What follows belongs to an exercise in optimizing a design on an open flow for small area; a production flow would make more cautious choices.
Only simulation tests tie the RTL to the original design; equivalence was not proved.
The series may have gaps, and a smaller design here may also do less where the tests do not look.

$ cat flow/config.mk
export PLATFORM = sky130hd
export DESIGN_NAME = SingleCycleCPU
export DESIGN_NICKNAME = SingleCycleCPU
export VERILOG_FILES = /design/flow/design.v
export SDC_FILE = /design/flow/constraint.sdc
export NUM_CORES = 4
export LEC_CHECK = 0
export CAP_MARGIN = 20
export CORE_MARGIN = 2
export CORE_UTILIZATION = 30
export PLACE_DENSITY = 0.5
export SLEW_MARGIN = 20
$ cat flow/constraint.sdc
create_clock -name core_clock -period 25.0 [get_ports {clk}]
set_input_delay 5.0000 -clock core_clock [delete_from_list [all_inputs] [get_ports {clk}]]
set_output_delay 5.0000 -clock core_clock [all_outputs]
set_load 0.01 [all_outputs]
$ cat flow/design.v
module PC (
    input clk,               
    input rst,               
    input [31:0] pc_i,       
    output reg [31:0] pc_o   
);
    always @(posedge clk or negedge rst) begin
        if (!rst) 
            pc_o <= 32'b0;   
        else 
            pc_o<= pc_i;
    end
endmodule
module Adder (
    input signed [31:0] a,
    input signed [31:0] b,
    output signed [31:0] sum
);
    assign sum = a + b;
endmodule
module Mux2to1 #(
    parameter size = 32
) 
(
    input sel,                       
    input signed [size-1:0] s0,      
    input signed [size-1:0] s1,      
    output signed [size-1:0] out     
);
    assign out = (sel) ? s1 : s0;
endmodule
module Mux3to1 #(
    parameter size = 32
) 
(
    input [1:0] sel,                 
    input signed [size-1:0] s0,      
    input signed [size-1:0] s1,      
    input signed [size-1:0] s2,      
    output signed [size-1:0] out     
);
    assign out = (sel == 2'b00) ? s0 : (sel == 2'b01) ? s1 : (sel == 2'b10) ? s2 : 0;
endmodule
module Control (
    input [6:0] opcode,          
    output reg memRead,          
    output reg [1:0] memtoReg,   
    output reg [2:0] ALUOp,      
    output reg memWrite,         
    output reg ALUSrc1,          
    output reg ALUSrc2,          
    output reg regWrite,         
    output reg PCSel             
);
    always @(*) begin
        memRead = 0;
        memtoReg = 2'b00;
        ALUOp = 3'b000;
        memWrite = 0;
        ALUSrc1 = 0;
        ALUSrc2 = 0;
        regWrite = 0;
        PCSel = 0;
        if (opcode == 7'b0110011) begin
            memRead = 0;
            memtoReg = 2'b00;
            ALUOp = 3'b000;
            memWrite = 0;
            ALUSrc1 = 0;
            ALUSrc2 = 0;
            regWrite = 1;
            PCSel = 0;
        end else if (opcode == 7'b0010011) begin
            memRead = 0;
            memtoReg = 2'b00;
            ALUOp = 3'b001;
            memWrite = 0;
            ALUSrc1 = 0;
            ALUSrc2 = 1;
            regWrite = 1;
            PCSel = 0;
        end else if (opcode == 7'b0000011) begin
            memRead = 1;
            memtoReg = 2'b01;
            ALUOp = 3'b010;
            memWrite = 0;
            ALUSrc1 = 0;
            ALUSrc2 = 1;
            regWrite = 1;
            PCSel = 0;
        end else if (opcode == 7'b0100011) begin
            memRead = 0;
            ALUOp = 3'b011;
            memWrite = 1;
            ALUSrc1 = 0;
            ALUSrc2 = 1;
            regWrite = 0;
            PCSel = 0;
        end else if (opcode == 7'b1100011) begin
            memRead = 0;
            memWrite = 0;
            ALUOp = 3'b100;
            ALUSrc1 = 1;
            ALUSrc2 = 1;
            regWrite = 0;
            PCSel = 1;
        end else if (opcode == 7'b1101111) begin
            memRead = 0;
            memtoReg = 2'b10;
            ALUOp = 3'b101;
            memWrite = 0;
            ALUSrc1 = 1;
            ALUSrc2 = 1;
            regWrite = 1;
            PCSel = 1;
        end else if (opcode == 7'b1100111) begin
            memRead = 0;
            memtoReg = 2'b10;
            ALUOp = 3'b110;
            memWrite = 0;
            ALUSrc1 = 0;
            ALUSrc2 = 1;
            regWrite = 1;
            PCSel = 1;
        end
    end
endmodule
module ALUCtrl (
    input [2:0] ALUOp,           
    input funct7,                
    input [2:0] funct3,          
    output reg [3:0] ALUCtl      
);
    always @(*) begin
        case (ALUOp)
            3'b000: begin  
                case (funct3)
                    3'b000: ALUCtl = funct7 ? 4'b0001 : 4'b0000;  
                    3'b111: ALUCtl = 4'b0010;  
                    3'b110: ALUCtl = 4'b0011;  
                    3'b010: ALUCtl = 4'b0100;  
                    default: ALUCtl = 4'b1111;  
                endcase
            end
            3'b001: begin  
                case (funct3)
                    3'b000: ALUCtl = 4'b0000;  
                    3'b111: ALUCtl = 4'b0010;  
                    3'b110: ALUCtl = 4'b0011;  
                    3'b010: ALUCtl = 4'b0100;  
                    default: ALUCtl = 4'b1111;  
                endcase
            end
            3'b010, 3'b011: ALUCtl = 4'b0000;  
            3'b100: begin  
                case (funct3)
                    3'b000: ALUCtl = 4'b0101;  
                    3'b001: ALUCtl = 4'b0110;  
                    3'b100: ALUCtl = 4'b0111;  
                    3'b101: ALUCtl = 4'b1000;  
                    default: ALUCtl = 4'b1111;  
                endcase
            end
            3'b101: ALUCtl = 4'b0000;  
            3'b110: ALUCtl = 4'b1001;  
            default: ALUCtl = 4'b1111;  
        endcase
    end
endmodule
module ALU (
    input [3:0] ALUctl,                      
    input brLt,                              
    input brEq,                              
    input signed [31:0] A, B,                
    output reg signed [31:0] ALUOut          
);
    always @(*) begin
        case (ALUctl)
            4'b0101: begin   
                if (brEq) 
                    ALUOut = A + B;
                else 
                    ALUOut = A + 32'd4;
            end
            4'b0110: begin   
                if (!brEq) 
                    ALUOut = A + B;
                else 
                    ALUOut = A + 32'd4;
            end
            4'b0111: begin   
                if (brLt) 
                    ALUOut = A + B;
                else 
                    ALUOut = A + 32'd4;
            end
            4'b1000: begin   
                if (!brLt) 
                    ALUOut = A + B;
                else 
                    ALUOut = A + 32'd4;
            end
            4'b0000: ALUOut = A + B;        
            4'b0001: ALUOut = A - B;        
            4'b0010: ALUOut = A & B;        
            4'b0011: ALUOut = A | B;        
            4'b1001: ALUOut = (A + B) & (~1);  
            4'b0100: ALUOut = (A < B) ? 32'd1 : 32'd0;  
            default: ALUOut = 32'd0;        
        endcase
    end
endmodule
module ImmGen (
    input [31:0] inst,                   
    output reg signed [31:0] imm         
);
    wire [6:0] opcode = inst[6:0];
    always @(*) begin
        case(opcode)
            7'b0110111: imm = {inst[31:12], 12'b0};
            7'b0010111: imm = {inst[31:12], 12'b0};
            7'b1101111: imm = { {12{inst[31]}}, inst[19:12], inst[20], inst[30:21], 1'b0 };
            7'b1100111: imm = { {20{inst[31]}}, inst[31:20] };
            7'b1100011: imm = { {19{inst[31]}}, inst[31], inst[7], inst[30:25], inst[11:8], 1'b0 };
            7'b0000011: imm = { {20{inst[31]}}, inst[31:20] };
            7'b0100011: imm = { {20{inst[31]}}, inst[31:25], inst[11:7] };
            7'b0010011: imm = { {20{inst[31]}}, inst[31:20] };
            default: imm = 32'd0;
        endcase
    end
endmodule
module BranchComp(
    input [31:0] rs1,        
    input [31:0] rs2,        
    output brLt,             
    output brEq              
);
    assign brLt = ($signed(rs1) < $signed(rs2));
    assign brEq = (rs1 == rs2); 
endmodule
module Register (
    input clk,                   
    input rst,                   
    input regWrite,              
    input [4:0] readReg1,        
    input [4:0] readReg2,        
    input [4:0] writeReg,        
    input [31:0] writeData,      
    output [31:0] readData1,     
    output [31:0] readData2,     
    output [31:0] reg5Data       
);
    reg [31:0] regs [0:31];
    assign readData1 = regs[readReg1];
    assign readData2 = regs[readReg2];
    assign reg5Data = regs[5];
    always @(posedge clk, negedge rst) begin
        if(~rst) begin
            regs[0] <= 0; regs[1] <= 0; regs[2] <= 32'd128; regs[3] <= 0; 
            regs[4] <= 0; regs[5] <= 0; regs[6] <= 0; regs[7] <= 0; 
            regs[8] <= 0; regs[9] <= 0; regs[10] <= 0; regs[11] <= 0; 
            regs[12] <= 0; regs[13] <= 0; regs[14] <= 0; regs[15] <= 0; 
            regs[16] <= 0; regs[17] <= 0; regs[18] <= 0; regs[19] <= 0; 
            regs[20] <= 0; regs[21] <= 0; regs[22] <= 0; regs[23] <= 0; 
            regs[24] <= 0; regs[25] <= 0; regs[26] <= 0; regs[27] <= 0; 
            regs[28] <= 0; regs[29] <= 0; regs[30] <= 0; regs[31] <= 0;        
        end
        else if(regWrite)
            regs[writeReg] <= (writeReg == 0) ? 0 : writeData;
    end
endmodule
module DataMemory(
	input rst,					 
	input clk,					 
	input memWrite,				 
	input memRead,				 
	input [31:0] address,		 
	input [31:0] writeData,		 
	output reg [31:0] readData	 
);
	reg [7:0] bank0 [0:31];
	reg [7:0] bank1 [0:31];
	reg [7:0] bank2 [0:31];
	reg [7:0] bank3 [0:31];
	wire [1:0] off = address[1:0];
	wire [4:0] row = address[6:2];
	wire [4:0] row0 = row + {4'd0, (off > 2'd0)};
	wire [4:0] row1 = row + {4'd0, (off > 2'd1)};
	wire [4:0] row2 = row + {4'd0, (off > 2'd2)};
	wire [4:0] row3 = row;
	reg [7:0] wb0, wb1, wb2, wb3;
	always @(*) begin
		case (off)
			2'd0: begin wb0 = writeData[7:0];   wb1 = writeData[15:8];  wb2 = writeData[23:16]; wb3 = writeData[31:24]; end
			2'd1: begin wb0 = writeData[31:24]; wb1 = writeData[7:0];   wb2 = writeData[15:8];  wb3 = writeData[23:16]; end
			2'd2: begin wb0 = writeData[23:16]; wb1 = writeData[31:24]; wb2 = writeData[7:0];   wb3 = writeData[15:8];  end
			default: begin wb0 = writeData[15:8]; wb1 = writeData[23:16]; wb2 = writeData[31:24]; wb3 = writeData[7:0]; end
		endcase
	end
	integer i;
	always @(posedge clk, negedge rst) begin
		if (!rst) begin
			for (i = 0; i < 32; i = i + 1) begin
				bank0[i] <= 8'b0;
				bank1[i] <= 8'b0;
				bank2[i] <= 8'b0;
				bank3[i] <= 8'b0;
			end
		end else if (memWrite) begin
			bank0[row0] <= wb0;
			bank1[row1] <= wb1;
			bank2[row2] <= wb2;
			bank3[row3] <= wb3;
		end
	end
	wire [7:0] rb0 = bank0[row0];
	wire [7:0] rb1 = bank1[row1];
	wire [7:0] rb2 = bank2[row2];
	wire [7:0] rb3 = bank3[row3];
	always @(*) begin
		if (memRead) begin
			case (off)
				2'd0: readData = {rb3, rb2, rb1, rb0};
				2'd1: readData = {rb0, rb3, rb2, rb1};
				2'd2: readData = {rb1, rb0, rb3, rb2};
				default: readData = {rb2, rb1, rb0, rb3};
			endcase
		end else begin
			readData = 32'b0;
		end
	end
endmodule
module Multiplexer (
    input  wire [15:0] DataIn,
    input  wire [1:0]  Selector,
    output reg  [3:0]  DataOut
);
    always @(*) begin
        case (Selector)
            2'b00: DataOut = DataIn[3:0];
            2'b01: DataOut = DataIn[7:4];
            2'b10: DataOut = DataIn[11:8];
            default: DataOut = DataIn[15:12];
        endcase
    end
endmodule
`timescale 1ns / 1ps
module SevenSegmentController #(
    parameter ControllerClockCycle   = 100000,  
    parameter ControllerCounterWidth = 16       
) (
    input  wire       Reset,
    input  wire       Clk,
    output reg  [3:0] AN,       
    output reg  [1:0] Selector  
);
    reg [ControllerCounterWidth-1:0] RefreshCounter;  
    reg [1:0] DigitCounter;  
    always @(posedge Clk or posedge Reset) begin
        if (Reset) begin  
            RefreshCounter <= 0;
            DigitCounter <= 0;
            AN <= 4'b1111;      
            Selector <= 2'b00;  
        end else begin  
            if (RefreshCounter == ControllerClockCycle - 1) begin  
                RefreshCounter <= 0;
                DigitCounter <= (DigitCounter == 2'b11) ? 2'b00 : DigitCounter + 1;
            end else begin
                RefreshCounter <= RefreshCounter + 1;
            end
            case (DigitCounter)
                2'b00: begin AN <= 4'b1110; Selector <= 2'b00; end
                2'b01: begin AN <= 4'b1101; Selector <= 2'b01; end
                2'b10: begin AN <= 4'b1011; Selector <= 2'b10; end
                2'b11: begin AN <= 4'b0111; Selector <= 2'b11; end
                default: begin AN <= 4'b1111; Selector <= 2'b00; end
            endcase
        end
    end
endmodule
`timescale 1ns / 1ps
module SevenSegmentDecodar(
    input  wire [3:0] DataIn,  
    output wire [7:0] Segments
);
  reg [7:0] segments;
  assign Segments = segments;
  always @(*) begin
    case (DataIn)
      4'b0000: segments = 8'b00000011;
      4'b0001: segments = 8'b10011111;
      4'b0010: segments = 8'b00100101;
      4'b0011: segments = 8'b00001101;
      4'b0100: segments = 8'b10011001;
      4'b0101: segments = 8'b01001001;
      4'b0110: segments = 8'b01000001;
      4'b0111: segments = 8'b00011111;
      4'b1000: segments = 8'b00000001;
      4'b1001: segments = 8'b00001001;
      4'b1010: segments = 8'b00010001;
      4'b1011: segments = 8'b11000001;
      4'b1100: segments = 8'b01100011;
      4'b1101: segments = 8'b10000101;
      4'b1110: segments = 8'b01100001;
      4'b1111: segments = 8'b01110001;
      default: segments = 8'b11111111;
    endcase
  end
endmodule
`timescale 1ns / 1ps
module SevenSegmentDisplay #(
    parameter ControllerClockCycle   = 1,
    parameter ControllerCounterWidth = 1
) (
    input wire [15:0] DataIn,
    input wire Clk,
    input wire Reset,
    output wire [7:0] Segments,
    output wire [3:0] AN
);
    wire [1:0] Selector;        
    wire [3:0] Digit;            
    SevenSegmentController #(
        .ControllerClockCycle(ControllerClockCycle),
        .ControllerCounterWidth(ControllerCounterWidth)
    ) Controller (
        .Reset(Reset),
        .Clk(Clk),
        .AN(AN),
        .Selector(Selector)
    );
    Multiplexer Mux (
        .DataIn(DataIn),
        .Selector(Selector),
        .DataOut(Digit)
    );
    SevenSegmentDecodar Decoder (
        .DataIn(Digit),
        .Segments(Segments)
    );
endmodule
module SingleCycleCPU (
    input   wire        clk,
    input   wire        start,
    output  wire [31:0] pc,          
    input   wire [31:0] inst,        
    output  wire        wb_we,       
    output  wire [4:0]  wb_rd,       
    output  wire [31:0] wb_data,     
    output  wire [7:0]  segments,
    output  wire [3:0]  an
);
wire [31:0] Result_mumpc;
wire [31:0] Result_mumwrite;
wire [31:0] Result_frombrother;
wire brLt;
wire brEq;
wire [31:0] Read_addr;
wire [31:0] Instruction;
wire memRead;          
wire [1:0] memtoReg;   
wire [2:0] ALUOp;      
wire memWrite;         
wire PCSel;             
wire ALUSrc1;          
wire ALUSrc2;          
wire regWrite;         
wire [31:0] for_sevenSegDis;
wire [31:0] Result_adder1;
PC m_PC(
    .clk(clk),
    .rst(start),
    .pc_i(Result_mumpc),
    .pc_o(Read_addr)
);
Adder m_Adder_1(
    .a(Read_addr),
    .b(32'd4),
    .sum(Result_adder1)
);
assign pc = Read_addr;
assign Instruction = inst;
assign wb_we = regWrite & (Instruction[11:7] != 5'd0);
assign wb_rd = Instruction[11:7];
assign wb_data = Result_mumwrite;
Control m_Control(
    .opcode(Instruction[6:0]),
    .memRead(memRead),
    .memtoReg(memtoReg),
    .ALUOp(ALUOp),
    .memWrite(memWrite),
    .ALUSrc1(ALUSrc1),
    .ALUSrc2(ALUSrc2),
    .regWrite(regWrite),
    .PCSel(PCSel)
);
wire [31:0] rd1;
wire [31:0] rd2;
Register m_Register(
    .clk(clk),
    .rst(start),
    .regWrite(regWrite),
    .readReg1(Instruction[19:15]),
    .readReg2(Instruction[24:20]),
    .writeReg(Instruction[11:7]),
    .writeData(Result_mumwrite),
    .readData1(rd1),
    .readData2(rd2),
    .reg5Data(for_sevenSegDis)  
);
SevenSegmentDisplay sevenSegDis(
    .DataIn(for_sevenSegDis[15:0]),  
    .Clk(clk),
    .Reset(!start),  
    .Segments(segments),
    .AN(an)
);
wire [31:0] Read_frommem;
DataMemory m_DataMemory(
    .rst(start),
    .clk(clk),
    .memWrite(memWrite),
    .memRead(memRead),
    .address(Result_frombrother),
    .writeData(rd2),
    .readData(Read_frommem)
);
wire [31:0] imm_val;
ImmGen m_ImmGen(
    .inst(Instruction),
    .imm(imm_val)
);
Mux2to1 #(.size(32)) m_Mux_PC(
    .sel(PCSel),
    .s0(Result_adder1),
    .s1(Result_frombrother),
    .out(Result_mumpc)
);
wire [31:0] Result_alu1;
Mux2to1 #(.size(32)) m_Mux_ALU_1(
    .sel(ALUSrc1),
    .s0(rd1),
    .s1(Read_addr),
    .out(Result_alu1)
);
wire [31:0] Result_alu2;
Mux2to1 #(.size(32)) m_Mux_ALU_2(
    .sel(ALUSrc2),
    .s0(rd2),
    .s1(imm_val),
    .out(Result_alu2)
);
wire [3:0] result_aluctrl;
ALUCtrl m_ALUCtrl(
    .ALUOp(ALUOp),
    .funct7(Instruction[30]),
    .funct3(Instruction[14:12]),
    .ALUCtl(result_aluctrl)
);
ALU m_ALU(
    .ALUctl(result_aluctrl),
    .brLt(brLt),
    .brEq(brEq),
    .A(Result_alu1),
    .B(Result_alu2),
    .ALUOut(Result_frombrother)
);
Mux3to1 #(.size(32)) m_Mux_WriteData(
    .sel(memtoReg),
    .s0(Result_frombrother),
    .s1(Read_frommem),
    .s2(Result_adder1),
    .out(Result_mumwrite)
);
BranchComp m_BranchComp(
    .rs1(rd1),
    .rs2(rd2),
    .brLt(brLt),
    .brEq(brEq)
);
endmodule
$ cat flow/run.sh
#!/bin/bash
# synth_recipe.tcl (not shown) runs the flow's synth.tcl, then flattens the netlist and writes it again
# the make line also repeats each setting of config.mk as NAME=value (left out here)
make -C /OpenROAD-flow-scripts/flow DESIGN_CONFIG=/design/flow/config.mk WORK_HOME=/design/flow/orfs CLKGATE_MAP_FILE= SYNTH_SCRIPT=/design/flow/synth_recipe.tcl finish
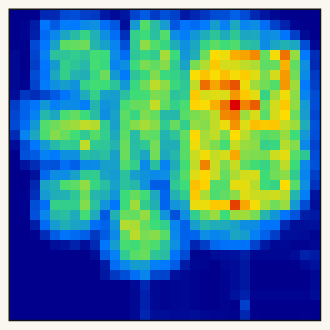
Fig. 1. Wire density map (run 1).
(0.5 px per micron) 31 x 31 tiles, from dark blue (low) to red (high), scaled to the fullest tile. Values are wire area over tile area, all layers added.
tiles over half the peak	28%
fullest tile	0.92
emptiest ninth of the die	bottom left
mean over tiles	0.29

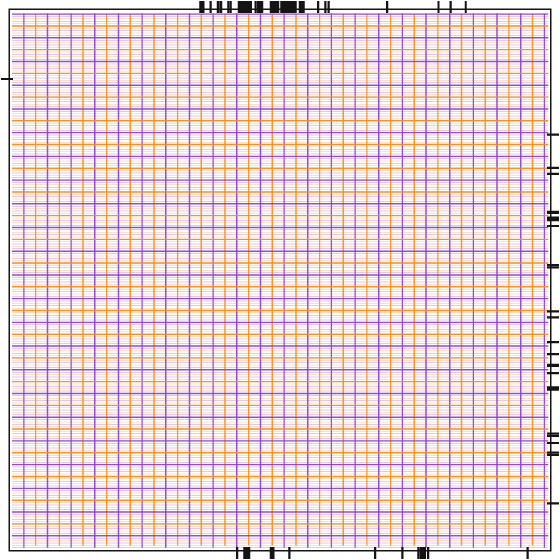
Fig. 2. PDN straps and rails (run 1).
Pins as bars on the die edge.
net	color
VSS	purple
VDD	orange
met5 straps	45
rows	225
area of the core: 376,000 sq um
Die Span X: 619 microns
Die H: 619 microns

==> run notes, run 1 <==
* Cell family with most CP delay: compound AO/OA/AOI/OAI gates
* CP arrival at 19.60 ns
* Adder-Cell Fraction of Synth Area at 0.0168
* Port Buffers at 114
* Max-cap violations at 0
* Reg2Reg Depth at 35
* Clock buffer depth at 4
* Mux cell area share after synthesis at 0.0839
* GRT overflow at 0
* Largest net degree at the start of global routing at 172
* GRT Total Usage at 0.319
* Min Tclk post-route at 24.60 ns
* FP Rows at 225
* Flops & latches, synth at 2,088
* Crit Path Max Fanout at 24
* H-tree Lvls at 4
* Post-synth top area cell: dfrtp_1
* Hold buffers post-CTS at 0
* CP startpoint: inst[23]
* Critical Path Slowest Stage Cell: clkdlybuf4s50_1
* Crit Path Category: in2out
* Fmax at 40.6 MHz
* WHS Path Cells at 2
* Synth top area cells: dfrtp_1 46%, nand2_1 5.7%, mux2_2 5.7%
* Commonest non-fill, non-tap cells in the layout: 2,083 x dfrtp_1, 1,718 x nand2_1, 1,183 x o21ai_0, 690 x nand3_1, 571 x mux2_2
* Worst-Skew Late Latency at 1.00 ns
* Setup bufs post-CTS at 0
* Hold Path Class: reg2reg
* Synth warn at 15
* Syn avg cell area at 9.19 sq um
* Seq/Total Area, Yosys at 0.460
* CP Launch Type: input port
* Vias at 109,527
* Post-synthesis compound-gate area fraction at 0.220
* DRC viols at 0
* CP Capture Type: output port
* End point of the critical path: wb_data[31]
* Slew Limit Fails at 0
* Fin worst setup slack at 0.398 ns
* Worst reg2reg startpoint: m_Register.regs[11][3]
* Pre-CTS setup slack at 1.08 ns
* Inst Count DP at 16,912
* RD Place Congestion at 1.06
* Ys flop type: dfrtp_1
* Post-synth top area share at 0.459
* Clock Sinks at 2,088
* Root Buffer: clkbuf_16
* Initial Util at 0.302
* XOR/XNOR Fraction of Synth Area at 0.00591
* Critical Path RT at 20.00 ns
* Commonest non-fill, non-tap cell in the layout: dfrtp_1
* Reg-to-Reg End: m_Register.regs[5][27]
* Global-route wire length before repair at 869 mm
* Unrepaired setup endpoints after global routing: no
* Layout cells sized above 1 at 0.151
* Reg-to-reg setup timing slack at 11.68 ns
* Post-Layout Cell Count at 17,371
* FFs w/ async S/R, synth at 1.00
* Final Setup Violations at 0
* Initial antenna violation count at 40
* Starting DRT DRC Count at 17,788
* Syn Inst Count at 12,366
* Worst Max-Slew Pin Slew at 1.34 ns
* Synth unique cells at 111
* Via density at 6.31
* TritonCTS clock tree: built
* Num CTS Buffers at 234
* TNS Setup at 0 ns
* CP peak stage delay at 0.81 ns
* Hpwl dp at 433 mm
* Post-synth EDFFs at 0
* Combinational family with the most area after synthesis: compound AO/OA/AOI/OAI gates
* Net count, final at 12,341
* Reg clk slew, reported paths at 0.06 ns
* Final count of hold timing violations at 0
* Antenna Nets Post-Route at 0
* Vias in the first global route at 102,516
* Outcome: complete, no violations
* Netlist Area Pre-Place at 114,000 sq um
* Cells resized by post-CTS repair at 0
* Post-Synth Simple-Gate Area at 0.164
* I/O pins at 116
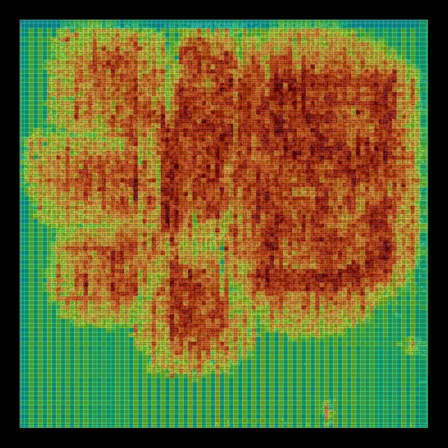
Fig. 3. Congestion heat map (run 1).
GR Util met1: 0.404
wire per inst: 36.3 microns
GR Util met2: 0.468
Final Util: 0.346
M3 GR Usage: 0.0935

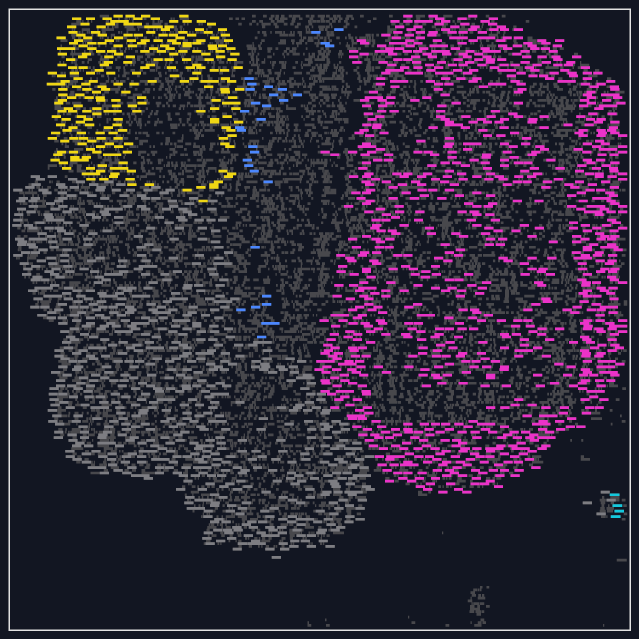
Fig. 4. Register map, names as in the netlist (run 1).
(1 px per micron) Other sequential cells in the stronger gray, the rest of the logic in the fainter gray.
name in the netlist	color	flops
m_Register.regs	magenta	1,024
m_DataMemory.bank2	yellow	256
sevenSegDis.Controller.AN	cyan	4
m_PC.pc_o	blue	32
Reg area: 52,300 sq um
Seq/total area: 0.401

## run 1: layer usage
metal	track usage	part of all wire
met5	0	0.00040
met4	0.219	0.084
met3	0.0935	0.11
met2	0.468	0.42
met1	0.404	0.39
## run 1: tightest hold or removal path, stage by stage, from the launching register on
cell	delay (ns)
dfrtp_1	0.33
nand2_1	0.05
o21ai_0	0.06
## run 1: flip-flops by register name, indices dropped and copies added (netlist names)
| register | flops |
|---|---|
| m_DataMemory.bank2 | 256 |
| m_DataMemory.bank3 | 256 |
| sevenSegDis.Controller.AN | 4 |
| m_DataMemory.bank1 | 256 |
| m_Register.regs | 1024 |
| m_DataMemory.bank0 | 256 |
| sevenSegDis.Controller.DigitCounter | 2 |
| sevenSegDis.Controller.Selector | 2 |
| m_PC.pc_o | 32 |
## run 1: cell type report
| class | count | area (sq um) | area share |
|---|---|---|---|
| Antenna cell | 23 | 57.6 | 0.000442 |
| Clock buffer | 331 | 6810 | 0.0523 |
| Clock inverter | 103 | 1120 | 0.00859 |
| Inverter | 298 | 1120 | 0.00858 |
| Multi-Input combinational cell | 8863 | 57100 | 0.438 |
| Sequential cell | 2088 | 52300 | 0.401 |
| Tap cell | 4994 | 6250 | 0.0480 |
| Timing Repair Buffer | 671 | 5570 | 0.0427 |
## run 1: cell families after synthesis
logic type | Yosys count
adders and majority gates | 151
buffers and inverters | 1415
and+or+nand+nor | 4060
muxes | 858
other | 1
AOI/OAI and AO/OA | 3718
xor gates and xnor gates | 75
DFF | 2088
## run 1: metrics by stage
stage	utilization	instance area, sq um
after global routing	0.346	130000
final	0.346	130000
after detailed placement	0.325	122000
after floorplan	-	114000
after global placement	0.325	122000
after CTS	0.346	130000
## run 1: worst min path at each step
stage          slack [ns]                        end                       from
5_1_grt              0.50  m_DataMemory.bank2[11][5]  m_DataMemory.bank2[11][5]
3_5_place_dp         0.46  m_DataMemory.bank1[10][0]  m_DataMemory.bank1[10][0]
4_1_cts              0.48  m_DataMemory.bank1[10][0]  m_DataMemory.bank1[10][0]
2_1_floorplan        0.44  m_DataMemory.bank2[12][0]  m_DataMemory.bank2[12][0]
3_3_place_gp         0.45  m_DataMemory.bank1[10][0]  m_DataMemory.bank1[10][0]
6_report             0.48  m_DataMemory.bank1[10][0]  m_DataMemory.bank1[10][0]
## run 1: cells in the mapped netlist (75+ instances only)
master	count
a221oi_1	212
o21ai_0	1193
o31ai_1	339
buf_2	132
nand2_1	1740
a31oi_1	103
mux2i_1	267
nor2_1	650
inv_1	292
o211ai_1	90
dfrtp_1	2083
ha_1	149
buf_1	75
nand3_1	700
nand4_1	264
mux2_2	571
nor4_1	94
a21oi_1	453
and3_1	162
clkbuf_1	865
a22oi_1	443
a22o_1	214
nor3_1	168
Fig. 5: run 1, met1 routing
(1 px per micron) Supply wires on this layer in gray.
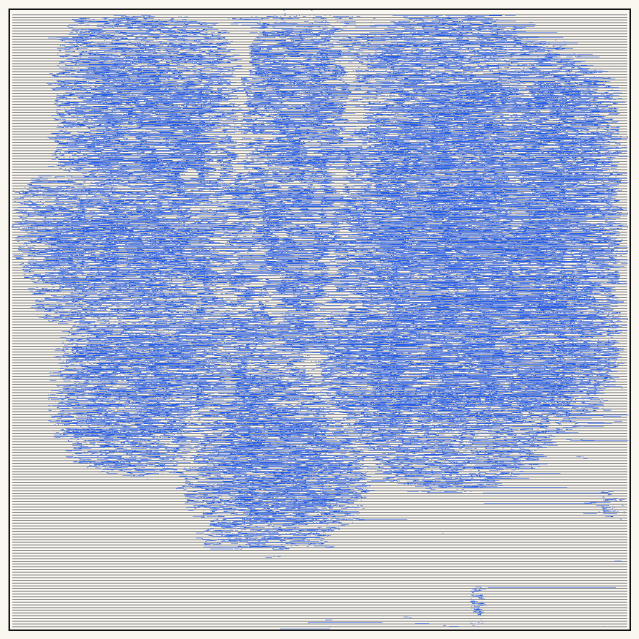

==> run 2: a larger rewrite; changed files in full <==
==> flow/design.v <==
module SingleCycleCPU (
    input   wire        clk,
    input   wire        start,
    output  wire [31:0] pc,
    input   wire [31:0] inst,
    output  wire        wb_we,
    output  wire [4:0]  wb_rd,
    output  wire [31:0] wb_data,
    output  wire [7:0]  segments,
    output  wire [3:0]  an
);
    integer i;
    genvar g, k;
    wire [4:0] op  = inst[6:2];
    wire [2:0] f3  = inst[14:12];
    wire [4:0] rd  = inst[11:7];
    wire [4:0] rs1 = inst[19:15];
    wire [4:0] rs2 = inst[24:20];
    wire is_alu  = op[2];                    
    wire is_r    = op[2] & op[3];
    wire is_sw   = ~op[4] & op[3] & ~op[2];
    wire is_br   = op[4] & ~op[0];
    wire is_jal  = op[1];
    wire is_jalr = op[4] & op[0] & ~op[1];
    wire is_jmp  = op[4];                    
    wire is_lw   = ~op[4] & ~op[2];          
    wire reg_write = op[2] | ~op[3] | op[0];
    wire [31:0] imm_i = {{20{inst[31]}}, inst[31:20]};
    wire [31:0] imm_s = {{20{inst[31]}}, inst[31:25], inst[11:7]};
    wire [31:0] imm_b = {{20{inst[31]}}, inst[7], inst[30:25], inst[11:8], 1'b0};
    wire [31:0] imm_j = {{12{inst[31]}}, inst[19:12], inst[20], inst[30:21], 1'b0};
    reg  [31:0] rf [1:31];
    reg  [31:1] rv;
    wire [31:0] wbd;
    assign wb_we = reg_write & (rd != 5'd0);
    always @(posedge clk or negedge start)
        if (!start) rv <= 31'd0;
        else if (wb_we) rv[rd] <= 1'b1;
    generate for (g = 1; g < 32; g = g + 1) begin : rfw
        always @(posedge clk)
            if (reg_write && rd == g) rf[g] <= wbd;
    end endgenerate
    reg [31:0] rs1v, rs2v;
    always @(*) begin
        rs1v = 32'd0;
        rs2v = 32'd0;
        for (i = 1; i < 32; i = i + 1) begin
            rs1v = rs1v | ({32{rs1 == i && rv[i]}} & rf[i]);
            rs2v = rs2v | ({32{rs2 == i && rv[i]}} & rf[i]);
        end
        rs1v[7] = rs1v[7] | (rs1 == 5'd2 && !rv[2]);
        rs2v[7] = rs2v[7] | (rs2 == 5'd2 && !rv[2]);
    end
    wire [31:0] bop = (is_r | is_br) ? rs2v : (is_sw ? imm_s : imm_i);
    wire sub = is_br | (is_alu & (f3[1] | (op[3] & inst[30])));
    wire [31:0] sum = rs1v + (bop ^ {32{sub}}) + {31'd0, sub};
    wire lt = (rs1v[31] ^ bop[31]) ? rs1v[31] : sum[31];
    wire eq = (sum == 32'd0);
    wire taken = (f3[2] ? lt : eq) ^ f3[0];
    wire [31:0] alu = f3[2] ? (f3[0] ? (rs1v & bop) : (rs1v | bop))
                            : (f3[1] ? {31'd0, lt} : sum);
    reg  [31:1] pcr;
    assign pc = {pcr, 1'b0};
    wire [31:0] pc4 = {pcr[31:2] + 30'd1, pcr[1], 1'b0};
    wire [31:0] pcimm = pc + (is_jal ? imm_j : imm_b);
    wire [31:1] npc = is_jalr ? sum[31:1]
                    : (is_jal | (is_br & taken)) ? pcimm[31:1] : pc4[31:1];
    always @(posedge clk or negedge start)
        if (!start) pcr <= 31'd0;
        else pcr <= npc;
    wire [1:0] off = sum[1:0];
    wire [4:0] row = sum[6:2];
    wire [31:0] dec = 32'd1 << row;
    wire [31:0] rsel [0:3];
    assign rsel[3] = dec;
    assign rsel[2] = (off > 2'd2) ? {dec[30:0], dec[31]} : dec;
    assign rsel[1] = (off > 2'd1) ? {dec[30:0], dec[31]} : dec;
    assign rsel[0] = (off > 2'd0) ? {dec[30:0], dec[31]} : dec;
    wire [7:0] wbyte [0:3];      
    wire [63:0] rs2x = {rs2v, rs2v} >> ({off, 3'b000});
    wire [63:0] rs2y = {rs2v, rs2v} << ({off, 3'b000});
    assign wbyte[0] = rs2y[39:32];
    assign wbyte[1] = rs2y[47:40];
    assign wbyte[2] = rs2y[55:48];
    assign wbyte[3] = rs2y[63:56];
    reg  [7:0] mem [0:127];      
    reg  [127:0] mv;
    wire [7:0] rbyte [0:3];
    generate for (k = 0; k < 4; k = k + 1) begin : bank
        for (g = 0; g < 32; g = g + 1) begin : row_
            always @(posedge clk)
                if (is_sw && rsel[k][g]) mem[32*k+g] <= wbyte[k];
            always @(posedge clk or negedge start)
                if (!start) mv[32*k+g] <= 1'b0;
                else if (is_sw && rsel[k][g]) mv[32*k+g] <= 1'b1;
        end
        reg [7:0] rb;
        always @(*) begin
            rb = 8'd0;
            for (i = 0; i < 32; i = i + 1)
                rb = rb | ({8{rsel[k][i] & mv[32*k+i]}} & mem[32*k+i]);
        end
        assign rbyte[k] = rb;
    end endgenerate
    wire [63:0] rw = {rbyte[3], rbyte[2], rbyte[1], rbyte[0],
                      rbyte[3], rbyte[2], rbyte[1], rbyte[0]} >> ({off, 3'b000});
    wire [31:0] ld = rw[31:0];
    assign wbd = is_lw ? ld : (is_jmp ? pc4 : alu);
    assign wb_rd = rd;
    assign wb_data = wbd;
    reg [1:0] sel;
    reg run;
    always @(posedge clk or negedge start)
        if (!start) begin sel <= 2'd0; run <= 1'b0; end
        else begin sel <= run ? sel + 2'd1 : 2'd0; run <= 1'b1; end
    assign an = run ? ~(4'b0001 << sel) : 4'b1111;
    wire [15:0] x5 = rv[5] ? rf[5][15:0] : 16'd0;
    wire [3:0] nib = x5[4*sel +: 4];
    reg [7:0] seg;
    always @(*) begin
        case (nib)
            4'h0: seg = 8'b00000011;
            4'h1: seg = 8'b10011111;
            4'h2: seg = 8'b00100101;
            4'h3: seg = 8'b00001101;
            4'h4: seg = 8'b10011001;
            4'h5: seg = 8'b01001001;
            4'h6: seg = 8'b01000001;
            4'h7: seg = 8'b00011111;
            4'h8: seg = 8'b00000001;
            4'h9: seg = 8'b00001001;
            4'hA: seg = 8'b00010001;
            4'hB: seg = 8'b11000001;
            4'hC: seg = 8'b01100011;
            4'hD: seg = 8'b10000101;
            4'hE: seg = 8'b01100001;
            default: seg = 8'b01110001;
        endcase
    end
    assign segments = seg;
endmodule
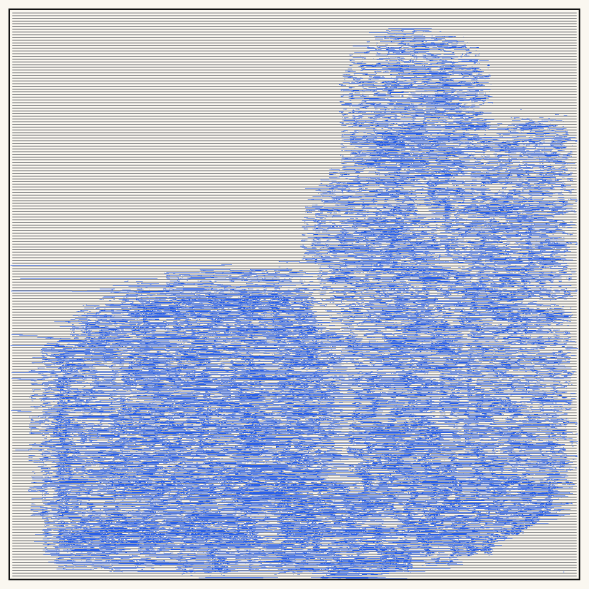
Fig. 6. Met1 routing (run 2).
(1 px per micron) Supply wires on this layer in gray.
wire length on this layer	169 mm
main direction	horizontal
share of all routed wire	37%
longest straight run	244 microns
nets with wire on the layer	6,925

==> run 2 against run 1 <==
Die area fell by 16%. Highest routed layer unchanged. Count of clock-buffer cells in the layout fell by 45. Clock skew rose by 0.046 ns. Largest cell class is now flip-flops and latches. Global-route usage fell by 5.1 points. Register-to-register slack improved by 2.5 ns. Critical endpoint is now wb_data[20]. Sequential share of layout area rose by 18 points. Still clean.
==> run notes, run 2 <==
* Outcome: complete, no violations (unchanged)
* Min Tclk post-route at 21.79 ns (was 24.60 ns)
* Post-synth top area share at 0.633 (was 0.459)
* Pre-CTS setup slack at 3.45 ns (was 1.08 ns)
* Fin worst setup slack at 3.21 ns (was 0.398 ns)
* Max reg flops at 1,024 (unchanged)
* Vias in the first global route at 69,418 (was 102,516)
* Largest reg by FF count: mem (was m_Register.regs)
* Syn avg cell area at 14.0 sq um (was 9.19 sq um)
* Post-DP Area at 104,000 sq um (was 122,000 sq um)
* Vias at 74,568 (was 109,527)
* Post-Layout Cell Count at 11,461 (was 17,371)
* Net count, final at 7,195 (was 12,341)
* FFs w/ async S/R, synth at 0.0874 (was 1.00)
* Layout cells sized above 1 at 0.142 (was 0.151)
* CP Capture Type: output port (unchanged)
* Finished Cell Area at 112,000 sq um (was 130,000 sq um)
* Max-cap violations at 0 (unchanged)
* Reg clk slew, reported paths at 0.06 ns (about the same)
* Die Span X at 569 microns (was 619 microns)
* Cells resized by post-CTS repair at 0 (unchanged)
* Commonest non-fill, non-tap cells in the layout: 2,016 x edfxtp_1, 692 x a22oi_1, 447 x nand2_1, 300 x buf_4, 255 x nand3_1 (was 2,083 x dfrtp_1, 1,718 x nand2_1, 1,183 x o21ai_0, 690 x nand3_1, 571 x mux2_2)
* Unrepaired setup endpoints after global routing: no (unchanged)
* Final count of hold timing violations at 0 (unchanged)
* Area of the core at 318,000 sq um (was 376,000 sq um)
* Critical Path RT at 20.00 ns (about the same)
* Hold buffers post-CTS at 0 (unchanged)
* Initial antenna violation count at 24 (was 40)
* Num CTS Buffers at 234 (unchanged)
* Flops & latches, synth at 2,209 (was 2,088)
* Synth warn at 3 (was 15)
* Commonest non-fill, non-tap cell in the layout: edfxtp_1 (was dfrtp_1)
* Biggest regs: mem: 1024 flops, rf: 992 flops, mv: 128 flops
* Post-synth top cells: 2,016 x edfxtp_1, 692 x a22oi_1, 448 x nand2_1 (was 2,083 x dfrtp_1, 1,740 x nand2_1, 1,193 x o21ai_0)
* Most frequent cell after synthesis: edfxtp_1 (was dfrtp_1)
* Antenna Nets Post-Route at 0 (unchanged)
* Die H at 569 microns (was 619 microns)
* Setup bufs post-CTS at 0 (unchanged)
* I/O pins at 116 (unchanged)
* Slew Limit Fails at 0 (unchanged)
* Synth unique cells at 105 (was 111)
* Post-synth top area cell: edfxtp_1 (was dfrtp_1)
* Startpoint of the worst hold path: mv[89] (was m_DataMemory.bank1[10][0])
* Clock buffer depth at 4 (unchanged)
* GRT overflow at 0 (unchanged)
* Global-route wire length before repair at 602 mm (was 869 mm)
* DRC viols at 0 (unchanged)
* Crit Path Category: in2out (unchanged)
* Final Setup Violations at 0 (unchanged)
* Port Buffers at 111 (was 114)
* Synth top area cells: edfxtp_1 63%, a22oi_1 5.4%, dfrtp_1 5.0% (was dfrtp_1 46%, nand2_1 5.7%, mux2_2 5.7%)
* Worst Max-Slew Pin Slew at 1.35 ns (was 1.34 ns)
* Worst reg2reg startpoint: rv[30] (was m_Register.regs[11][3])
* Hpwl dp at 280 mm (was 433 mm)
* Inst Count DP at 11,007 (was 16,912)
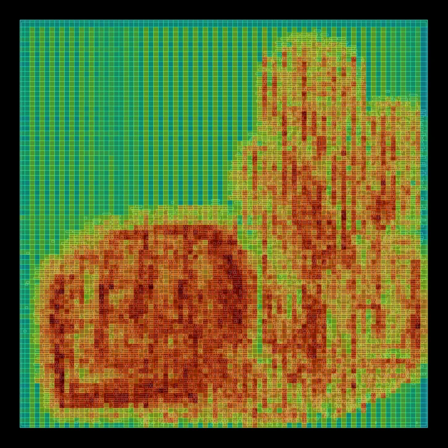
Fig. 7. Congestion heat map (run 2).
Final Util: 0.352
M3 GR Usage: 0.0902
wire per inst: 39.4 microns
GRT busiest layer: met2
GRT Total Usage: 0.268

## run 2: changes by cell type in the layout (fill, tap and decap cells not counted), moves of 324 or more
| cell | before | now |
|---|---|---|
| nand3_1 | 690 | 255 |
| a21oi_1 | 448 | 124 |
| nand2_1 | 1718 | 447 |
| o31ai_1 | 336 | 6 |
| o21ai_0 | 1183 | 101 |
| mux2_2 | 571 | 13 |
| dfrtp_1 | 2083 | 193 |
| edfxtp_1 | 0 | 2016 |
## run 2: critical path: cells and delay by family
family,cells,cell delay (ns)
AO/OA/AOI/OAI,7,2.81
buffers and inverters,7,2.57
XOR/XNOR,2,0.83
adder cells (fa/ha/maj),1,0.52
AND/OR/NAND/NOR,14,4.46
multiplexers,1,0.43
## run 2: cell type report
type / count / area, sq um / share of cell area
Antenna cell: 12 / 30.0 / 0.000268
Clock inverter: 145 / 1520 / 0.0136
Inverter: 75 / 282 / 0.00251
Sequential cell: 2209 / 65400 / 0.584
Multi-Input combinational cell: 4124 / 29600 / 0.264
Clock buffer: 286 / 6150 / 0.0550
Timing Repair Buffer: 430 / 3790 / 0.0339
Tap cell: 4180 / 5230 / 0.0467
## run 2: kinds of logic (layout without fill, tap and decap cells)
group	Yosys count	after routing	synth area share
muxes	100	100	0.0113
DFF	2209	2209	0.683
AOI/OAI and AO/OA	1940	1940	0.160
buffers and inverters	503	936	0.0205
xor gates and xnor gates	114	114	0.0105
adders and majority gates	111	111	0.0140
and+or+nand+nor	1856	1856	0.100
other	2	15	0.0000785
## run 2: routing by layer
metal  track usage  share of wire
met5       0.00119        0.00021
met4         0.135          0.063
met3        0.0902           0.14
met2         0.397           0.42
met1         0.347           0.37
## run 2: per-stage QoR
step,hold WS (ns)
after global routing,0.472
after detailed placement,0.443
after global placement,0.442
after CTS,0.459
after floorplan,0.427
final,0.457
## run 2: worst paths after layout
kind,depth (start not counted),to,slack [ns]
worst max-delay path,32,wb_data[20],3.21
worst min-delay path,1,mv[89],0.46
worst max register to register,28,rf[7][20],14.13
worst min register to register,1,mv[89],0.46
max in group asynchronous,3,rv[10],19.07
min in group asynchronous,1,mv[71],4.04
Fig. 8: run 2, PDN straps and rails
Pins as bars on the die edge.
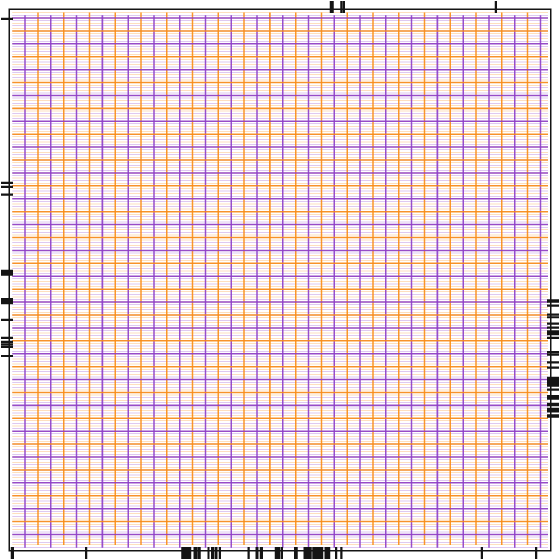

==> run 3: a larger rewrite; changed files in full <==
==> flow/design.v <==
module SingleCycleCPU (
    input   wire        clk,
    input   wire        start,
    output  wire [31:0] pc,
    input   wire [31:0] inst,
    output  wire        wb_we,
    output  wire [4:0]  wb_rd,
    output  wire [31:0] wb_data,
    output  wire [7:0]  segments,
    output  wire [3:0]  an
);
    genvar g, k, b;
    wire [4:0] op  = inst[6:2];
    wire [2:0] f3  = inst[14:12];
    wire [4:0] rd  = inst[11:7];
    wire [4:0] rs1 = inst[19:15];
    wire [4:0] rs2 = inst[24:20];
    wire is_alu  = op[2];                    
    wire is_r    = op[2] & op[3];
    wire is_sw   = ~op[4] & op[3] & ~op[2];
    wire is_br   = op[4] & ~op[0];
    wire is_jal  = op[1];
    wire is_jalr = op[4] & op[0] & ~op[1];
    wire is_jmp  = op[4];                    
    wire is_lw   = ~op[4] & ~op[2];          
    wire reg_write = op[2] | ~op[3] | op[0];
    wire [31:0] imm_i = {{20{inst[31]}}, inst[31:20]};
    wire [31:0] imm_s = {{20{inst[31]}}, inst[31:25], inst[11:7]};
    wire [31:0] imm_b = {{20{inst[31]}}, inst[7], inst[30:25], inst[11:8], 1'b0};
    wire [31:0] imm_j = {{12{inst[31]}}, inst[19:12], inst[20], inst[30:21], 1'b0};
    wire [31:0] wbd;
    wire [31:0] rf [1:31];
    reg  [31:1] rv;
    assign wb_we = reg_write & (rd != 5'd0);
    wire [3:0] wlo = 4'd1 << rd[1:0];
    wire [7:0] whi = {8{reg_write}} & (8'd1 << rd[4:2]);
    wire [31:0] rwe;
    generate for (g = 1; g < 32; g = g + 1) begin : rfw
        assign rwe[g] = wlo[g % 4] & whi[g / 4];
        reg [31:0] q;
        always @(posedge clk)
            if (rwe[g]) q <= wbd;
        assign rf[g] = q;
    end endgenerate
    assign rwe[0] = 1'b0;
    always @(posedge clk or negedge start)
        if (!start) rv <= 31'd0;
        else rv <= rv | rwe[31:1];
    wire [3:0] lo1 = 4'd1 << rs1[1:0];
    wire [7:0] hi1 = 8'd1 << rs1[4:2];
    wire [3:0] lo2 = 4'd1 << rs2[1:0];
    wire [7:0] hi2 = 8'd1 << rs2[4:2];
    wire [31:1] s1, s2;
    generate for (g = 1; g < 32; g = g + 1) begin : rsel_
        assign s1[g] = rv[g] & lo1[g % 4] & hi1[g / 4];
        assign s2[g] = rv[g] & lo2[g % 4] & hi2[g / 4];
    end endgenerate
    wire x2r1 = ~rv[2] & lo1[2] & hi1[0];
    wire x2r2 = ~rv[2] & lo2[2] & hi2[0];
    wire [31:0] rs1v, rs2v;
    generate for (b = 0; b < 32; b = b + 1) begin : rport
        wire [31:1] d;
        for (g = 1; g < 32; g = g + 1) begin : col
            assign d[g] = rf[g][b];
        end
        if (b == 7) begin : r7
            wire o1, o2;
            sel31 p1 (.d(d), .s(s1), .o(o1));
            sel31 p2 (.d(d), .s(s2), .o(o2));
            assign rs1v[b] = o1 | x2r1;
            assign rs2v[b] = o2 | x2r2;
        end else begin : rn
            sel31 p1 (.d(d), .s(s1), .o(rs1v[b]));
            sel31 p2 (.d(d), .s(s2), .o(rs2v[b]));
        end
    end endgenerate
    wire [31:0] bop = (is_r | is_br) ? rs2v : (is_sw ? imm_s : imm_i);
    wire sub = is_br | (is_alu & (f3[1] | (op[3] & inst[30])));
    wire [31:0] bx = bop ^ {32{sub}};
    wire [31:0] sum;
    wire [32:0] cy;
    wire [31:20] s0;
    wire [32:21] c0;
    wire [31:20] ones;
    assign cy[0] = sub;
    generate for (g = 0; g < 20; g = g + 1) begin : add_
        fadd fa (.a(rs1v[g]), .b(bx[g]), .c(cy[g]), .s(sum[g]), .co(cy[g+1]));
    end endgenerate
    hadd ha20 (.a(rs1v[20]), .b(bx[20]), .s(s0[20]), .co(c0[21]));
    generate for (g = 21; g < 32; g = g + 1) begin : addh_
        fadd fa (.a(rs1v[g]), .b(bx[g]), .c(c0[g]), .s(s0[g]), .co(c0[g+1]));
    end endgenerate
    assign ones[20] = 1'b1;
    generate for (g = 21; g < 32; g = g + 1) begin : inc_
        assign ones[g] = ones[g-1] & s0[g-1];
    end endgenerate
    assign sum[31:20] = s0 ^ ({12{cy[20]}} & ones);
    wire lt = (rs1v[31] ^ bop[31]) ? rs1v[31] : sum[31];
    wire eq = (sum == 32'd0);
    wire taken = (f3[2] ? lt : eq) ^ f3[0];
    wire [31:0] alu = f3[2] ? (f3[0] ? (rs1v & bop) : (rs1v | bop))
                            : (f3[1] ? {31'd0, lt} : sum);
    reg  [31:1] pcr;
    assign pc = {pcr, 1'b0};
    wire [31:0] pimm = is_jal ? imm_j : imm_b;
    wire [31:1] pcimm;
    wire [31:1] pc4;
    wire [31:1] pcy;
    wire [31:3] icy;
    assign pcimm[1] = pcr[1] ^ pimm[1];
    assign pcy[2] = pcr[1] & pimm[1];
    assign pc4[1] = pcr[1];
    assign pc4[2] = ~pcr[2];
    assign icy[3] = pcr[2];
    generate for (g = 2; g < 32; g = g + 1) begin : padd_
        if (g < 31) begin : f
            fadd fa (.a(pcr[g]), .b(pimm[g]), .c(pcy[g]), .s(pcimm[g]), .co(pcy[g+1]));
        end else begin : l
            assign pcimm[g] = pcr[g] ^ pimm[g] ^ pcy[g];
        end
        if (g > 2 && g < 31) begin : h
            hadd ha (.a(pcr[g]), .b(icy[g]), .s(pc4[g]), .co(icy[g+1]));
        end else if (g == 31) begin : hl
            assign pc4[g] = pcr[g] ^ icy[g];
        end
    end endgenerate
    wire [31:1] npc = is_jalr ? sum[31:1]
                    : (is_jal | (is_br & taken)) ? pcimm : pc4;
    always @(posedge clk or negedge start)
        if (!start) pcr <= 31'd0;
        else pcr <= npc;
    wire [1:0] off = sum[1:0];
    wire [4:0] row = sum[6:2];
    wire [1:0] amt = is_sw ? (2'd0 - off) : off;
    wire [3:0] amtd = 4'd1 << amt;
    wire [31:0] x;               
    wire [31:0] rot;
    generate for (k = 0; k < 4; k = k + 1) begin : rot_
        for (b = 0; b < 8; b = b + 1) begin : bit_
            mux4h m (.d0(x[8*k+b]),             .d1(x[8*((k+1)%4)+b]),
                     .d2(x[8*((k+2)%4)+b]),     .d3(x[8*((k+3)%4)+b]),
                     .s(amtd), .o(rot[8*k+b]));
        end
    end endgenerate
    wire [31:0] wdat = rot;
    wire [31:0] ld = rot;
    reg  [127:0] mv;             
    wire [127:0] mwe;
    wire rd_en = ~is_sw;
    generate for (k = 0; k < 4; k = k + 1) begin : bank
        wire [4:0] rk = row + {4'd0, (off > k)};
        wire [3:0] lo = 4'd1 << rk[1:0];
        wire [7:0] hi = 8'd1 << rk[4:2];
        wire [3:0] wlo_ = {4{is_sw}} & lo;
        wire [3:0] rlo_ = {4{rd_en}} & lo;
        wire [32:0] s;
        assign s[32] = is_sw;
        for (g = 0; g < 32; g = g + 1) begin : row_
            assign mwe[32*k+g] = wlo_[g % 4] & hi[g / 4];
            assign s[g] = mv[32*k+g] & rlo_[g % 4] & hi[g / 4];
            reg [7:0] q;
            always @(posedge clk)
                if (mwe[32*k+g]) q <= wdat[8*k +: 8];
        end
        for (b = 0; b < 8; b = b + 1) begin : rb
            wire [32:0] d;
            assign d[32] = rs2v[8*k+b];
            for (g = 0; g < 32; g = g + 1) begin : col
                assign d[g] = row_[g].q[b];
            end
            sel33 p (.d(d), .s(s), .o(x[8*k+b]));
        end
    end endgenerate
    always @(posedge clk or negedge start)
        if (!start) mv <= 128'd0;
        else mv <= mv | mwe;
    assign wbd = is_lw ? ld : (is_jmp ? {pc4, 1'b0} : alu);
    assign wb_rd = rd;
    assign wb_data = wbd;
    reg [1:0] sel;
    reg run;
    always @(posedge clk or negedge start)
        if (!start) begin sel <= 2'd0; run <= 1'b0; end
        else begin sel <= run ? sel + 2'd1 : 2'd0; run <= 1'b1; end
    assign an = run ? ~(4'b0001 << sel) : 4'b1111;
    wire [15:0] x5 = rv[5] ? rf[5][15:0] : 16'd0;
    wire [3:0] nib = x5[4*sel +: 4];
    reg [7:0] seg;
    always @(*) begin
        case (nib)
            4'h0: seg = 8'b00000011;
            4'h1: seg = 8'b10011111;
            4'h2: seg = 8'b00100101;
            4'h3: seg = 8'b00001101;
            4'h4: seg = 8'b10011001;
            4'h5: seg = 8'b01001001;
            4'h6: seg = 8'b01000001;
            4'h7: seg = 8'b00011111;
            4'h8: seg = 8'b00000001;
            4'h9: seg = 8'b00001001;
            4'hA: seg = 8'b00010001;
            4'hB: seg = 8'b11000001;
            4'hC: seg = 8'b01100011;
            4'hD: seg = 8'b10000101;
            4'hE: seg = 8'b01100001;
            default: seg = 8'b01110001;
        endcase
    end
    assign segments = seg;
endmodule
module sel31 (
    input  wire [31:1] d,
    input  wire [31:1] s,
    output wire        o
);
    wire [10:0] y;
    genvar i;
    generate for (i = 0; i < 10; i = i + 1) begin : grp
        aoi222 a (.a0(d[3*i+1]), .s0(s[3*i+1]), .a1(d[3*i+2]), .s1(s[3*i+2]),
                  .a2(d[3*i+3]), .s2(s[3*i+3]), .y(y[i]));
    end endgenerate
    assign y[10] = ~(d[31] & s[31]);
    assign o = ~&y;
endmodule
module sel33 (
    input  wire [32:0] d,
    input  wire [32:0] s,
    output wire        o
);
    wire [10:0] y;
    genvar i;
    generate for (i = 0; i < 11; i = i + 1) begin : grp
        aoi222 a (.a0(d[3*i]), .s0(s[3*i]), .a1(d[3*i+1]), .s1(s[3*i+1]),
                  .a2(d[3*i+2]), .s2(s[3*i+2]), .y(y[i]));
    end endgenerate
    assign o = ~&y;
endmodule
module mux4h (
    input  wire d0, d1, d2, d3,
    input  wire [3:0] s,
    output wire o
);
    assign o = (d0 & s[0]) | (d1 & s[1]) | (d2 & s[2]) | (d3 & s[3]);
endmodule
module aoi222 (
    input  wire a0, s0, a1, s1, a2, s2,
    output wire y
);
    assign y = ~((a0 & s0) | (a1 & s1) | (a2 & s2));
endmodule
module fadd (
    input  wire a, b, c,
    output wire s, co
);
    assign s = a ^ b ^ c;
    assign co = (a & b) | (c & (a ^ b));
endmodule
module hadd (
    input  wire a, b,
    output wire s, co
);
    assign s = a ^ b;
    assign co = a & b;
endmodule
==> flow/config.mk <==
export PLATFORM = sky130hd
export DESIGN_NAME = SingleCycleCPU
export DESIGN_NICKNAME = SingleCycleCPU
export VERILOG_FILES = /design/flow/design.v
export SDC_FILE = /design/flow/constraint.sdc
export NUM_CORES = 4
export LEC_CHECK = 0
export CAP_MARGIN = 20
export CORE_MARGIN = 2
export CORE_UTILIZATION = 45
export CTS_BUF_LIST = sky130_fd_sc_hd__clkbuf_16
export CTS_CLUSTER_DIAMETER = 60
export CTS_CLUSTER_SIZE = 30
export PLACE_DENSITY = 0.65
export SLEW_MARGIN = 20
export SYNTH_HIERARCHICAL = 1
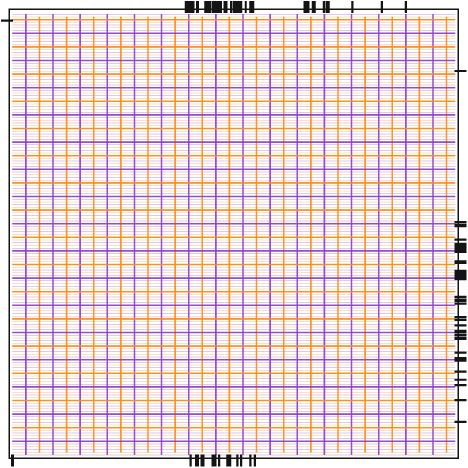
Fig. 9. PDN straps and rails (run 3).
(1 px per micron) Pins as bars on the die edge.
Die Span X: 448 microns
Die H: 448 microns

==> run 3 against run 2 <==
The layout now fails its checks (antenna violations). First-iteration DRC count is 10% lower. Non-clock buffer count fell by 119. Wire length shrank 34%. Maximum frequency fell by 8.5%. Critical path depth rose by 4. Synthesized cell count shrank 24%. Core utilization up 16 points. Clock skew is 0.099 ns lower.
==> run notes, run 3 <==
* Reg clk slew, reported paths at 0.08 ns (was 0.06 ns)
* Clk_skew at 0.0507 ns (was 0.150 ns)
* Area grow syn2layout at 12.2% (was 17.0%)
* Root Buffer: clkbuf_16 (unchanged)
* Post-synth EDFFs at 2,016 (unchanged)
* Via density at 7.19 (was 6.51)
* CP peak stage delay at 0.79 ns (was 1.09 ns)
* Fin worst setup slack at 1.19 ns (was 3.21 ns)
* Antenna Nets Post-Route at 1 (was 0)
* Worst reg2reg startpoint: rv[28] (was rv[30])
* Largest reg by FF count: bank.row_.q (was mem)
* Slew Limit Fails at 0 (unchanged)
* H-tree Lvls at 4 (unchanged)
* Post-synth top area cell: edfxtp_1 (unchanged)
* Post-synth top area share at 0.684 (was 0.633)
* Startpoint of the worst hold path: mv[7] (was mv[89])
* TritonCTS clock tree: built (unchanged)
* Commonest non-fill, non-tap cell in the layout: edfxtp_1 (unchanged)
* Synth top area cells: edfxtp_1 68%, a222oi_1 11%, dfrtp_1 5.5% (was edfxtp_1 63%, a22oi_1 5.4%, dfrtp_1 5.0%)
* Filler cell count at 15,831 (was 30,452)
* Pre-CTS setup slack at 1.53 ns (was 3.45 ns)
* Clock buffer depth at 3 (was 4)
* Global-route wire length before repair at 415 mm (was 602 mm)
* Worst-Skew Late Latency at 0.84 ns (was 0.95 ns)
* Final Setup Violations at 0 (unchanged)
* Commonest non-fill, non-tap cells in the layout: 2,016 x edfxtp_1, 992 x a222oi_1, 248 x nor2_1, 223 x nand2_1 (was 2,016 x edfxtp_1, 692 x a22oi_1, 447 x nand2_1, 300 x buf_4, 255 x nand3_1)
* Slew margin rel. at 0.180 (was 0.0995)
* Ys flop type: edfxtp_1 (unchanged)
* Syn avg cell area at 17.0 sq um (was 14.0 sq um)
* Netlist Area Pre-Place at 88,600 sq um (was 95,700 sq um)
* Max-cap violations at 0 (unchanged)
* Min Tclk post-route at 23.81 ns (was 21.79 ns)
* GRT overflow at 0 (unchanged)
* Clock Sinks at 2,209 (unchanged)
* Area of the core at 195,000 sq um (was 318,000 sq um)
* FP Rows at 162 (was 207)
* CP arrival at 18.81 ns (was 16.79 ns)
* Biggest regs: bank.row_.q: 1024 flops, rfw.q: 992 flops, mv: 128 flops (was mem: 1024 flops, rf: 992 flops, mv: 128 flops)
* Crit Path Category: in2out (unchanged)
* Synth warn at 7 (was 3)
* Critical Path RT at 20.00 ns (about the same)
* CP startpoint: inst[23] (was inst[21])
* Flops & latches, synth at 2,209 (unchanged)
* DRC viols at 0 (unchanged)
* 1st-pass router iterations at 15 (was 11)
* Hpwl dp at 191 mm (was 280 mm)
* Layout cells sized above 1 at 0.125 (was 0.142)
* Vias in the first global route at 56,320 (was 69,418)
* TNS Setup at 0 ns (unchanged)
* Critical Path Slowest Stage Cell: clkdlybuf4s50_1 (was a2111oi_0)
* Max reg flops at 1,024 (unchanged)
* CP Launch Type: input port (unchanged)
* Port Buffers at 111 (unchanged)
* Worst Max-Slew Pin Slew at 1.23 ns (was 1.35 ns)
* Outcome: failed layout checks (was complete, no violations)
* Cells resized by post-CTS repair at 0 (unchanged)
* Crit share post-route at 0.952 (was 0.872)
* Final count of hold timing violations at 0 (unchanged)
* FFs w/ async S/R, synth at 0.0874 (unchanged)
* Hold Path Class: reg2reg (unchanged)
* CP Buf/Inv Count at 3 (was 7)
* Starting DRT DRC Count at 13,882 (was 15,486)
* CP Capture Type: output port (unchanged)
* Initial Util at 0.454 (was 0.301)
* Violated Checks: antenna violations
* Synth unique cells at 73 (was 105)
* Num CTS Buffers at 136 (was 234)
* Most frequent cell after synthesis: edfxtp_1 (unchanged)
* Initial antenna violation count at 33 (was 24)
* Syn Inst Count at 5,217 (was 6,835)
* Die Area at 200,000 sq um (was 323,000 sq um)
* Post-synth top cells: 2,016 x edfxtp_1, 992 x a222oi_1, 287 x nor2_1 (was 2,016 x edfxtp_1, 692 x a22oi_1, 448 x nand2_1)
* Setup bufs post-CTS at 0 (unchanged)
* Hold buffers post-CTS at 0 (unchanged)
* Cell mode on critical path: fa_1 (was buf_4)
* Fmax at 42.0 MHz (was 45.9 MHz)
* Crit Path Max Fanout at 15 (was 32)
* RD Place Congestion at 0.976 (was 0.980)
* Seq/Total Area, Yosys at 0.738 (was 0.683)
* Unrepaired setup endpoints after global routing: no (unchanged)
* Net count, final at 5,705 (was 7,195)
* Largest net degree at the start of global routing at 75 (was 57)
* I/O pins at 116 (unchanged)
* Cell family with most CP delay: adder cells (was simple AND/OR/NAND/NOR gates)
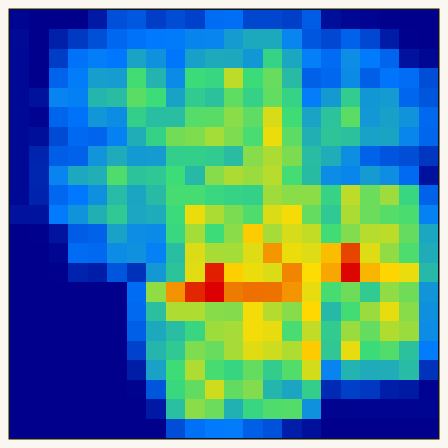
Fig. 10. Wire density map (run 3).
22 x 22 tiles, from dark blue (low) to red (high), scaled to the fullest tile. Values are wire area over tile area, all layers added.
tiles over half the peak	29%
nearly empty tiles	20%
fullest tile	0.79
emptiest ninth of the die	bottom left
GRT Total Usage: 0.289
Vias: 59,781
routed wire length: 297 mm
wire per inst: 35.8 microns

-- run 3: logic make-up (layout without fill, tap and decap cells) --
| logic type | after synthesis | in the layout | synth area share |
|---|---|---|---|
| and+or+nand+nor | 1200 | 1200 | 0.0698 |
| AOI/OAI and AO/OA | 1426 | 1426 | 0.152 |
| DFF | 2209 | 2209 | 0.738 |
| adders and majority gates | 131 | 131 | 0.0231 |
| other | 2 | 21 | 0.0000848 |
| xor gates and xnor gates | 45 | 45 | 0.00445 |
| muxes | 27 | 27 | 0.00376 |
| buffers and inverters | 177 | 626 | 0.00869 |
-- run 3: path summary, 6_finish.rpt --
check	to	depth (start not counted)	slack [ns]
setup / recovery	wb_data[26]	36	1.19
hold / removal	mv[7]	1	0.45
setup reg to reg	pcr[2]	33	11.58
hold reg to reg	mv[7]	1	0.45
max in group asynchronous	mv[94]	2	19.23
min in group asynchronous	sel[1]	1	4.13
-- run 3: area by class of cell --
class                           count  area (sq um)  area share
Sequential cell                  2209         65400       0.658
Timing Repair Buffer              311          2640      0.0266
Inverter                           68           255     0.00257
Tap cell                         2624          3280      0.0330
Clock buffer                      138          3450      0.0347
Antenna cell                       18          45.0    0.000453
Clock inverter                    109          1270      0.0128
Multi-Input combinational cell   2832         23100       0.232
-- run 3: routing by layer --
metal | up-vias | global-route usage | share of wire
li1 | 24106 | - | -
met1 | 30364 | 0.383 | 0.36
met2 | 4548 | 0.434 | 0.44
met3 | 733 | 0.0858 | 0.14
met4 | 30 | 0.145 | 0.058
met5 | - | 0.00611 | 0.0012
-- run 3: modules after synthesis, one instance, submodules excluded --
module	flip-flops and latches	cell area [sq um]	copies in the design
SingleCycleCPU	2209	73900	1
aoi222	0	10.0	992
fadd	0	20.0	60
hadd	0	12.5	29
mux4h	0	18.8	32
sel31	0	27.5	64
sel33	0	23.8	32
-- run 3: metrics by stage --
step / std cells / area, sq um / utilization / hold WS, ns
2_1_floorplan: 5218 / 88600 / - / 0.420
3_3_place_gp: 8041 / 94600 / 0.484 / 0.431
3_5_place_dp: 8043 / 94600 / 0.485 / 0.435
4_1_cts: 8290 / 99300 / 0.509 / 0.457
5_1_grt: 8296 / 99300 / 0.509 / 0.472
6_report: 8309 / 99400 / 0.509 / 0.455
Fig. 11: run 3, register map, names as in the netlist
(1 px per micron) Other sequential cells in the stronger gray, the rest of the logic in the fainter gray.
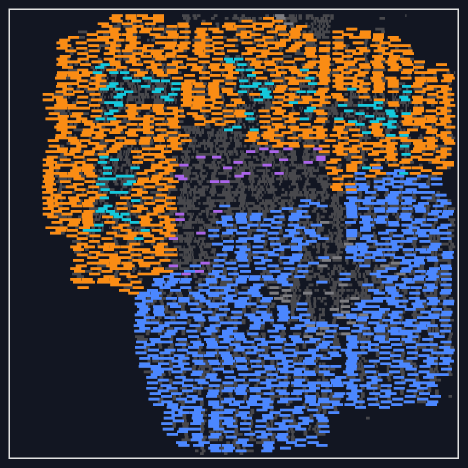

==> run 3 -> run 4 <==
==> flow/flow/run.sh (new file) <==
#!/bin/bash
# The standard layout (standard.sh: ORFS synthesis to finish) with two
# changes to how it is built:
#  - ports are buffered with sky130_fd_sc_hd__buf_1 instead of the default
#    buffer cell chosen by buffer_ports;
#  - clock tree synthesis uses clkbuf_16 leaves over larger sink clusters and
#    inserts no dummy loads.
# Everything else (synthesis, floorplan, power grid, taps, placement,
# routing) is the standard flow. Full output goes to standard.log.
set -euo pipefail
export BUFFER_PORTS_ARGS="-buffer_cell sky130_fd_sc_hd__buf_1"
export CTS_ARGS="-sink_clustering_enable -repair_clock_nets -dont_use_dummy_load -sink_clustering_size 30 -sink_clustering_max_diameter 60 -buf_list sky130_fd_sc_hd__clkbuf_16"
bash standard.sh finish > standard.log 2>&1
==> flow/standard.sh (new file) <==
#!/bin/bash
# synth_recipe.tcl (not shown) runs the flow's synth.tcl, then flattens the netlist and writes it again
# the make line also repeats each setting of config.mk as NAME=value (left out here)
make -C /OpenROAD-flow-scripts/flow DESIGN_CONFIG=/design/flow/config.mk WORK_HOME=/design/flow/orfs CLKGATE_MAP_FILE= SYNTH_SCRIPT=/design/flow/synth_recipe.tcl "${@:-finish}"
--- a/flow/config.mk
+++ b/flow/config.mk
@@ -8,9 +8,6 @@
 export CAP_MARGIN = 20
 export CORE_MARGIN = 2
 export CORE_UTILIZATION = 45
-export CTS_BUF_LIST = sky130_fd_sc_hd__clkbuf_16
-export CTS_CLUSTER_DIAMETER = 60
-export CTS_CLUSTER_SIZE = 30
 export PLACE_DENSITY = 0.65
 export SLEW_MARGIN = 20
 export SYNTH_HIERARCHICAL = 1
removed: flow/run.sh
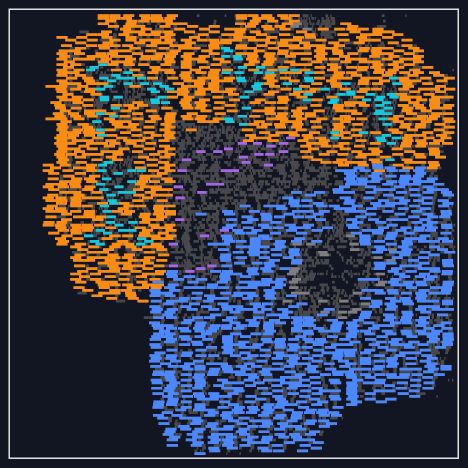
Fig. 12. Register map, names as in the netlist (run 4).
(1 px per micron) Other sequential cells in the stronger gray, the rest of the logic in the fainter gray.
name in the netlist	color	flops
bank.row_.q	orange	1,024
pcr	purple	31
rfw.q	blue	992
mv	cyan	128
Final Util: 0.499
Reg area: 65,400 sq um
Seq/total area: 0.671

==> run 4 against run 3 <==
The run now finishes clean. Maximum frequency is 3.0% higher. Non-clock buffer count grew 1. Count of clock-buffer cells in the layout stayed put.
==> run notes, run 4 <==
* Outcome: complete, no violations (was failed layout checks)
* Clk_skew at 0.0990 ns (was 0.0507 ns)
* Worst-Skew Late Latency at 0.85 ns (was 0.84 ns)
* Ys flop type: edfxtp_1 (unchanged)
* RD Place Congestion at 0.961 (was 0.976)
* CP Capture Type: output port (unchanged)
* Reg-to-Reg End: pcr[19] (was pcr[2])
* Flops & latches, synth at 2,209 (unchanged)
* Filler cell count at 16,028 (was 15,831)
* End point of the critical path: wb_data[27] (was wb_data[26])
* 1st-pass router iterations at 17 (was 15)
* Biggest regs: bank.row_.q: 1024 flops, rfw.q: 992 flops, mv: 128 flops (unchanged)
* Slew Limit Fails at 0 (unchanged)
* DRC viols at 0 (unchanged)
* Reg-to-reg setup timing slack at 11.44 ns (was 11.58 ns)
* Unrepaired setup endpoints after global routing: no (unchanged)
* Cell mode on critical path: fa_1 (unchanged)
* Final Setup Violations at 0 (unchanged)
* Vias at 59,462 (was 59,781)
* Reg clk slew, reported paths at 0.08 ns (about the same)
* Hold Path Class: reg2reg (unchanged)
* CP peak stage delay at 0.63 ns (was 0.79 ns)
* Post-Layout Cell Count at 8,199 (was 8,309)
* Largest net degree at the start of global routing at 70 (was 75)
* Worst Max-Slew Pin Slew at 1.15 ns (was 1.23 ns)
* Fin worst setup slack at 1.88 ns (was 1.19 ns)
* Num CTS Buffers at 138 (was 136)
* Crit share post-route at 0.925 (was 0.952)
* Worst reg2reg startpoint: rv[24] (was rv[28])
* Multi-input combinational cell area at 23,100 sq um (about the same)
* Pre-CTS setup slack at 2.00 ns (was 1.53 ns)
* Via density at 7.25 (was 7.19)
* H-tree Lvls at 4 (unchanged)
* Cells resized by post-CTS repair at 0 (unchanged)
* Vias in the first global route at 56,376 (was 56,320)
* Die Span X at 448 microns (unchanged)
* GRT overflow at 0 (unchanged)
* Clock Sinks at 2,209 (unchanged)
* Max reg flops at 1,024 (unchanged)
* Die H at 448 microns (unchanged)
* Antenna Nets Post-Route at 0 (was 1)
* Max-cap violations at 0 (unchanged)
* Layout cells sized above 1 at 0.109 (was 0.125)
* Fmax at 43.2 MHz (was 42.0 MHz)
* TritonCTS clock tree: built (unchanged)
* Post-synth top area cell: edfxtp_1 (unchanged)
* CP startpoint: inst[22] (was inst[23])
* Commonest non-fill, non-tap cell in the layout: edfxtp_1 (unchanged)
* Global-route wire length before repair at 414 mm (was 415 mm)
* Starting DRT DRC Count at 14,085 (was 13,882)
* Most frequent cell after synthesis: edfxtp_1 (unchanged)
* Wire per inst at 36.2 microns (was 35.8 microns)
* Seq/Total Area, Yosys at 0.738 (unchanged)
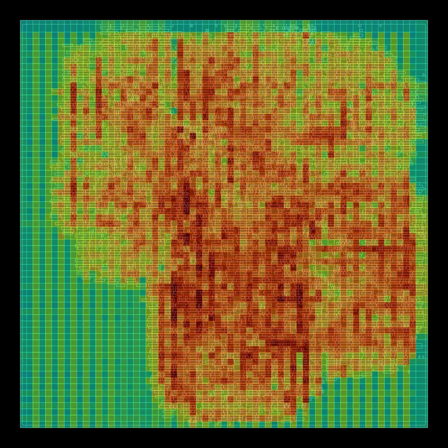
Fig. 13. Congestion heat map (run 4).
M3 GR Usage: 0.0859
GR Util met2: 0.436
GRT Total Usage: 0.289

-- run 4: cell count changes in the layout (fill, tap and decap cells not counted), moves of 7 or more --
| cell | before | now |
|---|---|---|
| buf_1 | 0 | 108 |
| clkdlybuf4s50_1 | 108 | 0 |
| clkinv_8 | 20 | 0 |
| inv_6 | 20 | 0 |
| inv_8 | 12 | 0 |
| clkinvlp_4 | 9 | 0 |
| inv_16 | 9 | 0 |
| clkinv_2 | 8 | 0 |
| inv_1 | 74 | 66 |
| clkinv_4 | 7 | 0 |
-- run 4: critical path, delay by kind of cell --
kind / cells / cell delay [ns]
xor gates and xnor gates: 2 / 0.38
AOI/OAI and AO/OA: 4 / 1.75
adders and majority gates: 20 / 8.26
buffers and inverters: 3 / 1.04
muxes: 1 / 0.27
and+or+nand+nor: 6 / 1.40
-- run 4: cells by family after synthesis --
group | after synthesis | share of synthesized area
mux | 27 | 0.00376
buf+inv | 177 | 0.00869
fa+ha+maj | 131 | 0.0231
xor+xnor | 45 | 0.00445
flops | 2209 | 0.738
other cells | 2 | 0.0000848
simple gates | 1200 | 0.0698
compound gates | 1426 | 0.152
-- run 4: worst min path at each step --
stage,slack (ns),depth (start not counted),start,endpoint
after floorplan,0.42,1,mv[12],mv[12]
after global placement,0.43,1,mv[37],mv[37]
after detailed placement,0.44,1,mv[77],mv[77]
after CTS,0.45,1,mv[70],mv[70]
after global routing,0.47,1,mv[126],mv[126]
final,0.45,1,mv[70],mv[70]
-- run 4: metrics by stage --
step / instance area (sq um)
floorplan: 88600
global placement: 93900
detailed placement: 93900
CTS: 97400
global route: 97400
finish: 97400
-- run 4: layout make-up --
type	instances	share of cell area
multi-input cells	2832	0.237
repair buffers	312	0.0204
diodes	16	0.000411
well taps	2624	0.0337
flip-flops and latches	2209	0.671
inverters	68	0.00262
clock buffers	138	0.0354
-- run 4: routing by layer --
| layer | track usage | wire, microns |
|---|---|---|
| met3 | 0.0859 | 41000 |
| met5 | 0 | 332 |
| met2 | 0.436 | 132000 |
| met1 | 0.380 | 106000 |
| met4 | 0.145 | 17300 |
-- run 4: per-module statistics from Yosys (local to each module, per instance) --
module          cells inside  copies in the design  cell area [sq um]  flip-flops and latches
fadd                       1                    60               20.0                       0
sel33                      4                    32               23.8                       0
sel31                      4                    64               27.5                       0
SingleCycleCPU          3656                     1              73900                    2209
aoi222                     1                   992               10.0                       0
mux4h                      3                    32               18.8                       0
hadd                       1                    29               12.5                       0
Fig. 14: run 4, wire density map
22 x 22 tiles, from dark blue (low) to red (high), scaled to the fullest tile. Values are wire area over tile area, all layers added.
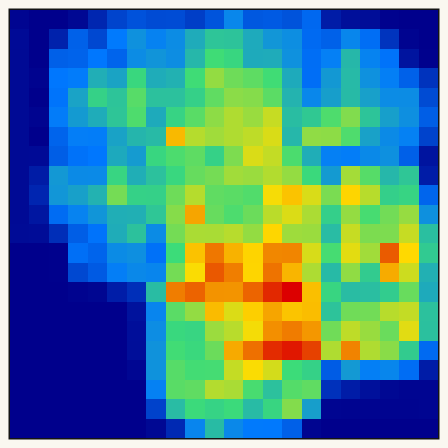

==> run 4 -> run 5 <==
==> flow/flow/run.sh (replaced) <==
#!/bin/bash
# The standard layout (standard.sh: ORFS synthesis to finish) with these
# changes to how it is built:
#  - ports are buffered with sky130_fd_sc_hd__buf_1 instead of the default
#    buffer cell chosen by buffer_ports;
#  - clock tree synthesis uses clkbuf_16 leaves over larger sink clusters and
#    inserts no dummy loads;
#  - extra antenna repair after global routing (30% ratio margin) and after
#    detailed routing if violations remain (flow/post_grt.tcl, post_drt.tcl).
# Everything else (synthesis, floorplan, power grid, taps, placement,
# routing) is the standard flow. Full output goes to standard.log.
set -euo pipefail
HERE=$(cd "$(dirname "$0")" && pwd)
export BUFFER_PORTS_ARGS="-buffer_cell sky130_fd_sc_hd__buf_1"
export CTS_ARGS="-sink_clustering_enable -repair_clock_nets -dont_use_dummy_load -sink_clustering_size 30 -sink_clustering_max_diameter 60 -buf_list sky130_fd_sc_hd__clkbuf_16"
export POST_GLOBAL_ROUTE_TCL="$HERE/post_grt.tcl"
export POST_DETAIL_ROUTE_TCL="$HERE/post_drt.tcl"
bash standard.sh finish > standard.log 2>&1
==> flow/flow/post_drt.tcl (new file) <==
# After detailed routing and the standard antenna loop: if violations remain,
# repair with a ratio margin and route again, a few times at most.
set extra_tries 0
while { [check_antennas] > 0 && $extra_tries < 3 } {
  repair_antennas -ratio_margin 30 -allow_congestion
  detailed_route {*}$::all_args
  incr extra_tries
}
==> flow/flow/post_grt.tcl (new file) <==
# After global routing: repair antennas once more with a 30% ratio margin, so
# that nets close to the limit are fixed (jumpers/diodes) before detailed
# routing, and rewrite the route guides the detailed router reads.
repair_antennas -iterations 5 -ratio_margin 30
check_placement -verbose
write_guides $::env(RESULTS_DIR)/route.guide
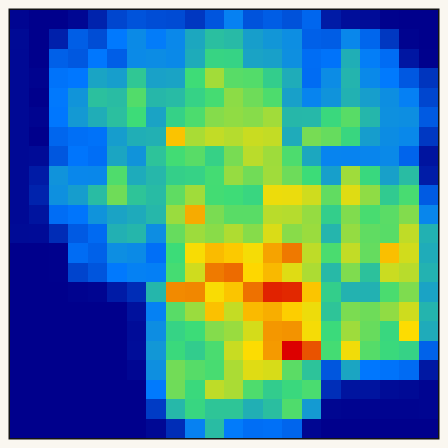
Fig. 15. Wire density map (run 5).
22 x 22 tiles, from dark blue (low) to red (high), scaled to the fullest tile. Values are wire area over tile area, all layers added.
densest ninth of the die	middle
nearly empty tiles	20%
mean over tiles	0.26
tiles over half the peak	31%

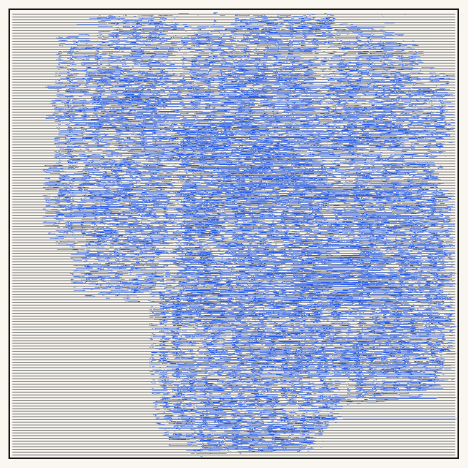
Fig. 16. Met1 routing (run 5).
(1 px per micron) Supply wires on this layer in gray.
routed wire length: 297 mm
GR Util met1: 0.380

==> run 5 against run 4 <==
Final area about the same. Wire length hardly changed. First-iteration DRC count grew 1.0%. Critical path depth unchanged. Via count grew 0.22%. Non-clock buffer count did not move. Register-to-register slack barely moved. Setup slack improved by 0.031 ns. Critical endpoint unchanged. Largest cell class unchanged.
==> run notes, run 5 <==
* Outcome: complete, no violations (unchanged)
* Slew Limit Fails at 0 (unchanged)
* Hpwl dp at 189 mm (unchanged)
* Fmax at 43.3 MHz (was 43.2 MHz)
* Layout cells sized above 1 at 0.109 (unchanged)
* Synth unique cells at 73 (unchanged)
* Clock Sinks at 2,209 (unchanged)
* Reg area at 65,400 sq um (unchanged)
* H-tree Lvls at 4 (unchanged)
* Syn avg cell area at 17.0 sq um (unchanged)
* Clk_skew at 0.0970 ns (was 0.0990 ns)
* Netlist Area Pre-Place at 88,600 sq um (unchanged)
* Final Setup Violations at 0 (unchanged)
* Ys flop type: edfxtp_1 (unchanged)
* CP peak stage delay at 0.63 ns (about the same)
* Post-synth top area share at 0.684 (unchanged)
* Reg clk slew, reported paths at 0.08 ns (about the same)
* Starting DRT DRC Count at 14,227 (was 14,085)
* Most frequent cell after synthesis: edfxtp_1 (unchanged)
* Critical Path Slowest Stage Cell: o31ai_4 (unchanged)
* Finished Cell Area at 97,400 sq um (about the same)
* Fin worst setup slack at 1.91 ns (was 1.88 ns)
* FP Rows at 162 (unchanged)
* GRT Total Usage at 0.289 (unchanged)
* Post-synth EDFFs at 2,016 (unchanged)
* Min Tclk post-route at 23.09 ns (was 23.12 ns)
* Wire per inst at 36.2 microns (about the same)
* Hold buffers post-CTS at 0 (unchanged)
* Hold Path Class: reg2reg (unchanged)
* Die Area at 200,000 sq um (unchanged)
* Via density at 7.27 (was 7.25)
* CP Capture Type: output port (unchanged)
* 1st-pass router iterations at 14 (was 17)
* Initial antenna violation count at 31 (unchanged)
* Critical Path RT at 20.00 ns (about the same)
* Max reg flops at 1,024 (unchanged)
* Net count, final at 5,708 (unchanged)
* Die H at 448 microns (unchanged)
* Post-DP Area at 93,900 sq um (unchanged)
* Worst-Skew Late Latency at 0.85 ns (about the same)
* Antenna Nets Post-Route at 0 (unchanged)
* Crit share post-route at 0.924 (was 0.925)
* Max-cap violations at 0 (unchanged)
* Seq/Total Area, Yosys at 0.738 (unchanged)
* Crit Path Category: in2out (unchanged)
* Largest reg by FF count: bank.row_.q (unchanged)
* Syn Inst Count at 5,217 (unchanged)
* DRC viols at 0 (unchanged)
* Vias at 59,591 (was 59,462)
* Pre-CTS setup slack at 2.00 ns (unchanged)
* CP arrival at 18.09 ns (was 18.12 ns)
* Port Buffers at 111 (unchanged)
* Flops & latches, synth at 2,209 (unchanged)
* Global-route wire length before repair at 414 mm (unchanged)
* Commonest non-fill, non-tap cell in the layout: edfxtp_1 (unchanged)
* Slew margin rel. at 0.222 (was 0.229)
* I/O pins at 116 (unchanged)
* Clock buffer depth at 3 (unchanged)
* TritonCTS clock tree: built (unchanged)
* Largest net degree at the start of global routing at 70 (unchanged)
* Synth warn at 7 (unchanged)
==> run 5: cell counts after synthesis <==
Identical to the previous run, type by type.
==> run 5: cell type report <==
type                       count  share of cell area
tap                         2624              0.0337
sequential                  2209               0.671
antenna                       19            0.000488
timing repair buffer         312              0.0204
inverter                      68             0.00262
multi-input combinational   2832               0.237
clock buffer                 138              0.0354
==> run 5: worst paths after layout <==
kind | from | end | slack [ns] | depth (start not counted)
worst max-delay path | inst[22] | wb_data[27] | 1.91 | 36
worst min-delay path | mv[70] | mv[70] | 0.46 | 1
worst max register to register | rv[25] | pcr[19] | 11.45 | 34
worst min register to register | mv[70] | mv[70] | 0.46 | 1
max in group asynchronous | start | pcr[7] | 18.88 | 3
min in group asynchronous | start | sel[1] | 4.40 | 2
==> run 5: kinds of logic (layout without fill, tap and decap cells) <==
group | Yosys count | in the layout | synth area share
flops | 2209 | 2209 | 0.738
compound gates | 1426 | 1426 | 0.152
simple gates | 1200 | 1200 | 0.0698
buf+inv | 177 | 518 | 0.00869
fa+ha+maj | 131 | 131 | 0.0231
xor+xnor | 45 | 45 | 0.00445
mux | 27 | 27 | 0.00376
other cells | 2 | 22 | 0.0000848
==> run 5: per-layer routing <==
metal,vias to the layer above,wire (microns),share of wire,global-route usage
li1,23972,-,-,-
met2,4602,132000,0.45,0.436
met4,26,17500,0.059,0.145
met5,-,194,0.00065,0
met1,30244,106000,0.36,0.380
met3,747,40700,0.14,0.0859
==> run 5: modules after synthesis (local to each module, per instance) <==
module          cell area [sq um]  cells inside
SingleCycleCPU              73900          3656
aoi222                       10.0             1
mux4h                        18.8             3
sel33                        23.8             4
sel31                        27.5             4
hadd                         12.5             1
fadd                         20.0             1
==> run 5: critical path: cells and delay by family <==
family | cells | cell delay [ns]
fa+ha+maj | 20 | 8.26
compound gates | 4 | 1.73
simple gates | 6 | 1.39
buf+inv | 3 | 1.03
xor+xnor | 2 | 0.38
mux | 1 | 0.27
==> run 5: metrics by stage <==
step | instances | utilization | hold slack (ns)
detailed placement | 8043 | 0.481 | 0.436
global placement | 8041 | 0.481 | 0.431
floorplan | 5218 | - | 0.420
finish | 8202 | 0.499 | 0.457
CTS | 8181 | 0.499 | 0.454
Fig. 17: run 5, congestion heat map
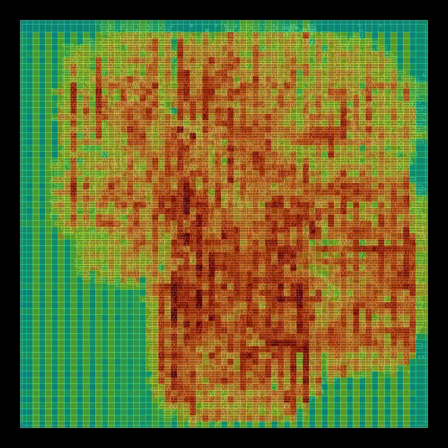

==> run 5 -> run 6 <==
--- a/flow/design.v
+++ b/flow/design.v
@@ -37,9 +37,13 @@
     wire [31:0] rwe;
     generate for (g = 1; g < 32; g = g + 1) begin : rfw
         assign rwe[g] = wlo[g % 4] & whi[g / 4];
+        wire wn = ~(wlo[g % 4] & whi[g / 4]);
         reg [31:0] q;
-        always @(posedge clk)
-            if (rwe[g]) q <= wbd;
+        wire [31:0] nx;
+        for (b = 0; b < 32; b = b + 1) begin : m
+            wmux w (.we(rwe[g]), .wn(wn), .d(wbd[b]), .q(q[b]), .y(nx[b]));
+        end
+        always @(posedge clk) q <= nx;
         assign rf[g] = q;
     end endgenerate
     assign rwe[0] = 1'b0;
@@ -158,9 +162,13 @@
         for (g = 0; g < 32; g = g + 1) begin : row_
             assign mwe[32*k+g] = wlo_[g % 4] & hi[g / 4];
             assign s[g] = mv[32*k+g] & rlo_[g % 4] & hi[g / 4];
+            wire wn = ~(wlo_[g % 4] & hi[g / 4]);
             reg [7:0] q;
-            always @(posedge clk)
-                if (mwe[32*k+g]) q <= wdat[8*k +: 8];
+            wire [7:0] nx;
+            for (b = 0; b < 8; b = b + 1) begin : m
+                wmux w (.we(mwe[32*k+g]), .wn(wn), .d(wdat[8*k+b]), .q(q[b]), .y(nx[b]));
+            end
+            always @(posedge clk) q <= nx;
         end
         for (b = 0; b < 8; b = b + 1) begin : rb
             wire [32:0] d;
@@ -242,6 +250,12 @@
 );
     assign o = (d0 & s[0]) | (d1 & s[1]) | (d2 & s[2]) | (d3 & s[3]);
 endmodule
+module wmux (
+    input  wire we, wn, d, q,
+    output wire y
+);
+    assign y = (we & d) | (wn & q);
+endmodule
 module aoi222 (
     input  wire a0, s0, a1, s1, a2, s2,
     output wire y
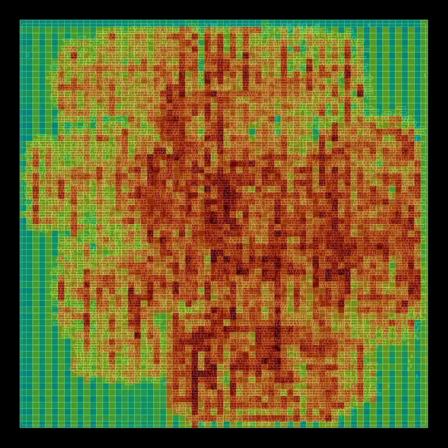
Fig. 18. Congestion heat map (run 6).
GR Util met2: 0.491
GRT Total Usage: 0.339
GR Util met1: 0.435
Final Util: 0.500

==> run 6 against run 5 <==
Via count increased by 30%. Register-to-register slack got worse by 0.71 ns. Cell count grew 25%. Critical path type unchanged. Still clean on timing, DRC and antenna. Synthesized cell count is 41% higher. Core utilization is 0.067 points higher. Non-clock buffer count up 36. First-iteration DRC count grew 15%. Critical path depth increased by 2.
==> run notes, run 6 <==
* Commonest non-fill, non-tap cells in the layout: 2,022 x a22o_1, 2,016 x dfxtp_1, 992 x a222oi_1, 356 x nand2_1, 236 x buf_4 (was 2,016 x edfxtp_1, 992 x a222oi_1, 248 x nor2_1, 224 x nand2_1, 198 x nand4_1)
* Reg-to-Reg End: pcr[28] (was pcr[19])
* GRT overflow at 0 (unchanged)
* Crit Path Category: in2out (unchanged)
* Clock buffer depth at 3 (unchanged)
* Cell family with most CP delay: adder cells (unchanged)
* Area of the core at 190,000 sq um (was 195,000 sq um)
* Crit Path Max Fanout at 32 (unchanged)
* Mux cell area share after synthesis at 0.00346 (was 0.00376)
* CP Capture Type: output port (unchanged)
* CP Buf/Inv Count at 3 (unchanged)
* Post-synth EDFFs at 0 (was 2,016)
* Net count, final at 7,899 (was 5,708)
* Synth unique cells at 69 (was 73)
* Post-synth top area share at 0.467 (was 0.684)
* Root Buffer: clkbuf_16 (unchanged)
* Seq/Total Area, Yosys at 0.523 (was 0.738)
* Worst Max-Slew Pin Slew at 1.17 ns (was 1.16 ns)
* Adder-Cell Fraction of Synth Area at 0.0229 (was 0.0231)
* CP startpoint: inst[22] (unchanged)
* Synth warn at 7 (unchanged)
* Syn avg cell area at 11.7 sq um (was 17.0 sq um)
* Slew Limit Fails at 0 (unchanged)
* Ys flop type: dfxtp_1 (was edfxtp_1)
* Outcome: complete, no violations (unchanged)
* Startpoint of the worst hold path: mv[20] (was mv[70])
* Final count of hold timing violations at 0 (unchanged)
* Starting DRT DRC Count at 16,388 (was 14,227)
* Clock Sinks at 2,209 (unchanged)
* Global-route wire length before repair at 504 mm (was 414 mm)
* Num CTS Buffers at 152 (was 138)
* Die H at 442 microns (was 448 microns)
* Initial antenna violation count at 30 (was 31)
* Via density at 7.53 (was 7.27)
* Crit share post-route at 0.935 (was 0.924)
* Combinational family with the most area after synthesis: compound AO/OA/AOI/OAI gates (unchanged)
* DRC viols at 0 (unchanged)
* Max reg flops at 1,024 (unchanged)
* TritonCTS clock tree: built (unchanged)
* TNS Setup at 0 ns (unchanged)
* Die Area at 195,000 sq um (was 200,000 sq um)
* Critical Path RT at 20.00 ns (about the same)
* Setup bufs post-CTS at 0 (unchanged)
* Layout cells sized above 1 at 0.0617 (was 0.109)
* Fmax at 42.8 MHz (was 43.3 MHz)
* Syn Inst Count at 7,360 (was 5,217)
* Final Setup Violations at 0 (unchanged)
* Reg clk slew, reported paths at 0.06 ns (was 0.08 ns)
* Hold buffers post-CTS at 0 (unchanged)
* Commonest non-fill, non-tap cell in the layout: a22o_1 (was edfxtp_1)
* CP arrival at 18.38 ns (was 18.09 ns)
* Die Span X at 442 microns (was 448 microns)
* Clk_skew at 0.110 ns (was 0.0970 ns)
* Multi-input combinational cell area at 40,100 sq um (was 23,100 sq um)
* Reg2Reg Depth at 36 (was 34)
* Slew margin rel. at 0.215 (was 0.222)
* Max-cap violations at 0 (unchanged)
* Post-Synth Simple-Gate Area at 0.0744 (was 0.0698)
* Vias in the first global route at 73,079 (was 56,376)
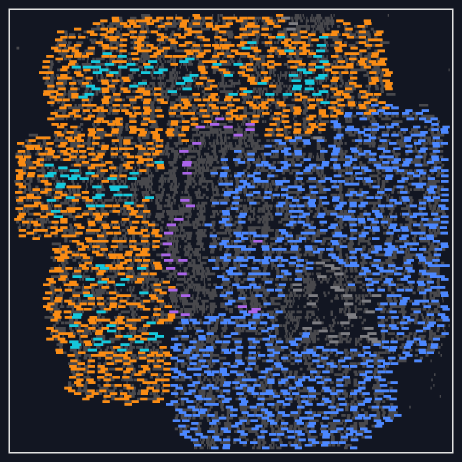
Fig. 19. Register map, names as in the netlist (run 6).
(1 px per micron) Other sequential cells in the stronger gray, the rest of the logic in the fainter gray.
name in the netlist	color	flops
bank.row_.q	orange	1,024
pcr	purple	31
mv	cyan	128
rfw.q	blue	992
Reg area: 45,200 sq um
Seq/total area: 0.475

## run 6: cell families (layout without fill, tap and decap cells)
| kind of cell | Yosys count | after routing |
|---|---|---|
| AOI/OAI and AO/OA | 3406 | 3406 |
| xor gates and xnor gates | 47 | 47 |
| adders and majority gates | 124 | 124 |
| buffers and inverters | 289 | 678 |
| DFF | 2209 | 2209 |
| muxes | 24 | 24 |
| other | 2 | 21 |
| and+or+nand+nor | 1259 | 1259 |
## run 6: how the worst max path moves through the flow
stage	slack, ns	cells past startpoint	to
after detailed placement	1.87	37	wb_data[28]
after CTS	1.89	37	wb_data[28]
after floorplan	2.45	37	wb_data[0]
after global placement	2.01	37	wb_data[28]
final	1.62	38	wb_data[28]
## run 6: worst reg2reg max path, delay by kind of cell (launching register included)
family / cells / cell delay [ns]
fa+ha+maj: 21 / 8.54
compound gates: 7 / 2.76
flops: 1 / 0.41
xor+xnor: 2 / 0.52
simple gates: 5 / 1.46
buf+inv: 1 / 0.34
## run 6: cell type report
type | instances | area share
flip-flops and latches | 2209 | 0.475
inverters | 178 | 0.00702
multi-input cells | 4863 | 0.422
repair buffers | 348 | 0.0232
well taps | 2511 | 0.0330
diodes | 18 | 0.000473
clock buffers | 152 | 0.0400
## run 6: through the flow
| step | util | worst slack (ns) | area (sq um) | hold WS (ns) | instances |
|---|---|---|---|---|---|
| final | 0.500 | 1.62 | 95200 | 0.449 | 10279 |
| after CTS | 0.500 | 1.89 | 95100 | 0.451 | 10261 |
| after detailed placement | 0.480 | 1.87 | 91300 | 0.435 | 10109 |
| after global placement | 0.480 | 2.01 | 91300 | 0.429 | 10108 |
| after floorplan | - | 2.45 | 86300 | 0.420 | 7361 |
## run 6: per-layer routing
layer,GRT usage,up-vias,routed length [microns]
met4,0.242,28,28300
li1,-,32393,-
met1,0.435,38114,133000
met2,0.491,5777,145000
met5,0,-,184
met3,0.0943,1138,43400
## run 6: modules after synthesis, one instance, submodules excluded
module	copies in the design	flip-flops and latches
fadd	60	0
hadd	29	0
wmux	2016	0
sel33	32	0
aoi222	992	0
mux4h	32	0
sel31	64	0
SingleCycleCPU	1	2209
Fig. 20: run 6, wire density map
22 x 22 tiles, from dark blue (low) to red (high), scaled to the fullest tile. Values are wire area over tile area, all layers added.
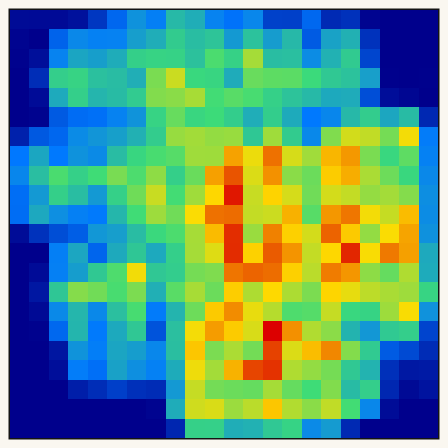

==> run 6 -> run 7 <==
--- a/flow/flow/run.sh
+++ b/flow/flow/run.sh
@@ -12,7 +12,7 @@
 set -euo pipefail
 HERE=$(cd "$(dirname "$0")" && pwd)
 export BUFFER_PORTS_ARGS="-buffer_cell sky130_fd_sc_hd__buf_1"
-export CTS_ARGS="-sink_clustering_enable -repair_clock_nets -dont_use_dummy_load -sink_clustering_size 30 -sink_clustering_max_diameter 60 -buf_list sky130_fd_sc_hd__clkbuf_16"
+export CTS_ARGS="-sink_clustering_enable -repair_clock_nets -dont_use_dummy_load -sink_clustering_size 30 -sink_clustering_max_diameter 70 -buf_list sky130_fd_sc_hd__clkbuf_16"
 export POST_GLOBAL_ROUTE_TCL="$HERE/post_grt.tcl"
 export POST_DETAIL_ROUTE_TCL="$HERE/post_drt.tcl"
 bash standard.sh finish > standard.log 2>&1
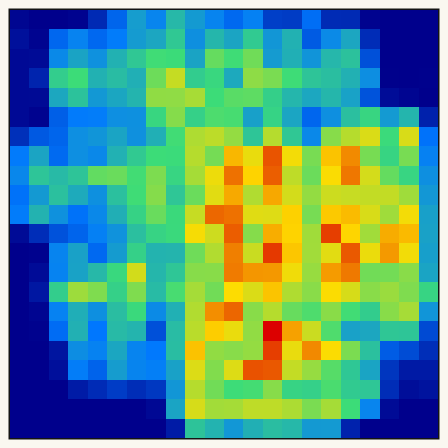
Fig. 21. Wire density map (run 7).
22 x 22 tiles, from dark blue (low) to red (high), scaled to the fullest tile. Values are wire area over tile area, all layers added.
fullest tile	0.78
mean over tiles	0.32
emptiest ninth of the die	bottom left
nearly empty tiles	13%
tiles over half the peak	38%
wire per inst: 34.1 microns
routed wire length: 350 mm
Vias: 77,306

==> run 7 against run 6 <==
Still clean on timing, DRC and antenna. Cell count down 0.24%. Maximum frequency down 0.13%. Worst hold slack better by 0.0017 ns. Core utilization down 0.40 points. Sequential cell count unchanged. Register-to-register slack worse by 0.11 ns. Critical path type unchanged. Critical endpoint unchanged. Highest routed layer unchanged.
==> run notes, run 7 <==
* Vias in the first global route at 72,835 (was 73,079)
* Netlist Area Pre-Place at 86,300 sq um (unchanged)
* Outcome: complete, no violations (unchanged)
* Post-synthesis compound-gate area fraction at 0.358 (unchanged)
* CP Capture Type: output port (unchanged)
* Clock buffer depth at 3 (unchanged)
* Post-synth top area cell: dfxtp_1 (unchanged)
* Initial antenna violation count at 32 (was 30)
* CP peak stage delay at 0.95 ns (was 0.99 ns)
* Commonest non-fill, non-tap cells in the layout: 2,022 x a22o_1, 2,016 x dfxtp_1, 992 x a222oi_1, 356 x nand2_1, 236 x buf_4 (unchanged)
* Global-route wire length before repair at 503 mm (was 504 mm)
* TritonCTS clock tree: built (unchanged)
* Critical Path RT at 20.00 ns (about the same)
* Seq/Total Area, Yosys at 0.523 (unchanged)
* Most frequent cell after synthesis: a22o_1 (unchanged)
* Area grow syn2layout at 9.35% (was 10.2%)
* Slew Limit Fails at 0 (unchanged)
* Num CTS Buffers at 121 (was 152)
* Slew margin rel. at 0.234 (was 0.215)
* RD Place Congestion at 1.00 (unchanged)
* Reg-to-reg setup timing slack at 10.63 ns (was 10.74 ns)
* DRC viols at 0 (unchanged)
* Crit Path Category: in2out (unchanged)
* Reg2Reg Depth at 36 (unchanged)
* Clock Sinks at 2,209 (unchanged)
* Net count, final at 7,868 (was 7,899)
* Root Buffer: clkbuf_16 (unchanged)
* Worst-Skew Late Latency at 0.86 ns (was 0.87 ns)
* GRT overflow at 0 (unchanged)
* I/O pins at 116 (unchanged)
* Flops & latches, synth at 2,209 (unchanged)
* Synth unique cells at 69 (unchanged)
* Post-synth EDFFs at 0 (unchanged)
* Final count of hold timing violations at 0 (unchanged)
* Starting DRT DRC Count at 16,523 (was 16,388)
* Worst Max-Slew Pin Slew at 1.15 ns (was 1.17 ns)
* Biggest regs: bank.row_.q: 1024 flops, rfw.q: 992 flops, mv: 128 flops (unchanged)
* XOR/XNOR Fraction of Synth Area at 0.00485 (unchanged)
* Combinational family with the most area after synthesis: compound AO/OA/AOI/OAI gates (unchanged)
* Setup bufs post-CTS at 0 (unchanged)
* Post-synth top area share at 0.467 (unchanged)
* Cells resized by post-CTS repair at 0 (unchanged)
* WHS Path Cells at 1 (unchanged)
* CP Launch Type: input port (unchanged)
* Hold buffers post-CTS at 0 (unchanged)
* Ys flop type: dfxtp_1 (unchanged)
* Reg-to-Reg End: pcr[8] (was pcr[28])
* Crit share post-route at 0.937 (was 0.935)
* Worst reg2reg startpoint: rv[16] (unchanged)
* Critical Path Slowest Stage Cell: a22o_2 (unchanged)
* Syn avg cell area at 11.7 sq um (unchanged)
* Hold Path End: mv[70] (was mv[20])
* Crit Path Max Fanout at 32 (unchanged)
* H-tree Lvls at 3 (was 4)
* Reg clk slew, reported paths at 0.07 ns (was 0.06 ns)
* Syn Inst Count at 7,360 (unchanged)
* Cell mode on critical path: fa_1 (unchanged)
* Max-cap violations at 0 (unchanged)
* Layout cells sized above 1 at 0.0579 (was 0.0617)
* Synth warn at 7 (unchanged)
* FFs w/ async S/R, synth at 0.0874 (unchanged)
* Startpoint of the worst hold path: mv[70] (was mv[20])
* Port Buffers at 111 (unchanged)
* Largest net degree at the start of global routing at 66 (unchanged)
* Commonest non-fill, non-tap cell in the layout: a22o_1 (unchanged)
* Max reg flops at 1,024 (unchanged)
* TNS Setup at 0 ns (unchanged)
* Post-Synth Simple-Gate Area at 0.0744 (unchanged)
* Final Setup Violations at 0 (unchanged)
* Synth top area cells: dfxtp_1 47%, a22o_1 21%, a222oi_1 12% (unchanged)
* Hpwl dp at 224 mm (unchanged)
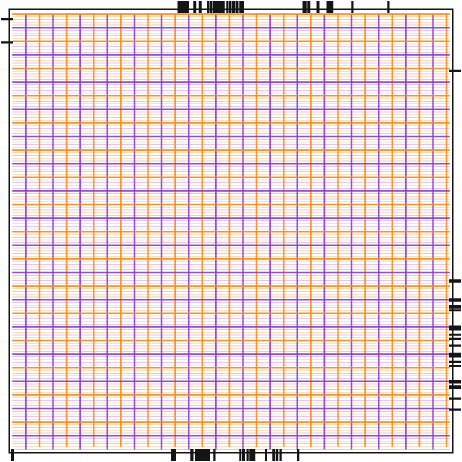
Fig. 22. PDN straps and rails (run 7).
(1 px per micron) Pins as bars on the die edge.
area of the core: 190,000 sq um
Die H: 442 microns
Die Span X: 442 microns

-- run 7: through the flow --
| step | worst slack [ns] | area, sq um | util |
|---|---|---|---|
| after detailed placement | 1.87 | 91300 | 0.480 |
| after floorplan | 2.45 | 86300 | - |
| after global placement | 2.01 | 91300 | 0.480 |
| final | 1.59 | 94400 | 0.496 |
| after CTS | 1.89 | 94300 | 0.496 |
-- run 7: logic make-up after synthesis --
logic type               Yosys count
AND/OR/NAND/NOR                 1259
XOR/XNOR                          47
AO/OA/AOI/OAI                   3406
flip-flops                      2209
multiplexers                      24
adder cells (fa/ha/maj)          124
buffers and inverters            289
other                              2
-- run 7: worst max path at each step --
stage,endpoint,cells after the start
after floorplan,wb_data[0],37
final,wb_data[28],37
after global placement,wb_data[28],37
after CTS,wb_data[28],37
after detailed placement,wb_data[28],37
-- run 7: final cells by class --
type,count,area share
inverter,178,0.00708
multi-input combinational,4863,0.425
clock buffer,121,0.0321
antenna,24,0.000636
tap,2511,0.0333
timing repair buffer,348,0.0233
sequential,2209,0.479
-- run 7: per-module statistics from Yosys, one instance, submodules excluded, excerpt --
module,cells,times used,flops+latches
aoi222,1,992,0
wmux,1,2016,0
SingleCycleCPU,3783,1,2209
hadd,1,29,0
fadd,1,60,0
mux4h,3,32,0
sel33,4,32,0
-- run 7: worst max-delay path: cells and delay by family --
| family | cells | cell delay [ns] |
|---|---|---|
| adder cells (fa/ha/maj) | 20 | 8.12 |
| AO/OA/AOI/OAI | 5 | 2.33 |
| AND/OR/NAND/NOR | 7 | 1.60 |
| buffers and inverters | 3 | 1.04 |
| XOR/XNOR | 2 | 0.28 |
-- run 7: per-layer routing --
layer | track usage | routed length (microns) | up-vias
met2 | 0.492 | 146000 | 5676
li1 | - | - | 32357
met3 | 0.0915 | 42400 | 1095
met5 | 0 | 131 | -
met1 | 0.438 | 134000 | 38156
met4 | 0.227 | 27800 | 22
Fig. 23: run 7, met1 routing
(1 px per micron) Supply wires on this layer in gray.
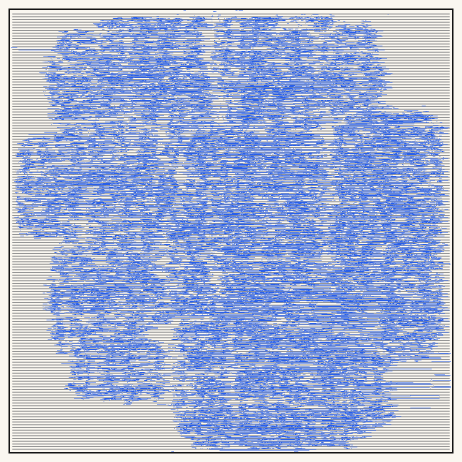

==> run 7 -> run 8 <==
--- a/flow/flow/run.sh
+++ b/flow/flow/run.sh
@@ -12,7 +12,7 @@
 set -euo pipefail
 HERE=$(cd "$(dirname "$0")" && pwd)
 export BUFFER_PORTS_ARGS="-buffer_cell sky130_fd_sc_hd__buf_1"
-export CTS_ARGS="-sink_clustering_enable -repair_clock_nets -dont_use_dummy_load -sink_clustering_size 30 -sink_clustering_max_diameter 70 -buf_list sky130_fd_sc_hd__clkbuf_16"
+export CTS_ARGS="-sink_clustering_enable -repair_clock_nets -dont_use_dummy_load -sink_clustering_size 30 -sink_clustering_max_diameter 80 -buf_list sky130_fd_sc_hd__clkbuf_16"
 export POST_GLOBAL_ROUTE_TCL="$HERE/post_grt.tcl"
 export POST_DETAIL_ROUTE_TCL="$HERE/post_drt.tcl"
 bash standard.sh finish > standard.log 2>&1
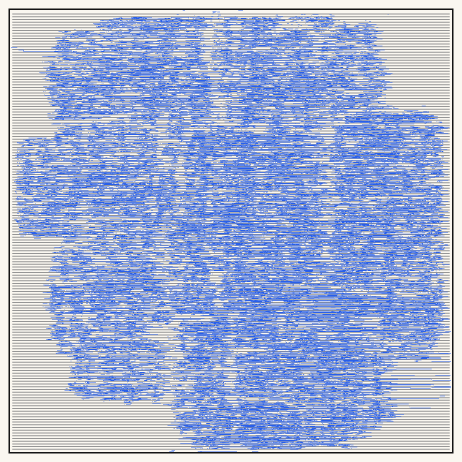
Fig. 24. Met1 routing (run 8).
(1 px per micron) Supply wires on this layer in gray.
routed wire length: 351 mm
Vias: 77,396
GR Util met1: 0.438

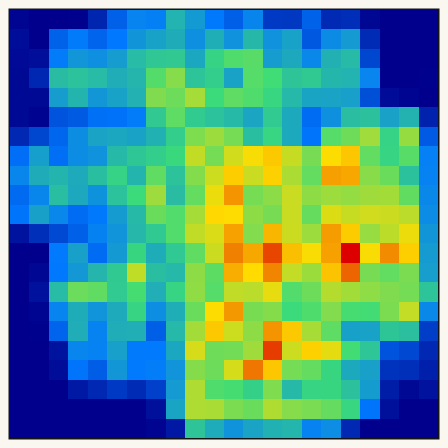
Fig. 25. Wire density map (run 8).
22 x 22 tiles, from dark blue (low) to red (high), scaled to the fullest tile. Values are wire area over tile area, all layers added.
fullest tile	0.83
mean over tiles	0.32
tiles over half the peak	35%
nearly empty tiles	13%
GRT Total Usage: 0.338
wire per inst: 34.2 microns

==> run 8 against run 7 <==
Still clean. Final area decreased by 0.16%. Non-clock buffer count unchanged. Via count increased by 0.12%. Core utilization fell by 0.079 points. Wire length up 0.35%. Register-to-register slack got worse by 0.06 ns. Maximum frequency shrank 0.14%. Sequential share of layout area is 0.076 points higher. Global-route usage is essentially flat. Count of clock-buffer cells in the layout fell by 6. Largest cell class unchanged.
==> run notes, run 8 <==
* CP Launch Type: input port (unchanged)
* Starting DRT DRC Count at 16,922 (was 16,523)
* TritonCTS clock tree: built (unchanged)
* Vias in the first global route at 72,856 (was 72,835)
* 1st-pass router iterations at 15 (unchanged)
* Flops & latches, synth at 2,209 (unchanged)
* Netlist Area Pre-Place at 86,300 sq um (unchanged)
* Final Setup Violations at 0 (unchanged)
* Root Buffer: clkbuf_16 (unchanged)
* Antenna Nets Post-Route at 0 (unchanged)
* Hold buffers post-CTS at 0 (unchanged)
* Cell mode on critical path: fa_1 (unchanged)
* Filler cell count at 16,828 (was 16,816)
* Slew margin rel. at 0.228 (was 0.234)
* Die H at 442 microns (unchanged)
* Most frequent cell after synthesis: a22o_1 (unchanged)
* Largest net degree at the start of global routing at 66 (unchanged)
* Die Span X at 442 microns (unchanged)
* Worst Max-Slew Pin Slew at 1.15 ns (about the same)
* Worst-Skew Late Latency at 0.84 ns (was 0.86 ns)
* Reg clk slew, reported paths at 0.08 ns (was 0.07 ns)
* Initial antenna violation count at 31 (was 32)
* Area of the core at 190,000 sq um (unchanged)
* Post-synth top cells: 2,023 x a22o_1, 2,016 x dfxtp_1, 992 x a222oi_1 (unchanged)
* Biggest regs: bank.row_.q: 1024 flops, rfw.q: 992 flops, mv: 128 flops (unchanged)
* Synth top area cells: dfxtp_1 47%, a22o_1 21%, a222oi_1 12% (unchanged)
* TNS Setup at 0 ns (unchanged)
* Post-synth EDFFs at 0 (unchanged)
* Setup bufs post-CTS at 0 (unchanged)
* I/O pins at 116 (unchanged)
* H-tree Lvls at 3 (unchanged)
* Outcome: complete, no violations (unchanged)
* Port Buffers at 111 (unchanged)
* Ys flop type: dfxtp_1 (unchanged)
* Min Tclk post-route at 23.45 ns (was 23.41 ns)
* Syn Inst Count at 7,360 (unchanged)
* Fmax at 42.6 MHz (was 42.7 MHz)
* Max-cap violations at 0 (unchanged)
* FFs w/ async S/R, synth at 0.0874 (unchanged)
* CP arrival at 18.45 ns (was 18.41 ns)
* FP Rows at 160 (unchanged)
* Crit Path Max Fanout at 32 (unchanged)
* Critical Path RT at 20.00 ns (about the same)
* DRC viols at 0 (unchanged)
* Hpwl dp at 224 mm (unchanged)
* Synth unique cells at 69 (unchanged)
* Post-synth top area share at 0.467 (unchanged)
* GRT overflow at 0 (unchanged)
* Hold Path Class: reg2reg (unchanged)
* Max reg flops at 1,024 (unchanged)
* CP Capture Type: output port (unchanged)
* Net count, final at 7,862 (was 7,868)
* Via density at 7.55 (was 7.54)
* Clk_skew at 0.110 ns (was 0.139 ns)
* Post-synth top area cell: dfxtp_1 (unchanged)
* Commonest non-fill, non-tap cells in the layout: 2,022 x a22o_1, 2,016 x dfxtp_1, 992 x a222oi_1, 356 x nand2_1, 236 x buf_4 (unchanged)
* Crit share post-route at 0.938 (was 0.937)
* Initial Util at 0.454 (unchanged)
* Die Area at 195,000 sq um (unchanged)
* Layout cells sized above 1 at 0.0573 (was 0.0579)
* Clock buffer depth at 3 (unchanged)
* CP peak stage delay at 0.97 ns (was 0.95 ns)
* Critical Path Slowest Stage Cell: a22o_2 (unchanged)
* Seq/Total Area, Yosys at 0.523 (unchanged)
* Synth warn at 7 (unchanged)
* Global-route wire length before repair at 504 mm (was 503 mm)
* Num CTS Buffers at 115 (was 121)
* Final count of hold timing violations at 0 (unchanged)
* Clock Sinks at 2,209 (unchanged)
* Slew Limit Fails at 0 (unchanged)
* Syn avg cell area at 11.7 sq um (unchanged)
* Area grow syn2layout at 9.17% (was 9.35%)
* Hold_ws at 0.452 ns (was 0.451 ns)
* Largest reg by FF count: bank.row_.q (unchanged)
* Cells resized by post-CTS repair at 0 (unchanged)
* Crit Path Category: in2out (unchanged)
* RD Place Congestion at 1.00 (unchanged)
* Commonest non-fill, non-tap cell in the layout: a22o_1 (unchanged)
run 8: cell counts after synthesis:
No cell type changed its count.
run 8: path summary, 6_finish.rpt:
kind / startpoint / to / slack [ns] / cells past startpoint
max reg2reg: rv[16] / pcr[8] / 10.57 / 36
min reg2reg: mv[70] / mv[70] / 0.45 / 1
max: inst[22] / wb_data[28] / 1.55 / 37
min: mv[70] / mv[70] / 0.45 / 1
max in group asynchronous: start / rv[19] / 18.70 / 3
min in group asynchronous: start / mv[32] / 4.06 / 1
run 8: cell type report:
class                      count  area [sq um]  share of cell area
multi-input combinational   4863         40100               0.426
tap                         2511          3140              0.0333
clock buffer                 115          2880              0.0305
sequential                  2209         45200               0.479
inverter                     178           668             0.00709
antenna                       23          57.6            0.000611
timing repair buffer         348          2200              0.0234
run 8: through the flow:
step	std cells	setup slack (ns)	area [sq um]	utilization
6_report	10247	1.55	94300	0.495
4_1_cts	10224	1.89	94200	0.495
3_5_place_dp	10109	1.87	91300	0.480
3_3_place_gp	10108	2.01	91300	0.480
2_1_floorplan	7361	2.45	86300	-
run 8: metal layers:
layer  part of all wire  GRT usage
met4              0.078      0.227
met3               0.12     0.0875
met5            0.00089    0.00757
met1               0.38      0.438
met2               0.42      0.495
run 8: modules after synthesis (local to each module, per instance):
module / cells inside / times used
fadd: 1 / 60
wmux: 1 / 2016
SingleCycleCPU: 3783 / 1
mux4h: 3 / 32
sel33: 4 / 32
aoi222: 1 / 992
hadd: 1 / 29
sel31: 4 / 64
run 8: cells by family after synthesis:
logic type,count (synthesis),share of synthesized area
AO/OA/AOI/OAI,3406,0.358
flip-flops,2209,0.523
AND/OR/NAND/NOR,1259,0.0744
buffers and inverters,289,0.0134
adder cells (fa/ha/maj),124,0.0229
XOR/XNOR,47,0.00485
multiplexers,24,0.00346
other,2,0.0000870
run 8: critical path, delay by kind of cell:
kind / cells / cell delay [ns]
and+or+nand+nor: 7 / 1.61
AOI/OAI and AO/OA: 5 / 2.36
buffers and inverters: 3 / 1.05
adders and majority gates: 20 / 8.12
xor gates and xnor gates: 2 / 0.28

## re-timing with driven ports
The results above use ideal ports. As a check the final layouts listed here were re-extracted and re-timed, cells and wires unchanged.
Step 1 assumes that a clkbuf_16 drives the clock port and a buf_2 every other input.
Step 2 times the ports against the registers' clock, not the clock port: input delays grow and output delays shrink by t, the midpoint of the rising clock arrivals with the driver on.
a / b / c = ideal ports / drivers / drivers and shift; a / b = the first two.
run	t (ns)	setup slack, ns	worst setup path at the end	latest minus earliest clock arrival (ns)	worst data-port slew with drivers (ns)
run 1	1.059	0.398 / 0.264 / 0.264	input to output	0.104 / 0.104	0.15
run 2	0.979	3.212 / 3.189 / 3.189	input to output	0.150 / 0.150	0.11
run 3	0.904	1.190 / 1.071 / 1.071	input to output	0.051 / 0.050	0.17
run 4	0.889	1.878 / 1.771 / 1.771	input to output	0.099 / 0.099	0.15
run 5	0.889	1.908 / 1.793 / 1.793	input to output	0.097 / 0.097	0.15
run 6	0.913	1.617 / 1.508 / 1.508	input to output	0.110 / 0.110	0.21
run 7	0.875	1.586 / 1.479 / 1.479	input to output	0.139 / 0.139	0.20
run 8	0.875	1.553 / 1.495 / 1.495	input to output	0.110 / 0.110	0.20
For run 1, which loses most, drivers alone change the setup slack by -0.134 ns; drivers and shift together by -0.134 ns.
